What follows belongs to an exercise in optimizing a design on an open flow for a short achievable clock period and few clock cycles; a production flow would make more cautious choices.
Function was checked by simulation only, so behaviour that the tests miss may differ from the original.
The series may have gaps, and a smaller design here may also do less where the tests do not look.

File: flow/flow/run.sh
#!/bin/bash
# The standard layout, unchanged synthesis and constraints, with
# repair_timing asked to leave setup slack beyond zero so that it shortens
# the paths that set the achieved period. Output goes to standard.log.
set -euo pipefail
bash standard.sh SETUP_SLACK_MARGIN=51 finish > standard.log 2>&1
File: flow/standard.sh
#!/bin/bash
# synth_recipe.tcl (not shown) runs the flow's synth.tcl, then flattens the netlist and writes it again
# the make line also repeats each setting of config.mk as NAME=value (left out here)
make -C /OpenROAD-flow-scripts/flow DESIGN_CONFIG=/design/flow/config.mk WORK_HOME=/design/flow/orfs CLKGATE_MAP_FILE= SYNTH_SCRIPT=/design/flow/synth_recipe.tcl "${@:-finish}"
File: flow/config.mk
export PLATFORM = sky130hd
export DESIGN_NAME = mips_pipe
export DESIGN_NICKNAME = mips_pipe
export VERILOG_FILES = /design/flow/design.v
export SDC_FILE = /design/flow/constraint.sdc
export NUM_CORES = 4
export LEC_CHECK = 0
export ABC_CLOCK_PERIOD_IN_PS = 15000
export CAP_MARGIN = 20
export CORE_MARGIN = 2
export CORE_UTILIZATION = 25
export PLACE_DENSITY = 0.45
export SLEW_MARGIN = 20
File: flow/constraint.sdc
create_clock -name core_clock -period 88.0 [get_ports {clk}]
set_input_delay 17.6000 -clock core_clock [delete_from_list [all_inputs] [get_ports {clk}]]
set_output_delay 17.6000 -clock core_clock [all_outputs]
set_load 0.01 [all_outputs]
File: flow/design.v
module mips_pipe (
    input  wire        clk,
    input  wire        rst,
    output wire [31:0] imem_addr,
    input  wire [31:0] imem_rdata,
    output wire [31:0] dmem_addr,
    output wire [31:0] dmem_wdata,
    output wire [3:0]  dmem_be,
    output wire        dmem_read,
    output wire        dmem_write,
    input  wire [31:0] dmem_rdata,
    input  wire [4:0]  dbg_reg_sel,
    output wire [31:0] dbg_reg_data
);
localparam [31:0] RESET_PC = 32'h00400000;
localparam [31:0] RESET_SP = 32'h10211FFC;
localparam integer DIV_STEPS = 8;                
localparam integer DIV_CYCLES = 32 / DIV_STEPS;
reg [31:0] pc;
reg [31:0] regs [1:31];
reg [31:0] hi, lo;
reg        m_ld, m_st;
reg [31:0] m_addr, m_wdata;
reg [3:0]  m_be;
reg [1:0]  m_size;           
reg        m_uns;
reg [4:0]  m_rd;
reg        mul_pend;
reg [32:0] mul_a, mul_b;
reg        dv_busy;
reg [1:0]  dv_cnt;
reg [31:0] dv_q, dv_d;
reg [32:0] dv_r;
reg        dv_qneg, dv_rneg;
assign dmem_addr  = m_addr;
assign dmem_wdata = m_wdata;
assign dmem_be    = m_be;
assign dmem_read  = m_ld;
assign dmem_write = m_st;
wire [15:0] ld_half = m_addr[1] ? dmem_rdata[31:16] : dmem_rdata[15:0];
wire [7:0]  ld_byte = m_addr[0] ? ld_half[15:8] : ld_half[7:0];
reg  [31:0] ld_data;
always @(*) begin
    case (m_size)
        2'd0:    ld_data = {{24{~m_uns & ld_byte[7]}}, ld_byte};
        2'd1:    ld_data = {{16{~m_uns & ld_half[15]}}, ld_half};
        default: ld_data = dmem_rdata;
    endcase
end
wire ld_wb = m_ld && (m_rd != 5'd0);
assign imem_addr = pc;
wire [31:0] ins = imem_rdata;
wire [5:0]  op = ins[31:26];
wire [4:0]  rs = ins[25:21];
wire [4:0]  rt = ins[20:16];
wire [4:0]  rd = ins[15:11];
wire [4:0]  sh = ins[10:6];
wire [5:0]  fn = ins[5:0];
wire [15:0] imm = ins[15:0];
wire [31:0] simm = {{16{imm[15]}}, imm};
wire [31:0] zimm = {16'b0, imm};
wire [31:0] rf_a = (rs == 5'd0) ? 32'b0 : regs[rs];
wire [31:0] rf_b = (rt == 5'd0) ? 32'b0 : regs[rt];
wire [31:0] a = (ld_wb && m_rd == rs) ? ld_data : rf_a;
wire [31:0] b = (ld_wb && m_rd == rt) ? ld_data : rf_b;
assign dbg_reg_data = (dbg_reg_sel == 5'd0) ? 32'b0 : regs[dbg_reg_sel];
wire rtype  = (op == 6'h00);
wire i_sll  = rtype && fn == 6'h00;
wire i_srl  = rtype && fn == 6'h02;
wire i_sra  = rtype && fn == 6'h03;
wire i_sllv = rtype && fn == 6'h04;
wire i_srlv = rtype && fn == 6'h06;
wire i_srav = rtype && fn == 6'h07;
wire i_jr   = rtype && fn == 6'h08;
wire i_mfhi = rtype && fn == 6'h10;
wire i_mthi = rtype && fn == 6'h11;
wire i_mflo = rtype && fn == 6'h12;
wire i_mtlo = rtype && fn == 6'h13;
wire i_mult = rtype && fn == 6'h18;
wire i_multu= rtype && fn == 6'h19;
wire i_div  = rtype && fn == 6'h1A;
wire i_divu = rtype && fn == 6'h1B;
wire i_add  = rtype && (fn == 6'h20 || fn == 6'h21);
wire i_sub  = rtype && (fn == 6'h22 || fn == 6'h23);
wire i_and  = rtype && fn == 6'h24;
wire i_or   = rtype && fn == 6'h25;
wire i_xor  = rtype && fn == 6'h26;
wire i_nor  = rtype && fn == 6'h27;
wire i_slt  = rtype && fn == 6'h2A;
wire i_sltu = rtype && fn == 6'h2B;
wire i_j    = (op == 6'h02);
wire i_jal  = (op == 6'h03);
wire i_beq  = (op == 6'h04);
wire i_bne  = (op == 6'h05);
wire i_addi = (op == 6'h08 || op == 6'h09);
wire i_slti = (op == 6'h0A);
wire i_sltiu= (op == 6'h0B);
wire i_andi = (op == 6'h0C);
wire i_ori  = (op == 6'h0D);
wire i_xori = (op == 6'h0E);
wire i_lui  = (op == 6'h0F);
wire i_lb   = (op == 6'h20);
wire i_lh   = (op == 6'h21);
wire i_lw   = (op == 6'h23);
wire i_lbu  = (op == 6'h24);
wire i_lhu  = (op == 6'h25);
wire i_sb   = (op == 6'h28);
wire i_sh   = (op == 6'h29);
wire i_sw   = (op == 6'h2B);
wire i_load  = i_lb | i_lh | i_lw | i_lbu | i_lhu;
wire i_store = i_sb | i_sh | i_sw;
wire i_hilo  = i_mfhi | i_mthi | i_mflo | i_mtlo | i_mult | i_multu | i_div | i_divu;
wire stall = dv_busy && i_hilo;
wire signed [32:0] mul_sa = mul_a;
wire signed [32:0] mul_sb = mul_b;
wire signed [65:0] prod = mul_sa * mul_sb;
wire [31:0] hi_eff = mul_pend ? prod[63:32] : hi;
wire [31:0] lo_eff = mul_pend ? prod[31:0]  : lo;
wire [31:0] pc4 = pc + 32'd4;
wire [31:0] sum    = a + (i_lui ? {imm, 16'b0} : (rtype ? b : simm));
wire [31:0] diff   = a - b;
wire signed [31:0] cmp_sa = a;
wire signed [31:0] cmp_sb = i_slti ? simm : b;
wire        lt_s   = cmp_sa < cmp_sb;
wire        lt_u   = a < (i_sltiu ? zimm : b);
wire [4:0]  shamt  = (i_sll | i_srl | i_sra) ? sh : a[4:0];
wire [31:0] shl    = b << shamt;
wire [31:0] shr    = b >> shamt;
wire signed [31:0] sh_sb = b;
wire [31:0] sha    = sh_sb >>> shamt;
reg  [31:0] res;
always @(*) begin
    res = sum;
    if (i_sub)               res = diff;
    if (i_and)               res = a & b;
    if (i_or)                res = a | b;
    if (i_xor)               res = a ^ b;
    if (i_nor)               res = ~(a | b);
    if (i_andi)              res = a & zimm;
    if (i_ori)               res = a | zimm;
    if (i_xori)              res = a ^ zimm;
    if (i_slt | i_slti)      res = {31'b0, lt_s};
    if (i_sltu | i_sltiu)    res = {31'b0, lt_u};
    if (i_sll | i_sllv)      res = shl;
    if (i_srl | i_srlv)      res = shr;
    if (i_sra | i_srav)      res = sha;
    if (i_mfhi)              res = hi_eff;
    if (i_mflo)              res = lo_eff;
    if (i_jal)               res = pc + 32'd8;
end
wire wr_rd = i_sll | i_srl | i_sra | i_sllv | i_srlv | i_srav | i_mfhi | i_mflo |
             i_add | i_sub | i_and | i_or | i_xor | i_nor | i_slt | i_sltu;
wire wr_rt = i_addi | i_slti | i_sltiu | i_andi | i_ori | i_xori | i_lui;
wire [4:0] wdst = i_jal ? 5'd31 : (wr_rd ? rd : rt);
wire       wen  = (wr_rd | wr_rt | i_jal) && !stall;
wire        eq     = (a == b);
wire        taken  = (i_beq & eq) | (i_bne & ~eq);
wire [31:0] br_tgt = pc4 + {simm[29:0], 2'b00};
wire [31:0] j_tgt  = {pc4[31:28], ins[25:0], 2'b00};
wire [31:0] npc    = stall ? pc :
                     i_jr ? a :
                     (i_j | i_jal) ? j_tgt :
                     taken ? br_tgt : pc4;
wire [31:0] ea = a + simm;
reg  [3:0]  st_be;
reg  [31:0] st_data;
always @(*) begin
    if (i_sb) begin
        st_be   = 4'b0001 << ea[1:0];
        st_data = {4{b[7:0]}};
    end else if (i_sh) begin
        st_be   = ea[1] ? 4'b1100 : 4'b0011;
        st_data = {2{b[15:0]}};
    end else begin
        st_be   = 4'b1111;
        st_data = b;
    end
end
reg [32:0] ds_r;
reg [31:0] ds_q;
reg [33:0] ds_t;
integer k;
always @(*) begin
    ds_r = dv_r;
    ds_q = dv_q;
    for (k = 0; k < DIV_STEPS; k = k + 1) begin
        ds_r = {ds_r[31:0], ds_q[31]};
        ds_q = {ds_q[30:0], 1'b0};
        ds_t = {1'b0, ds_r} - {2'b0, dv_d};
        if (!ds_t[33]) begin
            ds_r = ds_t[32:0];
            ds_q[0] = 1'b1;
        end
    end
end
wire dv_last = dv_busy && (dv_cnt == DIV_CYCLES - 1);
integer i;
always @(posedge clk) begin
    if (rst) begin
        pc <= RESET_PC;
        for (i = 1; i < 32; i = i + 1) regs[i] <= 32'b0;
        regs[29] <= RESET_SP;
        hi <= 32'b0;
        lo <= 32'b0;
        m_ld <= 1'b0;
        m_st <= 1'b0;
        m_addr <= 32'b0;
        m_wdata <= 32'b0;
        m_be <= 4'b0;
        m_size <= 2'b0;
        m_uns <= 1'b0;
        m_rd <= 5'b0;
        mul_pend <= 1'b0;
        mul_a <= 33'b0;
        mul_b <= 33'b0;
        dv_busy <= 1'b0;
        dv_cnt <= 2'b0;
        dv_q <= 32'b0;
        dv_d <= 32'b0;
        dv_r <= 33'b0;
        dv_qneg <= 1'b0;
        dv_rneg <= 1'b0;
    end else begin
        pc <= npc;
        if (ld_wb) regs[m_rd] <= ld_data;
        if (wen && wdst != 5'd0) regs[wdst] <= res;
        m_ld    <= i_load && !stall;
        m_st    <= i_store && !stall;
        m_addr  <= ea;
        m_wdata <= st_data;
        m_be    <= st_be;
        m_size  <= (i_lb | i_lbu) ? 2'd0 : (i_lh | i_lhu) ? 2'd1 : 2'd2;
        m_uns   <= i_lbu | i_lhu;
        m_rd    <= rt;
        mul_pend <= 1'b0;
        hi <= hi_eff;
        lo <= lo_eff;
        if (!stall) begin
            if (i_mthi) hi <= a;
            if (i_mtlo) lo <= a;
            if (i_mult | i_multu) begin
                mul_pend <= 1'b1;
                mul_a <= {i_mult & a[31], a};
                mul_b <= {i_mult & b[31], b};
            end
        end
        if (dv_busy) begin
            dv_r <= ds_r;
            dv_q <= ds_q;
            dv_cnt <= dv_cnt + 2'd1;
            if (dv_last) begin
                dv_busy <= 1'b0;
                hi <= dv_rneg ? -ds_r[31:0] : ds_r[31:0];
                lo <= dv_qneg ? -ds_q : ds_q;
            end
        end else if (i_div | i_divu) begin
            dv_busy <= 1'b1;
            dv_cnt  <= 2'd0;
            dv_r    <= 33'b0;
            dv_q    <= (i_div & a[31]) ? -a : a;
            dv_d    <= (i_div & b[31]) ? -b : b;
            dv_qneg <= i_div & (a[31] ^ b[31]);
            dv_rneg <= i_div & a[31];
        end
    end
end
endmodule
==> metrics.md, run 1 <==
| Metric | Value |
|---|---|
| Largest net degree at the start of global routing | `167` |
| Synth area leader | `edfxtp_1` |
| RSZ-0062 raised after global routing | `true` |
| Worst-path clk slew | `0.05 ns` |
| Max incr delay on CP | `0.55 ns` |
| Post-layout nets | `roughly 18,000` |
| Filler cell count | `64,690` |
| Antenna viol nets, final | `0` |
| Htree depth | `4` |
| YS warnings | `1` |
| Setup TNS | `0 ns` |
| Die Span Y | `between 700 and 800 um` |
| Worst-Skew Late Latency | `1.03 ns` |
| I/O pin total | `205` |
| Final WL | `around 810 mm` |
| Pins Over Slew Limit | `0` |
| Worst EP arrival | `19.98 ns` |
| Initial DRT Pass Iterations | `6` |
| Post-synthesis sequential area ratio | `24.31%` |
| Core area | `615,800 um2` |
| Cells after Synth | `16,442` |
| Post-synthesis register bit count | `1,366` |
| Port Buffers | `slightly above 200` |
| Starting Density | `between 20% and 30%` |
| Relative slew slack | `4.976%` |
| Num CTS Buffers | `174` |
| DR DRC count | `0` |
| Fmax | `26.61 MHz` |
| Final Hold Viols | `0` |
| Final worst-path cycle share | `42.71%` |
| Status | `complete, no violations` |
| First-pass GRT wire length | `1106 mm` |
| Drt wl/cell | `32.96 um` |
| Clock Skew | `0.1495 ns` |
| Syn-to-layout area delta | `13.98%` |
| Final setup violation count | `0` |
| CP Class | `in -> out` |
| Clk buf depth | `4` |
| Die area | `625,000 um2` |
| Syn Area/Cell | `~9.4 um2` |
| Crit path cell chain | `buf_16 -> buf_12 -> buf_12 -> mux4_2 -> mux4_2 -> mux2i_4 -> buf_6 -> nor2_2 -> buf_6` |
| Antenna violations before repair | `77` |
| Layout cells sized above 1 | `14.61%` |
| Predominant post-synthesis flop cell | `edfxtp_1` |
| Remaining global-route overflow | `0` |
| Mapped Area | `154,700 um2` |
| Core Util, Final | `around 29%` |
| Total clock sinks | `1,366` |
| Critical path data required time | `70.40 ns` |
| Vias in the first global route | `134,287` |
| Crit Path Max Fanout | `6` |
| Clock root buffer | `clkbuf_16` |
| Cts-stage hold buffer count | `0` |
| Async SR Flop Fraction | `0%` |
| Library cells used by synthesis | `114` |
| Most common cell in the netlist | `nand2_1` |
| Top post-synthesis cells by area | `edfxtp_1 20%, fa_1 15%, mux4_2 12%` |
| Post-layout min period | `37.58 ns` |
| Std-Cell Rows | `288` |
| CP Launch Type | `input port` |
| Worst hold-check path type | `reg -> reg` |
| DRT iter0 DRCs | `18,513` |
| Number of synthesized flops with an enable pin | `1,024` |
| Slew @ Worst Pin | `roughly 1.4 ns` |
| Hpwl dp | `between 500 and 600 mm` |
| Element type at the critical path end | `output pin` |
| Post-synth top area share | `19.88%` |
| Chip width | `790.6 um` |
| GPL Wtd Cong | `0.9826` |
| GRT Resource Usage Total | `between 20% and 30%` |
| Post-synth top cells | `1,978 x nand2_1, 1,314 x inv_1, 1,160 x clkbuf_1, 1,137 x fa_1, 1,123 x o21ai_0` |
| Avg Vias per Cell | `5.757` |
| Max-cap violations | `0` |
| Slowest-stage cell, CP | `mux4_2` |
| CTS tree | `yes` |
Testbench counts for the RTL of run 1, summed over its fixed seeds: cycles 16,160.
-- run 1: final timing paths --
kind	start	endpoint	slack [ns]	cells after the start
max	dbg_reg_sel[0]	dbg_reg_data[17]	50.42	9
min reg2reg	dv_d[8]	dv_d[8]	0.45	2
min	dv_d[8]	dv_d[8]	0.45	2
max reg2reg	dv_d[1]	hi[28]	52.69	127
-- run 1: what timing repair did --
| item | in CTS | in global routing |
|---|---|---|
| gates cloned | 34 | 2 |
| endpoints found under the hold margin | 0 | 0 |
| pin swaps | 12 | 11 |
| buffers inserted | 40 | 27 |
| setup endpoints to repair | 32 | 99 |
| resized for setup | 304 | 43 |
-- run 1: kinds of logic (layout without fill, tap and decap cells) --
kind of cell | after synthesis | in the layout | synth area share (%)
AO/OA/AOI/OAI | 3766 | 3766 | 15.49
flip-flops | 1366 | 1366 | 24.31
adder cells (fa/ha/maj) | 1876 | 1876 | 20.69
XOR/XNOR | 566 | 566 | 3.210
buffers and inverters | 2703 | 2504 | 6.659
AND/OR/NAND/NOR | 4836 | 4837 | 14.07
other | 1 | 83 | 0.002424
multiplexers | 1328 | 1328 | 15.57
-- run 1: stage by stage --
stage          hold WS [ns]  setup WS, ns  std cells  cell area (um2)
3_5_place_dp         0.4458         47.37      23968           167500
6_report             0.4485         50.42      24446           176300
2_1_floorplan        0.4319         50.98      16473           154900
3_3_place_gp         0.4403         47.43      23966           167500
5_1_grt              0.4644         50.48      24413           176200
4_1_cts              0.4518         50.50      24361           175600
-- run 1: per-layer routing --
layer	part of all wire, %	wire, um	vias up	global-route usage, %
met1	38	309300	71352	31.51
li1	-	-	58326	-
met5	0.079	633	-	0.1526
met2	43	347700	8847	37.75
met3	11	89670	2165	7.237
met4	7.3	58430	52	14.74
-- run 1: final cells by class --
type                            instances  area [um2]  share of cell area [%]
Tap cell                             8120       10160                   5.762
Antenna cell                           51       127.6                 0.07238
Timing Repair Buffer                  861        8451                   4.793
Clock buffer                          234        4863                   2.758
Inverter                             1324        4970                   2.819
Multi-Input combinational cell      12405      109100                   61.89
Clock inverter                         85        1008                  0.5720
Sequential cell                      1366       37610                   21.33
-- run 1: worst max-delay path, delay by kind of cell --
kind / cells / cell delay [ns]
buffers and inverters: 5 / 0.73
muxes: 3 / 1.58
and+or+nand+nor: 1 / 0.04
-- run 1: sequential cells by signal, indices dropped and copies added (netlist names), 2 cells and up --
signal   flops
regs      1024
mul_a       33
mul_b       33
dv_d        32
dv_q        32
dv_r        32
hi          32
lo          32
m_addr      32
m_wdata     32
pc          32
m_rd         5
m_be         4
dv_cnt       2
m_size       2
-- run 1: cells in the final DEF (no fill, tap or decap), types with 183 or more instances in the layout --
master,count
xor2_1,183
fa_1,1137
ha_1,739
dfxtp_1,336
o31ai_1,452
nor2_1,927
mux4_2,848
nand3_1,748
xnor2_1,382
inv_1,1309
nand2_1,1968
edfxtp_1,1024
buf_4,556
o21ai_0,1108
a21o_1,189
mux2i_1,306
and2_1,301
a21oi_1,753
a211oi_1,231
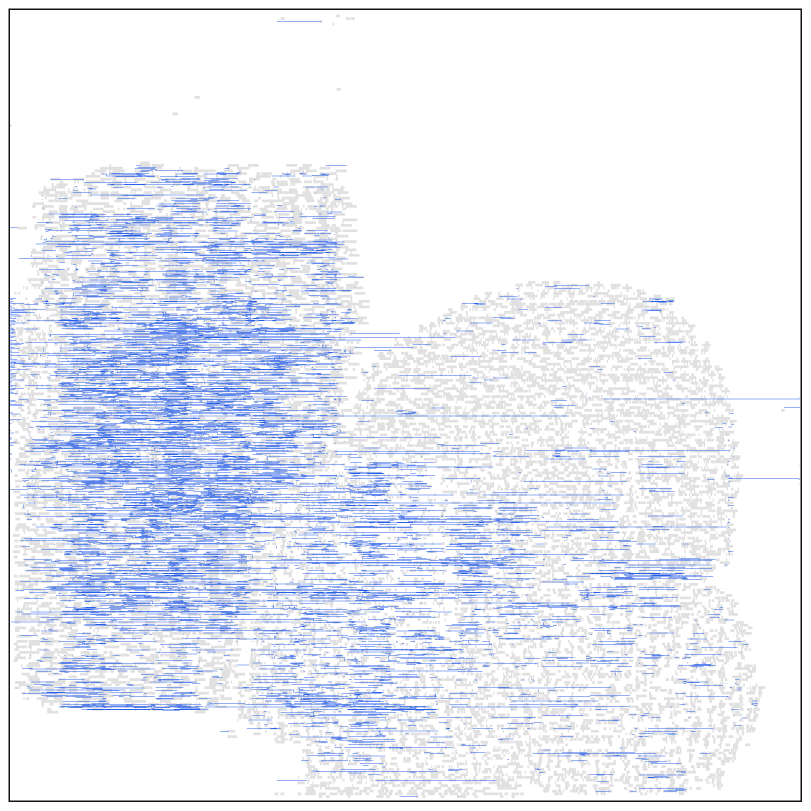
*The metal 3 layer, run 1*
Scale: 1 px per um. Cells faint in the background.
nets with wire on the layer	1,924
longest straight run	322 um
wire length on this layer	89.7 mm
met3 usage: 7.237%
total number of vias: 140,742

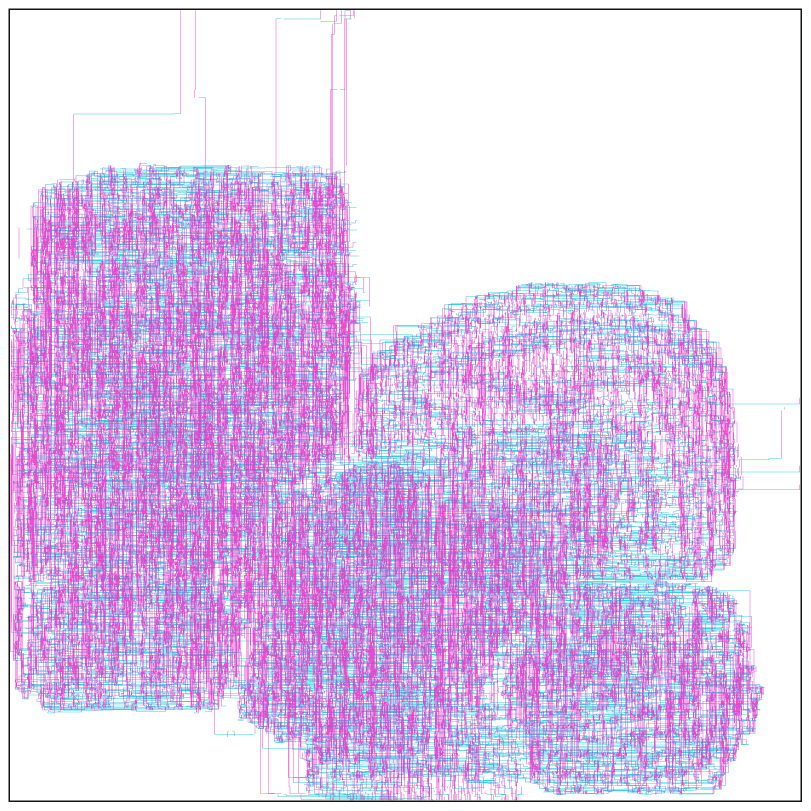
*Metal layers overlaid, run 1*
Scale: 1 px per um. Only two layers are drawn.
layer	colour	wire length
M1	cyan	309 mm
M2	magenta	348 mm

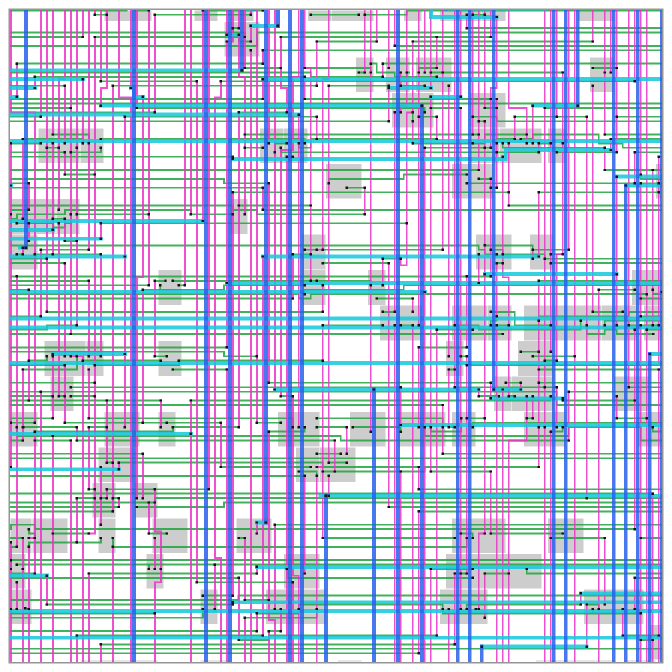
*Close-up of the layout, run 1*
Region (370, 212) to (420, 262) um. Cells in grey, sequential cells in the stronger grey; small squares are vias.
layer	colour
M2	magenta
M1	green
M4	blue
M3	cyan
most frequent	buf_4 (12), a21oi_1 (9), nor2_1 (7)
cells with their middle in the window	73
sequential cells in the window	0

### Track usage over the die, run 1

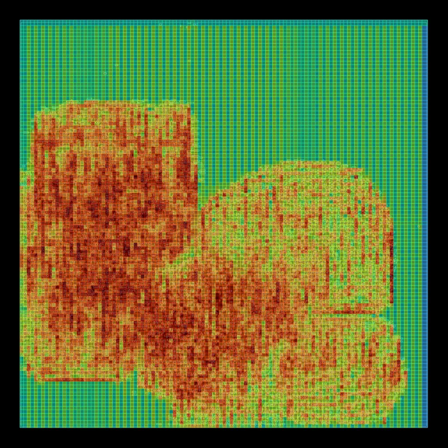

--- run 2 (diff from run 1) ---
--- a/flow/design.v
+++ b/flow/design.v
@@ -16,4 +16,4 @@
 localparam [31:0] RESET_SP = 32'h10211FFC;
-localparam integer DIV_STEPS = 8;                
-localparam integer DIV_CYCLES = 32 / DIV_STEPS;
+localparam integer DIV_BITS = 8;                 
+localparam integer DIV_CHUNKS = 32 / DIV_BITS;
 reg [31:0] pc;
@@ -30,5 +30,7 @@
 reg        dv_busy;
-reg [1:0]  dv_cnt;
-reg [31:0] dv_q, dv_d;
-reg [32:0] dv_r;
+reg [2:0]  dv_left;          
+reg [31:0] dv_q;             
+reg [31:0] dv_r;             
+reg [31:0] dv_d;             
+reg [33:0] dv_d3;            
 reg        dv_qneg, dv_rneg;
@@ -65,3 +67,10 @@
 wire [31:0] b = (ld_wb && m_rd == rt) ? ld_data : rf_b;
-assign dbg_reg_data = (dbg_reg_sel == 5'd0) ? 32'b0 : regs[dbg_reg_sel];
+reg [31:0] dbg_or;
+integer j;
+always @(*) begin
+    dbg_or = 32'b0;
+    for (j = 1; j < 32; j = j + 1)
+        dbg_or = dbg_or | (regs[j] & {32{dbg_reg_sel == j}});
+end
+assign dbg_reg_data = dbg_or;
 wire rtype  = (op == 6'h00);
@@ -112,3 +121,4 @@
 wire i_hilo  = i_mfhi | i_mthi | i_mflo | i_mtlo | i_mult | i_multu | i_div | i_divu;
-wire stall = dv_busy && i_hilo;
+wire dv_last = dv_busy && (dv_left == 3'd1);
+wire stall = dv_busy && !dv_last && i_hilo;
 wire signed [32:0] mul_sa = mul_a;
@@ -116,4 +126,4 @@
 wire signed [65:0] prod = mul_sa * mul_sb;
-wire [31:0] hi_eff = mul_pend ? prod[63:32] : hi;
-wire [31:0] lo_eff = mul_pend ? prod[31:0]  : lo;
+wire [31:0] hi_eff = dv_last ? dv_hi : mul_pend ? prod[63:32] : hi;
+wire [31:0] lo_eff = dv_last ? dv_lo : mul_pend ? prod[31:0]  : lo;
 wire [31:0] pc4 = pc + 32'd4;
@@ -178,5 +188,6 @@
 end
-reg [32:0] ds_r;
+reg [31:0] ds_r;
 reg [31:0] ds_q;
-reg [33:0] ds_t;
+reg [33:0] ds_r4;
+reg [34:0] ds_t1, ds_t2, ds_t3;
 integer k;
@@ -185,9 +196,19 @@
     ds_q = dv_q;
-    for (k = 0; k < DIV_STEPS; k = k + 1) begin
-        ds_r = {ds_r[31:0], ds_q[31]};
-        ds_q = {ds_q[30:0], 1'b0};
-        ds_t = {1'b0, ds_r} - {2'b0, dv_d};
-        if (!ds_t[33]) begin
-            ds_r = ds_t[32:0];
-            ds_q[0] = 1'b1;
+    for (k = 0; k < DIV_BITS / 2; k = k + 1) begin
+        ds_r4 = {ds_r, ds_q[31:30]};
+        ds_q  = {ds_q[29:0], 2'b00};
+        ds_t1 = {1'b0, ds_r4} - {3'b0, dv_d};
+        ds_t2 = {1'b0, ds_r4} - {2'b0, dv_d, 1'b0};
+        ds_t3 = {1'b0, ds_r4} - {1'b0, dv_d3};
+        if (!ds_t3[34]) begin
+            ds_r = ds_t3[31:0];
+            ds_q[1:0] = 2'd3;
+        end else if (!ds_t2[34]) begin
+            ds_r = ds_t2[31:0];
+            ds_q[1:0] = 2'd2;
+        end else if (!ds_t1[34]) begin
+            ds_r = ds_t1[31:0];
+            ds_q[1:0] = 2'd1;
+        end else begin
+            ds_r = ds_r4[31:0];
         end
@@ -195,3 +216,14 @@
 end
-wire dv_last = dv_busy && (dv_cnt == DIV_CYCLES - 1);
+wire [31:0] dv_hi = dv_rneg ? -ds_r : ds_r;
+wire [31:0] dv_lo = dv_qneg ? -ds_q : ds_q;
+wire [31:0] dn = (i_div & a[31]) ? -a : a;
+wire [31:0] dd = (i_div & b[31]) ? -b : b;
+reg  [2:0]  dn_chunks;
+integer c;
+always @(*) begin
+    dn_chunks = DIV_CHUNKS;
+    for (c = DIV_CHUNKS - 1; c >= 0; c = c - 1)
+        if ({32'b0, dn} < ({32'b0, dd} << (DIV_BITS * c))) dn_chunks = c;
+end
+wire [63:0] dn_init = {32'b0, dn} << (32 - DIV_BITS * dn_chunks);
 integer i;
@@ -216,6 +248,7 @@
         dv_busy <= 1'b0;
-        dv_cnt <= 2'b0;
+        dv_left <= 3'b0;
         dv_q <= 32'b0;
+        dv_r <= 32'b0;
         dv_d <= 32'b0;
-        dv_r <= 33'b0;
+        dv_d3 <= 34'b0;
         dv_qneg <= 1'b0;
@@ -249,14 +282,17 @@
             dv_q <= ds_q;
-            dv_cnt <= dv_cnt + 2'd1;
-            if (dv_last) begin
-                dv_busy <= 1'b0;
-                hi <= dv_rneg ? -ds_r[31:0] : ds_r[31:0];
-                lo <= dv_qneg ? -ds_q : ds_q;
+            dv_left <= dv_left - 3'd1;
+            if (dv_last) dv_busy <= 1'b0;
+        end
+        if ((i_div | i_divu) && !stall) begin
+            if (dn_chunks == 3'd0) begin
+                hi <= a;
+                lo <= 32'b0;
+            end else begin
+                dv_busy <= 1'b1;
+                dv_left <= dn_chunks;
             end
-        end else if (i_div | i_divu) begin
-            dv_busy <= 1'b1;
-            dv_cnt  <= 2'd0;
-            dv_r    <= 33'b0;
-            dv_q    <= (i_div & a[31]) ? -a : a;
-            dv_d    <= (i_div & b[31]) ? -b : b;
+            dv_r    <= dn_init[63:32];
+            dv_q    <= dn_init[31:0];
+            dv_d    <= dd;
+            dv_d3   <= {2'b0, dd} + {1'b0, dd, 1'b0};
             dv_qneg <= i_div & (a[31] ^ b[31]);
--- a/flow/flow/run.sh
+++ b/flow/flow/run.sh
@@ -5,2 +5,2 @@
 set -euo pipefail
-bash standard.sh SETUP_SLACK_MARGIN=51 finish > standard.log 2>&1
+bash standard.sh SETUP_SLACK_MARGIN=52 finish > standard.log 2>&1
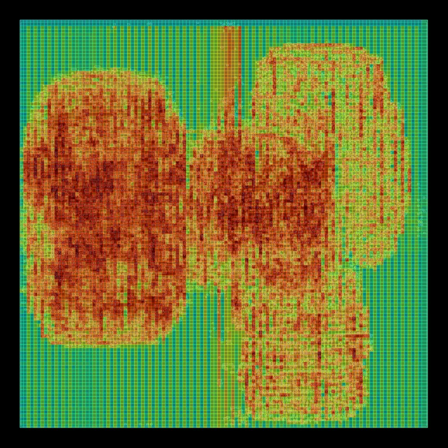
*Track usage over the die, run 2*
gr busiest metal: met2
GRT Resource Usage Total: 27.61%
Core Util, Final: 28.94%
routing usage on met1: 33.77%
met3 usage: 9.086%

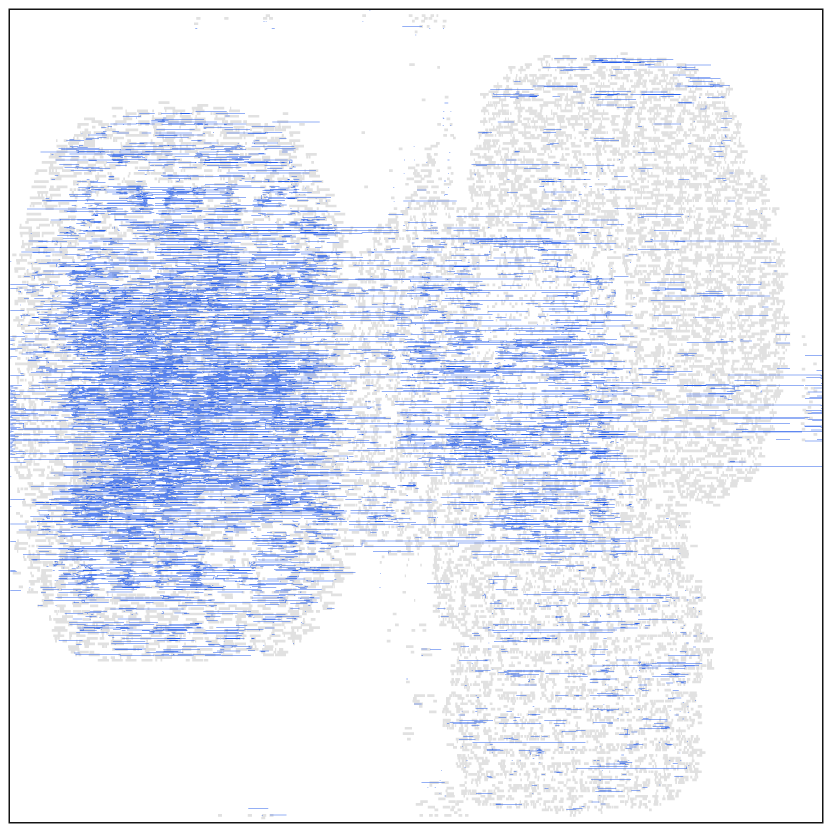
*The metal 3 layer, run 2*
Scale: 1 px per um. Cells faint in the background.
nets with wire on the layer	2,419
share of all routed wire	12%
wire length on this layer	111 mm

==> metrics.md, run 2 <==
| Metric | Value |
|---|---|
| Status | `complete, no violations` |
| Xor/xnor share of the synthesized area | `3.723% (+0.51 points)` |
| CP Class | `in -> out` |
| Top post-synthesis cells by area | `edfxtp_1 19%, fa_1 14%, mux4_2 8.4%` |
| Setup TNS | `0 ns (unchanged)` |
| Clock Skew | `0.1794 ns (+0.02998 ns)` |
| Vias in the first global route | `149,573 (+11%)` |
| Met1 WL | `356.5 mm (+15%)` |
| First-pass GRT wire length | `1277 mm (+15%)` |
| CTS tree | `yes` |
| Fmax | `26.76 MHz (+0.58%)` |
| Remaining global-route overflow | `0 (unchanged)` |
| Avg Vias per Cell | `5.887 (+2.3%)` |
| Port Buffers | `204 (unchanged)` |
| Chip width | `812.1 um (+2.7%)` |
| Post-Synth Adder-Cell Area | `21.63% (+0.94 points)` |
| Post-layout nets | `20,241 (+12%)` |
| Syn Area/Cell | `8.983 um2 (-4.5%)` |
| Max FFs per register | `1,024 (unchanged)` |
| Cts-stage hold buffer count | `0 (unchanged)` |
| Std-Cell Rows | `296 (+2.8%)` |
| Most frequent cells in the layout | `1,965 x nand2_1, 1,398 x inv_1, 1,142 x fa_1` |
| I/O pin total | `205 (unchanged)` |
| Sequential Area | `38,280 um2 (+1.8%)` |
| Mapped Area | `163,300 um2 (+5.5%)` |
| Synth area leader | `edfxtp_1` |
| Worst-Skew Late Latency | `1.05 ns (+0.02 ns)` |
| Number of synthesized flops with an enable pin | `1,024 (unchanged)` |
| Worst hold-check path type | `reg -> reg` |
| Met3 wire length | `111.2 mm (+24%)` |
| Worst setup margin | `50.64 ns (+0.2185 ns)` |
| Starting Density | `25.10% (about the same)` |
| CP Launch Type | `input port` |
| DRT iter0 DRCs | `23,084 (+25%)` |
| Largest family of logic cells by synthesized area | `adder cells` |
| Relative slew slack | `12.18% (+7.2 points)` |
| Die area | `659,500 um2 (+5.5%)` |
| Biggest register | `regs` |
| Library cells used by synthesis | `117 (+2.6%)` |
| Cells after Synth | `18,174 (+11%)` |
| Mux cell area share after synthesis | `10.51% (-5.1 points)` |
| Met2 Routed Length | `410.7 mm (+18%)` |
| Most common cell in the netlist | `nand2_1` |
| Final setup violation count | `0 (unchanged)` |
| Post-layout min period | `37.36 ns (-0.2185 ns)` |
| YS warnings | `1 (unchanged)` |
| Die Span Y | `812.1 um (+2.7%)` |
| Synth Area in Compound Gates | `18.99% (+3.5 points)` |
| Post-synth top cells | `2,022 x nand2_1, 1,401 x inv_1, 1,198 x clkbuf_1, 1,165 x nor2_1, 1,142 x fa_1` |
| GPL Wtd Cong | `0.9958 (+1.3%)` |
| Htree depth | `4 (unchanged)` |
| Syn-to-layout area delta | `15.31%` |
| Top routing layer used | `met5` |
| Multi-input logic area | `117,300 um2 (+7.5%)` |
| Clock root buffer | `clkbuf_16` |
| Post-synthesis simple-gate area fraction | `15.15% (+1.1 points)` |
| Total clock sinks | `1,400 (+2.5%)` |
| Final Hold Viols | `0 (unchanged)` |
| Core area | `650,300 um2 (+5.6%)` |
| Post-synth top area share | `18.84% (-1.0 points)` |
| Filler cell count | `68,896 (+6.5%)` |
| Post-synthesis sequential area ratio | `23.45% (-0.86 points)` |
| Final Cell Area | `188,200 um2 (+6.8%)` |
| Worst-path clk slew | `0.05 ns (about the same)` |
| Hpwl dp | `663.6 mm (+20%)` |
| DR DRC count | `0 (unchanged)` |
| Initial DRT Pass Iterations | `9 (+3)` |
| Layout cells sized above 1 | `13.01% (-1.6 points)` |
| Clk buf depth | `4 (unchanged)` |
| Most common cell after layout, fill and taps aside | `nand2_1` |
| Largest net degree at the start of global routing | `136 (-19%)` |
| Pre-CTS setup slack | `48.55 ns (+1.181 ns)` |
| Antenna violations before repair | `88 (+14%)` |
| Antenna viol nets, final | `0 (unchanged)` |
| Worst EP arrival | `19.76 ns (-0.22 ns)` |
| Critical path data required time | `70.40 ns (about the same)` |
| Placed cell area | `178,100 um2 (+6.3%)` |
| Crit Path Max Fanout | `7 (+1)` |
| Worst hold margin | `0.4505 ns (+0.001931 ns)` |
| Async SR Flop Fraction | `0% (unchanged)` |
| Post-synthesis register bit count | `1,400 (+2.5%)` |
Testbench counts for the RTL of run 2, summed over its fixed seeds: cycles 15,676.
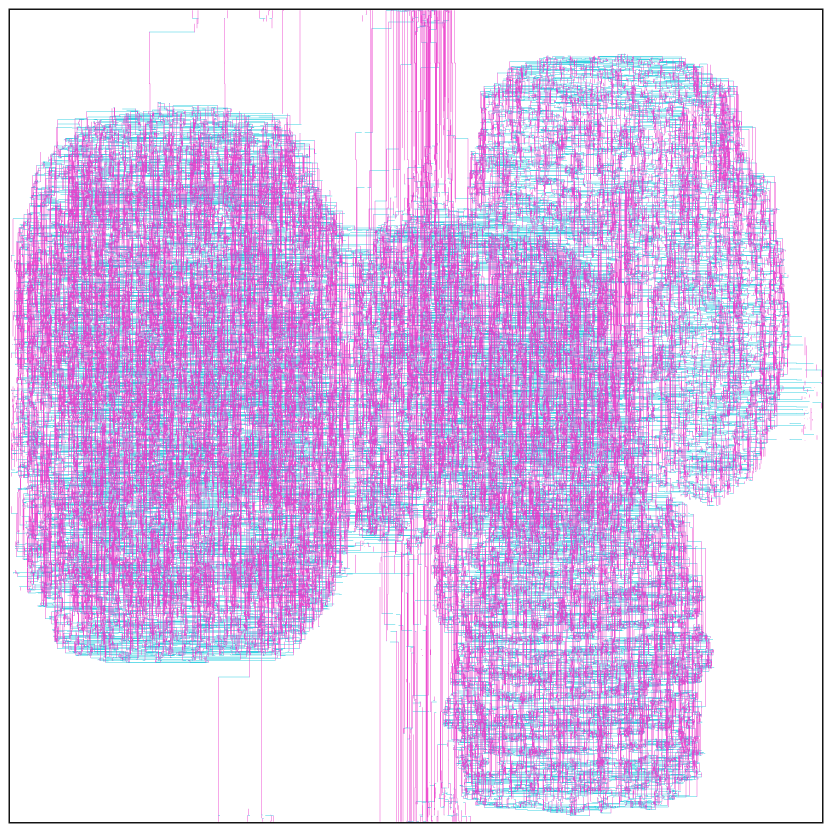
*Metal layers overlaid, run 2*
Scale: 1 px per um. Only two layers are drawn.
layer	colour	wire length
M2	magenta	411 mm
M1	cyan	357 mm
total number of vias: 158,370
drt wl/cell: 35.32 um
final WL: 950.2 mm

## run 2: cell types whose count changed after synthesis, moves of 76 or more
cell	before	now
o31ai_1	455	365
nand3_1	754	830
nor3_1	190	340
a22oi_1	54	327
a21oi_1	783	1001
a21o_1	194	346
xnor2_1	382	490
mux2_2	139	36
nor2_1	1009	1165
ha_1	739	995
a22o_1	6	90
mux4_2	848	610
a211oi_1	233	317
inv_1	1314	1401
## run 2: final timing paths
kind,slack [ns],startpoint,cells after the start,end
setup / recovery,50.64,dbg_reg_sel[3],12,dbg_reg_data[4]
hold / removal,0.45,dv_d3[25],2,dv_d3[25]
setup reg to reg,64.38,dv_q[30],73,regs[4][28]
hold reg to reg,0.45,dv_d3[25],2,dv_d3[25]
## run 2: layer usage
metal | vias to the layer above | global-route usage (%)
met5 | - | 0.5868
met4 | 34 | 17.05
met3 | 2686 | 9.086
met2 | 10682 | 41.94
met1 | 79698 | 33.77
li1 | 65270 | -
## run 2: area by class of cell
cell class | instances | area share (%)
multi-input combinational | 13995 | 62.31
sequential | 1400 | 20.34
tap | 8642 | 5.744
timing repair buffer | 1037 | 5.418
inverter | 1414 | 2.824
clock buffer | 240 | 2.684
clock inverter | 94 | 0.5723
antenna | 80 | 0.1064
## run 2: cell families after synthesis
family,count (synthesis)
adder cells (fa/ha/maj),2137
flip-flops,1400
AO/OA/AOI/OAI,4759
other,1
AND/OR/NAND/NOR,5426
XOR/XNOR,694
multiplexers,947
buffers and inverters,2810
## run 2: through the flow
| stage | std cells | utilization, % |
|---|---|---|
| 2_1_floorplan | 18205 | - |
| 3_3_place_gp | 26283 | 27.37 |
| 3_5_place_dp | 26288 | 27.39 |
| 4_1_cts | 26780 | 28.77 |
| 5_1_grt | 26861 | 28.93 |
| 6_report | 26902 | 28.94 |
## run 2: critical path, stage by stage
cell	delay, ns
buf_12	0.11
or3b_4	0.26
buf_6	0.11
nor2_4	0.05
buf_6	0.15
buf_16	0.18
buf_12	0.16
buf_8	0.14
a22oi_2	0.15
nand3_1	0.10
or4_4	0.60
buf_6	0.15
## run 2: what timing repair did
action / in CTS / in global routing
buffers inserted: 136 / 34
hold endpoints to repair: 0 / 0
cloned: 22 / 6
resized for setup: 378 / 89
setup endpoints to repair: 32 / 32
pin swaps: 96 / 85
### Clock distribution, run 2

Scale: 1 px per um.
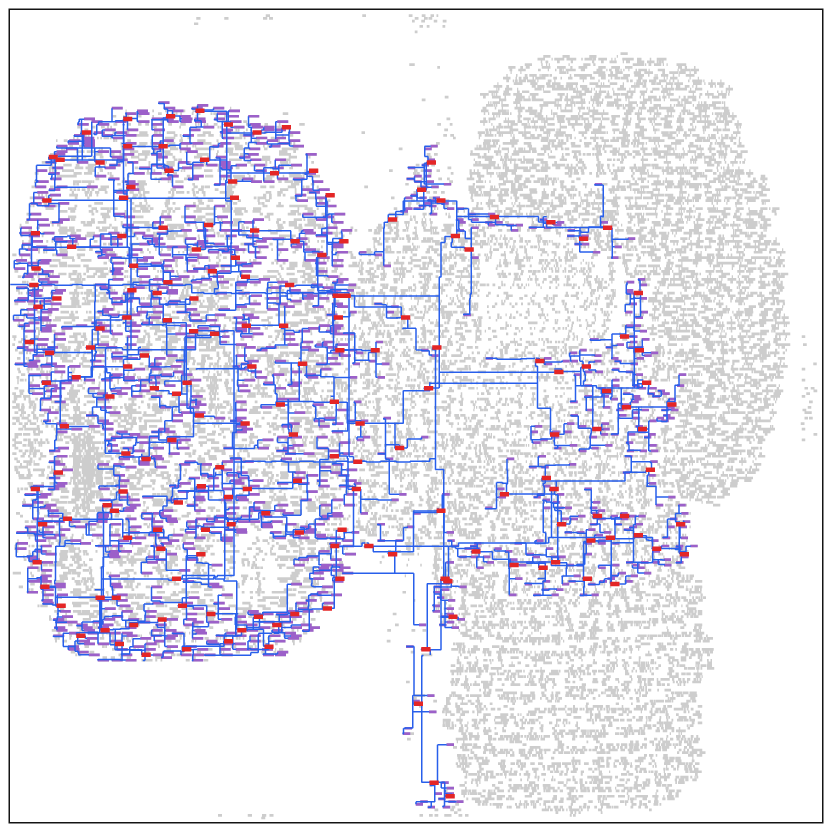

--- run 3 (changed files replaced; the others as in run 2) ---
==> flow/design.v <==
module mips_pipe (
    input  wire        clk,
    input  wire        rst,
    output wire [31:0] imem_addr,
    input  wire [31:0] imem_rdata,
    output wire [31:0] dmem_addr,
    output wire [31:0] dmem_wdata,
    output wire [3:0]  dmem_be,
    output wire        dmem_read,
    output wire        dmem_write,
    input  wire [31:0] dmem_rdata,
    input  wire [4:0]  dbg_reg_sel,
    output wire [31:0] dbg_reg_data
);
localparam [31:0] RESET_PC = 32'h00400000;
localparam [31:0] RESET_SP = 32'h10211FFC;
localparam integer DIV_BITS = 8;                 
localparam integer DIV_CHUNKS = 32 / DIV_BITS;
reg [31:0] pc;               
reg [31:0] ir;
reg [31:0] regs [1:31];
reg [31:0] hi, lo;
reg        mul_pend;
reg [32:0] mul_a, mul_b;
reg        dv_busy;
reg [2:0]  dv_left;          
reg [31:0] dv_q;             
reg [31:0] dv_r;             
reg [31:0] dv_d;             
reg [33:0] dv_d3;            
reg        dv_qneg, dv_rneg;
wire [31:0] ins = ir;
wire [5:0]  op = ins[31:26];
wire [4:0]  rs = ins[25:21];
wire [4:0]  rt = ins[20:16];
wire [4:0]  rd = ins[15:11];
wire [4:0]  sh = ins[10:6];
wire [5:0]  fn = ins[5:0];
wire [15:0] imm = ins[15:0];
wire [31:0] simm = {{16{imm[15]}}, imm};
wire [31:0] zimm = {16'b0, imm};
wire [31:0] a = (rs == 5'd0) ? 32'b0 : regs[rs];
wire [31:0] b = (rt == 5'd0) ? 32'b0 : regs[rt];
reg [31:0] dbg_or;
integer j;
always @(*) begin
    dbg_or = 32'b0;
    for (j = 1; j < 32; j = j + 1)
        dbg_or = dbg_or | (regs[j] & {32{dbg_reg_sel == j}});
end
assign dbg_reg_data = dbg_or;
wire rtype  = (op == 6'h00);
wire i_sll  = rtype && fn == 6'h00;
wire i_srl  = rtype && fn == 6'h02;
wire i_sra  = rtype && fn == 6'h03;
wire i_sllv = rtype && fn == 6'h04;
wire i_srlv = rtype && fn == 6'h06;
wire i_srav = rtype && fn == 6'h07;
wire i_jr   = rtype && fn == 6'h08;
wire i_mfhi = rtype && fn == 6'h10;
wire i_mthi = rtype && fn == 6'h11;
wire i_mflo = rtype && fn == 6'h12;
wire i_mtlo = rtype && fn == 6'h13;
wire i_mult = rtype && fn == 6'h18;
wire i_multu= rtype && fn == 6'h19;
wire i_div  = rtype && fn == 6'h1A;
wire i_divu = rtype && fn == 6'h1B;
wire i_add  = rtype && (fn == 6'h20 || fn == 6'h21);
wire i_sub  = rtype && (fn == 6'h22 || fn == 6'h23);
wire i_and  = rtype && fn == 6'h24;
wire i_or   = rtype && fn == 6'h25;
wire i_xor  = rtype && fn == 6'h26;
wire i_nor  = rtype && fn == 6'h27;
wire i_slt  = rtype && fn == 6'h2A;
wire i_sltu = rtype && fn == 6'h2B;
wire i_j    = (op == 6'h02);
wire i_jal  = (op == 6'h03);
wire i_beq  = (op == 6'h04);
wire i_bne  = (op == 6'h05);
wire i_addi = (op == 6'h08 || op == 6'h09);
wire i_slti = (op == 6'h0A);
wire i_sltiu= (op == 6'h0B);
wire i_andi = (op == 6'h0C);
wire i_ori  = (op == 6'h0D);
wire i_xori = (op == 6'h0E);
wire i_lui  = (op == 6'h0F);
wire i_lb   = (op == 6'h20);
wire i_lh   = (op == 6'h21);
wire i_lw   = (op == 6'h23);
wire i_lbu  = (op == 6'h24);
wire i_lhu  = (op == 6'h25);
wire i_sb   = (op == 6'h28);
wire i_sh   = (op == 6'h29);
wire i_sw   = (op == 6'h2B);
wire i_load  = i_lb | i_lh | i_lw | i_lbu | i_lhu;
wire i_store = i_sb | i_sh | i_sw;
wire i_hilo  = i_mfhi | i_mthi | i_mflo | i_mtlo | i_mult | i_multu | i_div | i_divu;
wire dv_last = dv_busy && (dv_left == 3'd1);
wire stall = dv_busy && !dv_last && i_hilo;
wire signed [32:0] mul_sa = mul_a;
wire signed [32:0] mul_sb = mul_b;
wire signed [65:0] prod = mul_sa * mul_sb;
wire [31:0] hi_eff = dv_last ? dv_hi : mul_pend ? prod[63:32] : hi;
wire [31:0] lo_eff = dv_last ? dv_lo : mul_pend ? prod[31:0]  : lo;
wire [31:0] pc4 = pc + 32'd4;
wire [31:0] sum    = a + (i_lui ? {imm, 16'b0} : (rtype ? b : simm));
wire [31:0] diff   = a - b;
wire signed [31:0] cmp_sa = a;
wire signed [31:0] cmp_sb = i_slti ? simm : b;
wire        lt_s   = cmp_sa < cmp_sb;
wire        lt_u   = a < (i_sltiu ? zimm : b);
wire [4:0]  shamt  = (i_sll | i_srl | i_sra) ? sh : a[4:0];
wire [31:0] shl    = b << shamt;
wire [31:0] shr    = b >> shamt;
wire signed [31:0] sh_sb = b;
wire [31:0] sha    = sh_sb >>> shamt;
reg  [31:0] res;
always @(*) begin
    res = sum;
    if (i_sub)               res = diff;
    if (i_and)               res = a & b;
    if (i_or)                res = a | b;
    if (i_xor)               res = a ^ b;
    if (i_nor)               res = ~(a | b);
    if (i_andi)              res = a & zimm;
    if (i_ori)               res = a | zimm;
    if (i_xori)              res = a ^ zimm;
    if (i_slt | i_slti)      res = {31'b0, lt_s};
    if (i_sltu | i_sltiu)    res = {31'b0, lt_u};
    if (i_sll | i_sllv)      res = shl;
    if (i_srl | i_srlv)      res = shr;
    if (i_sra | i_srav)      res = sha;
    if (i_mfhi)              res = hi_eff;
    if (i_mflo)              res = lo_eff;
    if (i_jal)               res = pc + 32'd8;
end
wire wr_rd = i_sll | i_srl | i_sra | i_sllv | i_srlv | i_srav | i_mfhi | i_mflo |
             i_add | i_sub | i_and | i_or | i_xor | i_nor | i_slt | i_sltu;
wire wr_rt = i_addi | i_slti | i_sltiu | i_andi | i_ori | i_xori | i_lui | i_load;
wire [4:0] wdst = i_jal ? 5'd31 : (wr_rd ? rd : rt);
wire       wen  = (wr_rd | wr_rt | i_jal) && !stall;
wire        eq     = (a == b);
wire        taken  = (i_beq & eq) | (i_bne & ~eq);
wire [31:0] br_tgt = pc4 + {simm[29:0], 2'b00};
wire [31:0] j_tgt  = {pc4[31:28], ins[25:0], 2'b00};
wire [31:0] npc    = stall ? pc :
                     i_jr ? a :
                     (i_j | i_jal) ? j_tgt :
                     taken ? br_tgt : pc4;
assign imem_addr = rst ? RESET_PC : npc;
wire [31:0] ea = a + simm;
reg  [3:0]  st_be;
reg  [31:0] st_data;
always @(*) begin
    if (i_sb) begin
        st_be   = 4'b0001 << ea[1:0];
        st_data = {4{b[7:0]}};
    end else if (i_sh) begin
        st_be   = ea[1] ? 4'b1100 : 4'b0011;
        st_data = {2{b[15:0]}};
    end else begin
        st_be   = 4'b1111;
        st_data = b;
    end
end
assign dmem_addr  = ea;
assign dmem_wdata = st_data;
assign dmem_be    = st_be;
assign dmem_read  = i_load;
assign dmem_write = i_store && !stall && !rst;
wire [15:0] ld_half = ea[1] ? dmem_rdata[31:16] : dmem_rdata[15:0];
wire [7:0]  ld_byte = ea[0] ? ld_half[15:8] : ld_half[7:0];
reg  [31:0] ld_data;
always @(*) begin
    if (i_lb | i_lbu)      ld_data = {{24{i_lb & ld_byte[7]}}, ld_byte};
    else if (i_lh | i_lhu) ld_data = {{16{i_lh & ld_half[15]}}, ld_half};
    else                   ld_data = dmem_rdata;
end
wire [31:0] wdata = i_load ? ld_data : res;
wire [31:0] dn = (i_div & a[31]) ? -a : a;
wire [31:0] dd = (i_div & b[31]) ? -b : b;
wire [33:0] dd3 = {2'b0, dd} + {1'b0, dd, 1'b0};
reg  [2:0]  dn_chunks;
integer c;
always @(*) begin
    dn_chunks = DIV_CHUNKS;
    for (c = DIV_CHUNKS - 1; c >= 0; c = c - 1)
        if ({32'b0, dn} < ({32'b0, dd} << (DIV_BITS * c))) dn_chunks = c;
end
wire [63:0] dn_init = {32'b0, dn} << (32 - DIV_BITS * dn_chunks);
wire [31:0] d0_r, d0_q;
div_steps first (.r(dn_init[63:32]), .q(dn_init[31:0]), .d(dd), .d3(dd3),
                 .r_out(d0_r), .q_out(d0_q));
wire        d0_qneg = i_div & (a[31] ^ b[31]);
wire        d0_rneg = i_div & a[31];
wire [31:0] ds_r, ds_q;
div_steps next (.r(dv_r), .q(dv_q), .d(dv_d), .d3(dv_d3),
                .r_out(ds_r), .q_out(ds_q));
wire [31:0] dv_hi = dv_rneg ? -ds_r : ds_r;
wire [31:0] dv_lo = dv_qneg ? -ds_q : ds_q;
integer i;
always @(posedge clk) begin
    if (rst) begin
        pc <= RESET_PC;
        ir <= imem_rdata;
        for (i = 1; i < 32; i = i + 1) regs[i] <= 32'b0;
        regs[29] <= RESET_SP;
        hi <= 32'b0;
        lo <= 32'b0;
        mul_pend <= 1'b0;
        mul_a <= 33'b0;
        mul_b <= 33'b0;
        dv_busy <= 1'b0;
        dv_left <= 3'b0;
        dv_q <= 32'b0;
        dv_r <= 32'b0;
        dv_d <= 32'b0;
        dv_d3 <= 34'b0;
        dv_qneg <= 1'b0;
        dv_rneg <= 1'b0;
    end else begin
        pc <= npc;
        ir <= imem_rdata;
        if (wen && wdst != 5'd0) regs[wdst] <= wdata;
        mul_pend <= 1'b0;
        hi <= hi_eff;
        lo <= lo_eff;
        if (!stall) begin
            if (i_mthi) hi <= a;
            if (i_mtlo) lo <= a;
            if (i_mult | i_multu) begin
                mul_pend <= 1'b1;
                mul_a <= {i_mult & a[31], a};
                mul_b <= {i_mult & b[31], b};
            end
        end
        if (dv_busy) begin
            dv_r <= ds_r;
            dv_q <= ds_q;
            dv_left <= dv_left - 3'd1;
            if (dv_last) dv_busy <= 1'b0;
        end
        if ((i_div | i_divu) && !stall) begin
            if (dn_chunks == 3'd0) begin
                hi <= a;
                lo <= 32'b0;
            end else if (dn_chunks == 3'd1) begin
                hi <= d0_rneg ? -d0_r : d0_r;
                lo <= d0_qneg ? -d0_q : d0_q;
            end else begin
                dv_busy <= 1'b1;
                dv_left <= dn_chunks - 3'd1;
            end
            dv_r    <= d0_r;
            dv_q    <= d0_q;
            dv_d    <= dd;
            dv_d3   <= dd3;
            dv_qneg <= d0_qneg;
            dv_rneg <= d0_rneg;
        end
    end
end
endmodule
module div_steps (
    input  wire [31:0] r,
    input  wire [31:0] q,
    input  wire [31:0] d,
    input  wire [33:0] d3,           
    output reg  [31:0] r_out,
    output reg  [31:0] q_out
);
localparam integer DIV_BITS = 8;
reg [33:0] r4;
reg [34:0] t1, t2, t3;
integer k;
always @(*) begin
    r_out = r;
    q_out = q;
    for (k = 0; k < DIV_BITS / 2; k = k + 1) begin
        r4    = {r_out, q_out[31:30]};
        q_out = {q_out[29:0], 2'b00};
        t1 = {1'b0, r4} - {3'b0, d};
        t2 = {1'b0, r4} - {2'b0, d, 1'b0};
        t3 = {1'b0, r4} - {1'b0, d3};
        if (!t3[34]) begin
            r_out = t3[31:0];
            q_out[1:0] = 2'd3;
        end else if (!t2[34]) begin
            r_out = t2[31:0];
            q_out[1:0] = 2'd2;
        end else if (!t1[34]) begin
            r_out = t1[31:0];
            q_out[1:0] = 2'd1;
        end else begin
            r_out = r4[31:0];
        end
    end
end
endmodule
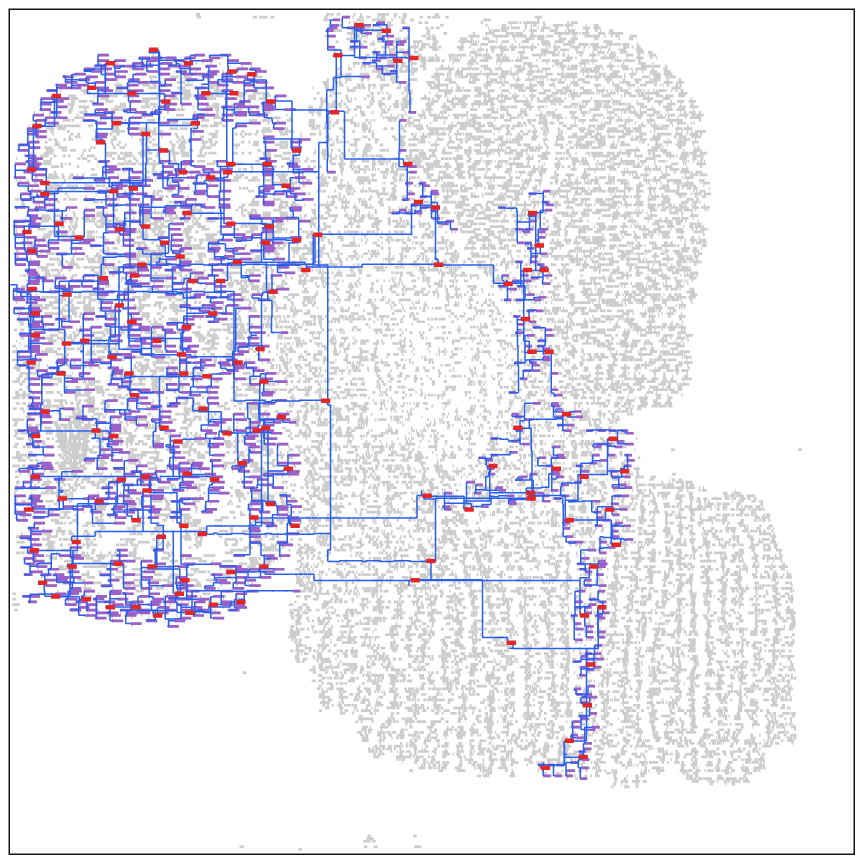
*Clock distribution, run 3*
Scale: 1 px per um.
[clock wires] blue | length: 24.2 mm
[clock-net drivers] red | count: 165
[flip-flops] purple | count: 1,354
routed clock nets	166
Clock Skew: 0.1571 ns
Worst-Skew Late Latency: 1.00 ns

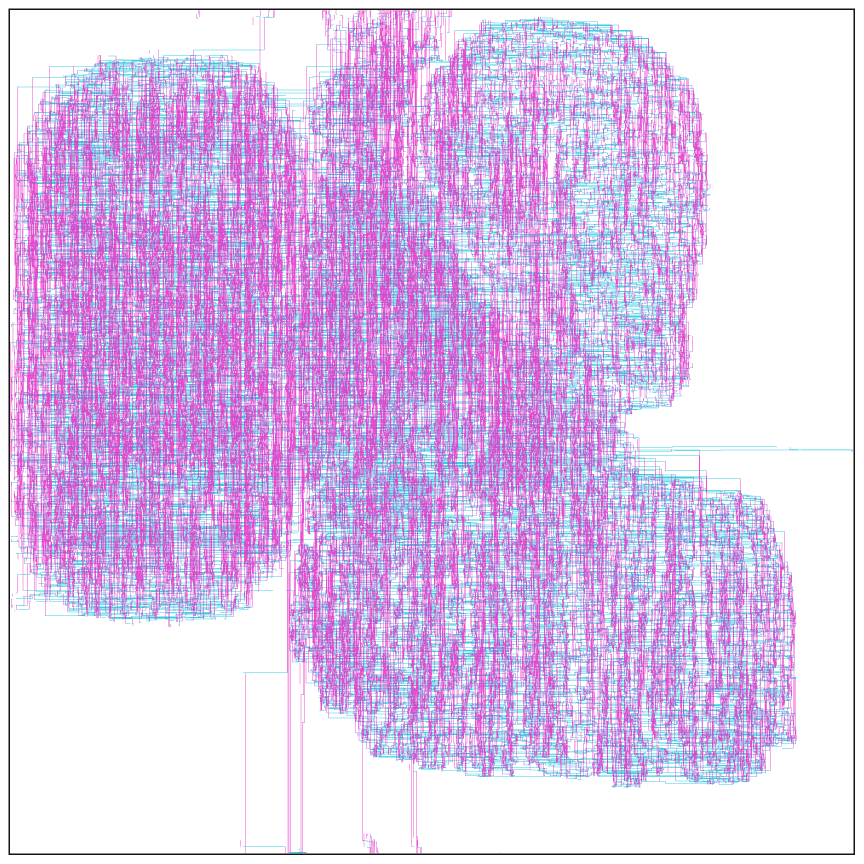
*Metal layers overlaid, run 3*
Scale: 1 px per um. Only two layers are drawn.
layer	colour	wire length
M1	cyan	392 mm
M2	magenta	432 mm

==> metrics.md, run 3 <==
| Metric | Value |
|---|---|
| Most frequent cells in the layout | `2,264 x nor2_1, 2,037 x nand2_1, 1,745 x inv_1` |
| Max FFs per register | `1,024 (unchanged)` |
| CP Launch Type | `input port` |
| Chip width | `843.5 um (+3.9%)` |
| DRT iter0 DRCs | `21,480 (-6.9%)` |
| Total clock sinks | `1,354 (-3.3%)` |
| Post-layout min period | `37.34 ns (-0.02730 ns)` |
| Largest net degree at the start of global routing | `105 (-23%)` |
| Final WL | `1003 mm (+5.5%)` |
| RSZ-0062 raised after global routing | `true` |
| Slew @ Worst Pin | `1.331 ns` |
| YS warnings | `2 (+1)` |
| Critical path data required time | `70.40 ns (about the same)` |
| Post-layout nets | `23,007 (+14%)` |
| Clk buf depth | `4 (unchanged)` |
| Total number of vias | `171,622 (+8.4%)` |
| Clock root buffer | `clkbuf_16` |
| RR Startpoint | `ir[22]` |
| Post-synth top area share | `17.45% (-1.4 points)` |
| Worst EP arrival | `19.74 ns (-0.02 ns)` |
| Post-synthesis register bit count | `1,354 (-3.3%)` |
| Std-Cell Rows | `308 (+4.1%)` |
| DR DRC count | `0 (unchanged)` |
| Worst-path clk slew | `0.05 ns (about the same)` |
| Element type at the critical path end | `output pin` |
| Die Span Y | `843.5 um (+3.9%)` |
| Final worst-path cycle share | `42.43%` |
| Final std cells w/o fill | `29,900 (+11%)` |
| Setup TNS | `0 ns (unchanged)` |
| Most common cell after layout, fill and taps aside | `nor2_1` |
| Post-synth top cells | `2,333 x nor2_1, 2,072 x nand2_1, 1,748 x inv_1, 1,380 x ha_1, 1,344 x a21oi_1` |
| Cts-stage hold buffer count | `0 (unchanged)` |
| CTS tree | `yes` |
| R2R Path End | `hi[30]` |
| Library cells used by synthesis | `132 (+13%)` |
| I/O pin total | `205 (unchanged)` |
| Pins Over Slew Limit | `0` |
| Most common cell in the netlist | `nor2_1` |
| Mapped Area | `176,200 um2 (+7.9%)` |
| Antenna viol nets, final | `0 (unchanged)` |
| Port Buffers | `204 (unchanged)` |
| Predominant post-synthesis flop cell | `edfxtp_1` |
| Die area | `711,500 um2 (+7.9%)` |
| Worst R2R Setup Slack | `53.71 ns (-10.67 ns)` |
| Cells after Synth | `20,304 (+12%)` |
| Syn Area/Cell | `8.678 um2 (-3.4%)` |
| Hpwl dp | `713.8 mm (+7.6%)` |
| Post-synthesis sequential area ratio | `21.20% (-2.2 points)` |
| Starting Density | `25.07% (-0.036 points)` |
| Final setup violation count | `0 (unchanged)` |
| Remaining global-route overflow | `0 (unchanged)` |
| Worst hold-check path type | `reg -> reg` |
| Placed cell count | `29,313 (+12%)` |
| GPL Wtd Cong | `1.006 (+0.99%)` |
| Crit Path Max Fanout | `8 (+1)` |
| First-pass GRT wire length | `1363 mm (+6.8%)` |
| Final Hold Viols | `0 (unchanged)` |
| CP Class | `in -> out` |
| Max-cap violations | `0` |
| Antenna violations before repair | `85 (-3.4%)` |
| Core area | `702,900 um2 (+8.1%)` |
| Biggest register | `regs` |
| Top post-synthesis cells by area | `edfxtp_1 17%, fa_1 13%, ha_1 9.8%` |
| Drt wl/cell | `33.54 um (-5.0%)` |
| GRT Resource Usage Total | `26.97% (-0.64 points)` |
| Initial DRT Pass Iterations | `9 (unchanged)` |
| Worst Hold End | `mul_b[8]` |
| Layout cells sized above 1 | `11.94% (-1.1 points)` |
| Fmax | `26.78 MHz (about the same)` |
| Async SR Flop Fraction | `0% (unchanged)` |
| HP Start | `mul_b[8]` |
| Relative slew slack | `10.89% (-1.3 points)` |
| Avg Vias per Cell | `5.740 (-2.5%)` |
| Htree depth | `4 (unchanged)` |
| Status | `complete, no violations` |
| Vias in the first global route | `163,442 (+9.3%)` |
| Worst reg-to-reg path cell count | `126 (+73%)` |
| Synth area leader | `edfxtp_1` |
| Syn-to-layout area delta | `14.84%` |
| WHS Path Cells | `2 (unchanged)` |
| Number of synthesized flops with an enable pin | `1,024 (unchanged)` |
| Num CTS Buffers | `165` |
Testbench counts for the RTL of run 3, summed over its fixed seeds: cycles 15,589.
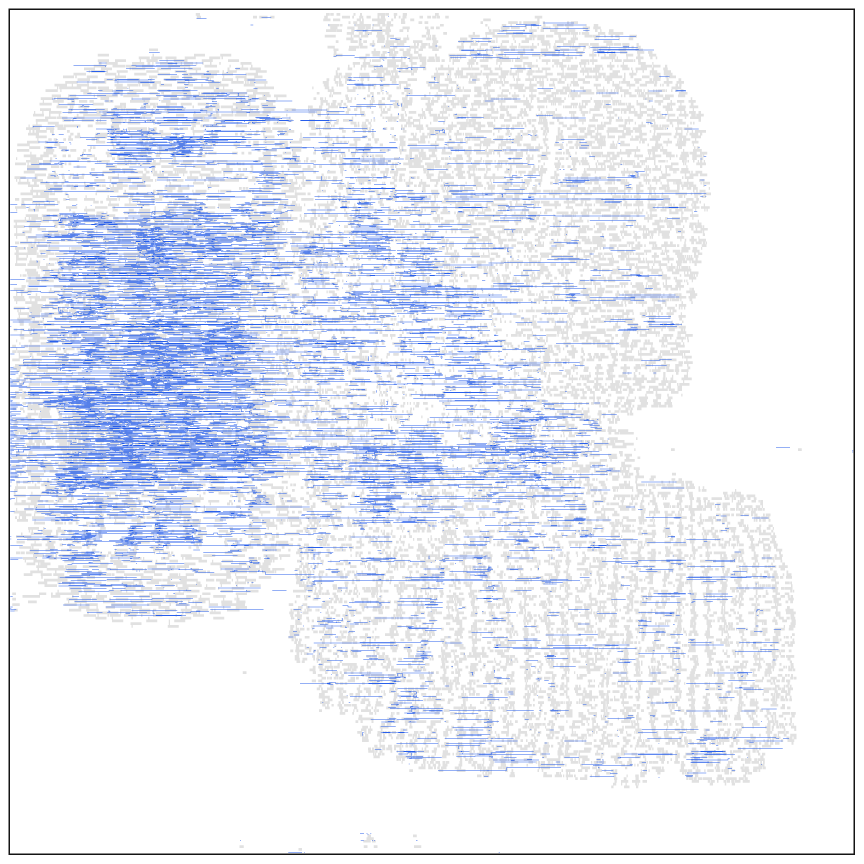
*The metal 3 layer, run 3*
Scale: 1 px per um. Cells faint in the background.
main direction	horizontal
longest straight run	276 um
share of all routed wire	9.9%
wire length on this layer	99.7 mm

-- run 3: cell types whose count changed in the layout (fill, tap and decap cells not counted), moves of 68 or more --
cell	delta
mux4_2	-81
nor2_1	+1197
buf_4	+81
nand2_1	+72
o21ai_0	-148
a21oi_1	+349
xor2_1	+73
ha_1	+383
a31oi_1	+68
a21boi_0	+80
o31ai_1	-276
xnor2_1	+133
inv_1	+347
nand3_1	-455
-- run 3: cell families after synthesis --
family | after synthesis | synth area share (%)
adders and majority gates | 2535 | 22.92
DFF | 1354 | 21.20
other | 1 | 0.002128
xor gates and xnor gates | 942 | 4.683
muxes | 944 | 9.161
and+or+nand+nor | 6421 | 16.35
AOI/OAI and AO/OA | 5103 | 19.03
buffers and inverters | 3004 | 6.654
-- run 3: worst max-delay path by stage --
stage | from | cells past startpoint | endpoint
finish | dbg_reg_sel[3] | 10 | dbg_reg_data[27]
global route | dbg_reg_sel[3] | 10 | dbg_reg_data[27]
CTS | dbg_reg_sel[1] | 10 | dbg_reg_data[1]
detailed placement | dbg_reg_sel[2] | 9 | dbg_reg_data[18]
global placement | dbg_reg_sel[1] | 9 | dbg_reg_data[25]
floorplan | dbg_reg_sel[3] | 7 | dbg_reg_data[21]
-- run 3: timing repair --
action                     4_1_cts  5_1_grt
setup endpoints to repair      138      153
cloned                          28        2
pin swaps                      126       96
resized for setup              609      126
buffers inserted               141       44
-- run 3: final cells by class --
| cell class | count | area (um2) |
|---|---|---|
| diodes | 72 | 180.2 |
| clock buffers | 202 | 4412 |
| clock inverters | 91 | 954.7 |
| fillers | 74906 | 500600 |
| inverters | 1762 | 6633 |
| multi-input cells | 15977 | 129900 |
| flip-flops and latches | 1354 | 37410 |
| well taps | 9300 | 11640 |
| repair buffers | 1142 | 11180 |
-- run 3: critical path: stages --
cell	delay (ns)
buf_12	0.11
or3b_4	0.31
nor2_4	0.08
buf_12	0.15
buf_12	0.16
a22o_1	0.22
a221oi_2	0.20
nand3_1	0.12
or4_4	0.60
buf_6	0.17
-- run 3: metrics by stage --
step,instance area [um2],worst slack (ns),hold slack [ns],util [%]
after floorplan,177000,51.40,0.4363,-
after global placement,192100,48.91,0.4418,27.33
after detailed placement,192200,48.92,0.4482,27.34
after CTS,201000,50.72,0.4562,28.60
after global routing,202200,50.65,0.4758,28.77
final,202300,50.66,0.4550,28.79
-- run 3: routing by layer --
metal	global-route usage (%)	up-vias	wire length, um	share of wire (%)
li1	-	72493	-	-
met1	33.69	86494	392000	39
met2	41.28	10043	432000	43
met3	7.231	2558	99660	9.9
met4	16.86	34	78570	7.8
met5	0	-	695	0.069
### Close-up of the layout, run 3

Region (397, 228) to (447, 278) um. Cells in grey, sequential cells in the stronger grey; small squares are vias.
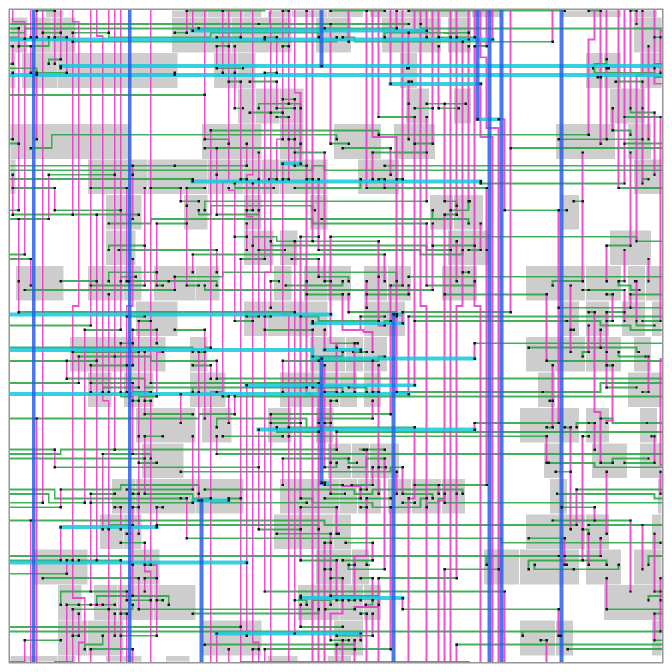

--- run 4 (diff from run 3) ---
--- a/flow/config.mk
+++ b/flow/config.mk
@@ -7,7 +7,6 @@
 export LEC_CHECK = 0
-export ABC_CLOCK_PERIOD_IN_PS = 15000
 export CAP_MARGIN = 20
 export CORE_MARGIN = 2
-export CORE_UTILIZATION = 25
-export PLACE_DENSITY = 0.45
+export CORE_UTILIZATION = 45
+export PLACE_DENSITY = 0.6
 export SLEW_MARGIN = 20
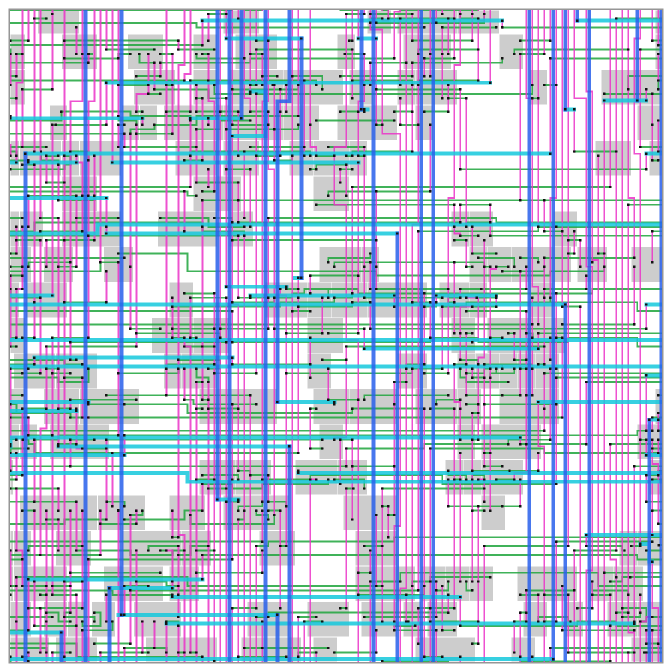
*Close-up of the layout, run 4*
Region (290, 164) to (340, 214) um. Cells in grey, sequential cells in the stronger grey; small squares are vias.
layer	colour
M3	cyan
M4	blue
M1	green
M2	magenta
sequential cells in the window	0
cells with their middle in the window	161
most frequent	ha_1 (17), a21oi_1 (16), nor2_1 (13)

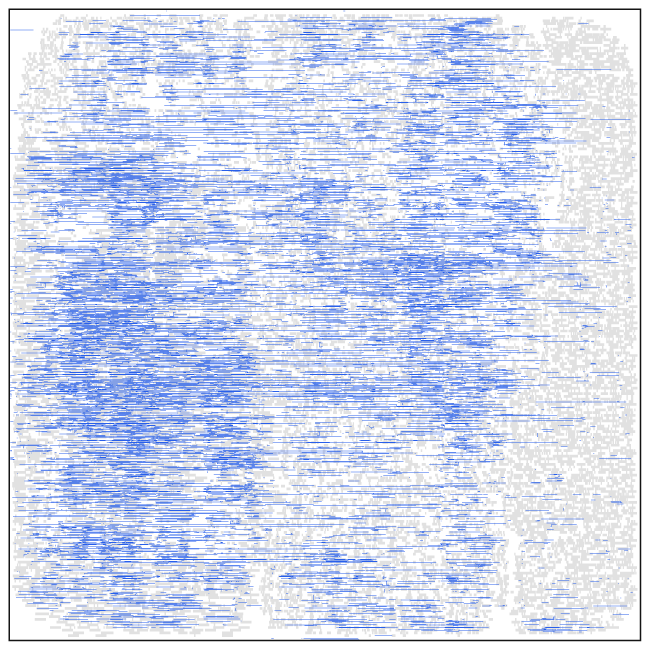
*The metal 3 layer, run 4*
Scale: 1 px per um. Cells faint in the background.
nets with wire on the layer	2,968
main direction	horizontal
longest straight run	358 um
share of all routed wire	13%
wire length on this layer	126 mm

==> metrics.md, run 4 <==
| Metric | Value |
|---|---|
| Status | `complete, no violations` |
| Final setup violation count | `0 (unchanged)` |
| Pins Over Slew Limit | `0 (unchanged)` |
| Filler cell count | `37,035 (-51%)` |
| Element type at the critical path end | `output pin` |
| Met3 usage | `16.62% (+9.4 points)` |
| Post-layout nets | `23,002 (-0.022%)` |
| Max-cap violations | `0 (unchanged)` |
| Final WL | `994.8 mm (-0.81%)` |
| Fmax | `26.74 MHz (-0.18%)` |
| Biggest register | `regs` |
| Remaining global-route overflow | `0 (unchanged)` |
| Worst reg-to-reg path cell count | `118 (-6.3%)` |
| First-pass GRT wire length | `1356 mm (-0.54%)` |
| Post-synth top cells | `2,333 x nor2_1, 2,072 x nand2_1, 1,748 x inv_1, 1,380 x ha_1, 1,344 x a21oi_1` |
| Post-synthesis sequential area ratio | `21.20% (unchanged)` |
| Most common cell in the netlist | `nor2_1` |
| Core area | `389,400 um2 (-45%)` |
| Syn Area/Cell | `8.678 um2 (unchanged)` |
| Library cells used by synthesis | `132 (unchanged)` |
| I/O pin total | `205 (unchanged)` |
| Vias in the first global route | `166,655 (+2.0%)` |
| Critical path data required time | `70.40 ns (about the same)` |
| Crit Path Max Fanout | `7 (-1)` |
| Slew @ Worst Pin | `1.335 ns (+0.004052 ns)` |
| Most common cell after layout, fill and taps aside | `nor2_1` |
| Top post-synthesis cells by area | `edfxtp_1 17%, fa_1 13%, ha_1 9.8%` |
| Port Buffers | `204 (unchanged)` |
| Antenna violations before repair | `90 (+5.9%)` |
| Post-synthesis register bit count | `1,354 (unchanged)` |
| Met2 Track Usage GR | `71.46% (+30 points)` |
| DR DRC count | `0 (unchanged)` |
| Std-Cell Rows | `229 (-26%)` |
| Worst setup path endpoint | `dbg_reg_data[16]` |
| Number of synthesized flops with an enable pin | `1,024 (unchanged)` |
| Pre-CTS setup slack | `48.41 ns (-0.5105 ns)` |
| Drt wl/cell | `38.56 um (+15%)` |
| Worst setup margin | `50.60 ns (-0.06640 ns)` |
| Worst hold-check path type | `reg -> reg` |
| Htree depth | `4 (unchanged)` |
| Relative slew slack | `10.41% (-0.48 points)` |
| Post-layout min period | `37.40 ns (+0.06640 ns)` |
| Core Util, Final | `50.59% (+22 points)` |
| Total number of vias | `176,937 (+3.1%)` |
| Synth area leader | `edfxtp_1` |
| Worst-path clk slew | `0.05 ns (about the same)` |
| Avg Vias per Cell | `6.859 (+20%)` |
| Final worst-path cycle share | `42.50% (+0.075 points)` |
| RSZ-0062 raised after global routing | `true` |
| Mapped Area | `176,200 um2 (unchanged)` |
| Clock root buffer | `clkbuf_16` |
| YS warnings | `2 (unchanged)` |
| GPL Wtd Cong | `1.095 (+8.9%)` |
| Worst EP arrival | `19.80 ns (+0.06 ns)` |
| Cts-stage hold buffer count | `0 (unchanged)` |
| DRT iter0 DRCs | `25,732 (+20%)` |
| Die area | `396,600 um2 (-44%)` |
| Gr busiest metal | `met2` |
| R2R Path End | `hi[26]` |
| Async SR Flop Fraction | `0% (unchanged)` |
| Setup TNS | `0 ns (unchanged)` |
| Layout cells sized above 1 | `11.59% (-0.36 points)` |
| Hpwl dp | `720.9 mm (+1.0%)` |
| Chip width | `629.7 um (-25%)` |
| HP Start | `mul_b[3]` |
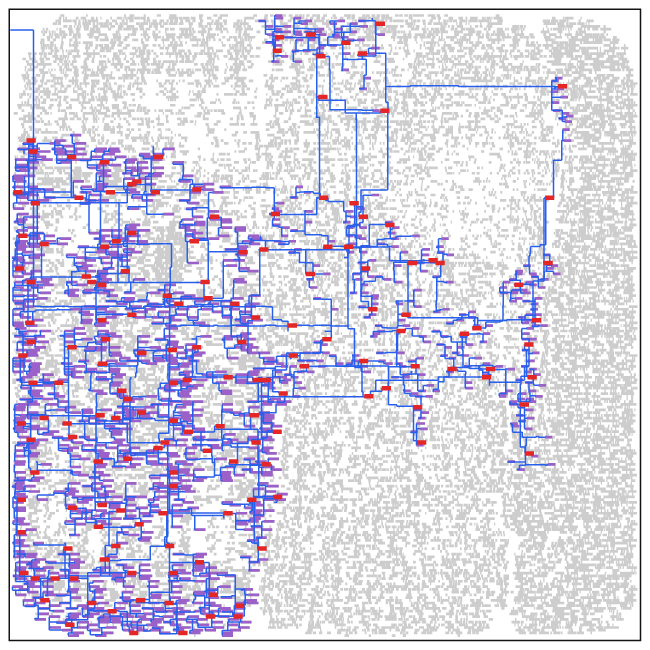
*Clock distribution, run 4*
Scale: 1 px per um.
[clock wires] blue | length: 21.9 mm
[flip-flops] purple | count: 1,354
[clock-net drivers] red | count: 163
flops lie	all over the die
routed clock nets	164
Worst-Skew Late Latency: 0.99 ns
Clock Skew: 0.1595 ns

run 4: cell counts after synthesis:
Identical to the previous run, type by type.
run 4: how the worst min path moves through the flow:
| stage | endpoint | slack (ns) | cells after the start |
|---|---|---|---|
| 5_1_grt | mul_a[24] | 0.46 | 2 |
| 6_report | mul_b[3] | 0.45 | 2 |
| 3_3_place_gp | mul_b[4] | 0.44 | 2 |
| 2_1_floorplan | dv_d3[1] | 0.44 | 2 |
| 4_1_cts | mul_b[9] | 0.45 | 2 |
| 3_5_place_dp | mul_b[9] | 0.45 | 2 |
run 4: final cells by class:
| cell class | instances | area, um2 | share of cell area, % |
|---|---|---|---|
| clock buffer | 211 | 4424 | 2.246 |
| multi-input combinational | 15977 | 129800 | 65.86 |
| clock inverter | 81 | 1066 | 0.5411 |
| antenna | 74 | 185.2 | 0.09400 |
| timing repair buffer | 1139 | 11020 | 5.595 |
| tap | 5197 | 6502 | 3.301 |
| sequential | 1354 | 37400 | 18.98 |
| inverter | 1762 | 6648 | 3.374 |
run 4: what timing repair did:
item,CTS,global route
cloned,27,4
setup endpoints to repair,71,135
resized for setup,436,135
pin swaps,106,90
buffers inserted,119,52
run 4: cells by family (layout without fill, tap and decap cells):
group	after synthesis	in the layout	synth area share, %
simple gates	6421	6421	16.35
compound gates	5103	5103	19.03
buf+inv	3004	3193	6.654
fa+ha+maj	2535	2535	22.92
flops	1354	1354	21.20
mux	944	944	9.161
xor+xnor	942	942	4.683
other cells	1	106	0.002128
run 4: metrics by stage:
stage | area, um2 | hold slack, ns
3_3_place_gp | 187100 | 0.4421
2_1_floorplan | 177000 | 0.4363
3_5_place_dp | 187200 | 0.4471
6_report | 197000 | 0.4527
4_1_cts | 195500 | 0.4548
5_1_grt | 196900 | 0.4633
run 4: routing by layer:
| metal | up-vias | wire length (um) |
|---|---|---|
| met1 | 87092 | 340200 |
| met3 | 4205 | 126400 |
| li1 | 72524 | - |
| met2 | 13078 | 413000 |
| met5 | - | 691 |
| met4 | 38 | 114500 |
run 4: worst max-delay path, stage by stage:
cell and delay, ns:
buf_12 0.12, nand2b_4 0.21, buf_12 0.13, nor2_4 0.08, buf_12 0.19, buf_16 0.19, a221oi_4 0.29, nand3_1 0.11
or4_4 0.69, buf_6 0.18

-- afterwards: timing with drivers on the ports --
How much do the figures lean on ideal ports? The routed layouts below were timed once more, with nothing changed but the port constraints.
Step 1 sets driving cells, clkbuf_16 on the clock port and buf_2 on the other inputs (assumed; they add their load-dependent delay and slew).
Step 2 times the ports against the registers' clock, not the clock port: input delays grow and output delays shrink by t, the midpoint of the rising clock arrivals with the driver on.
Slacks: ideal ports / drivers / drivers and shift; pairs: ideal ports / drivers.
run | t (ns) | setup WS [ns] | worst hold slack (ns) | worst setup path after step 2 | clock arrival spread, ns
run 1 | 1.091 | 50.418 / 49.857 / 49.857 | 0.449 / 0.449 / 0.449 | input to output | 0.151 / 0.150
run 2 | 1.079 | 50.636 / 50.558 / 50.558 | 0.450 / 0.450 / 0.450 | input to output | 0.179 / 0.179
run 3 | 1.034 | 50.664 / 50.588 / 50.588 | 0.455 / 0.455 / 0.455 | input to output | 0.158 / 0.157
run 4 | 1.045 | 50.597 / 50.453 / 50.453 | 0.453 / 0.453 / 0.453 | input to output | 0.159 / 0.160
After both steps setup and hold are still met in every run listed. For run 1, which loses most, drivers alone change the setup slack by -0.561 ns; drivers and shift together by -0.561 ns.
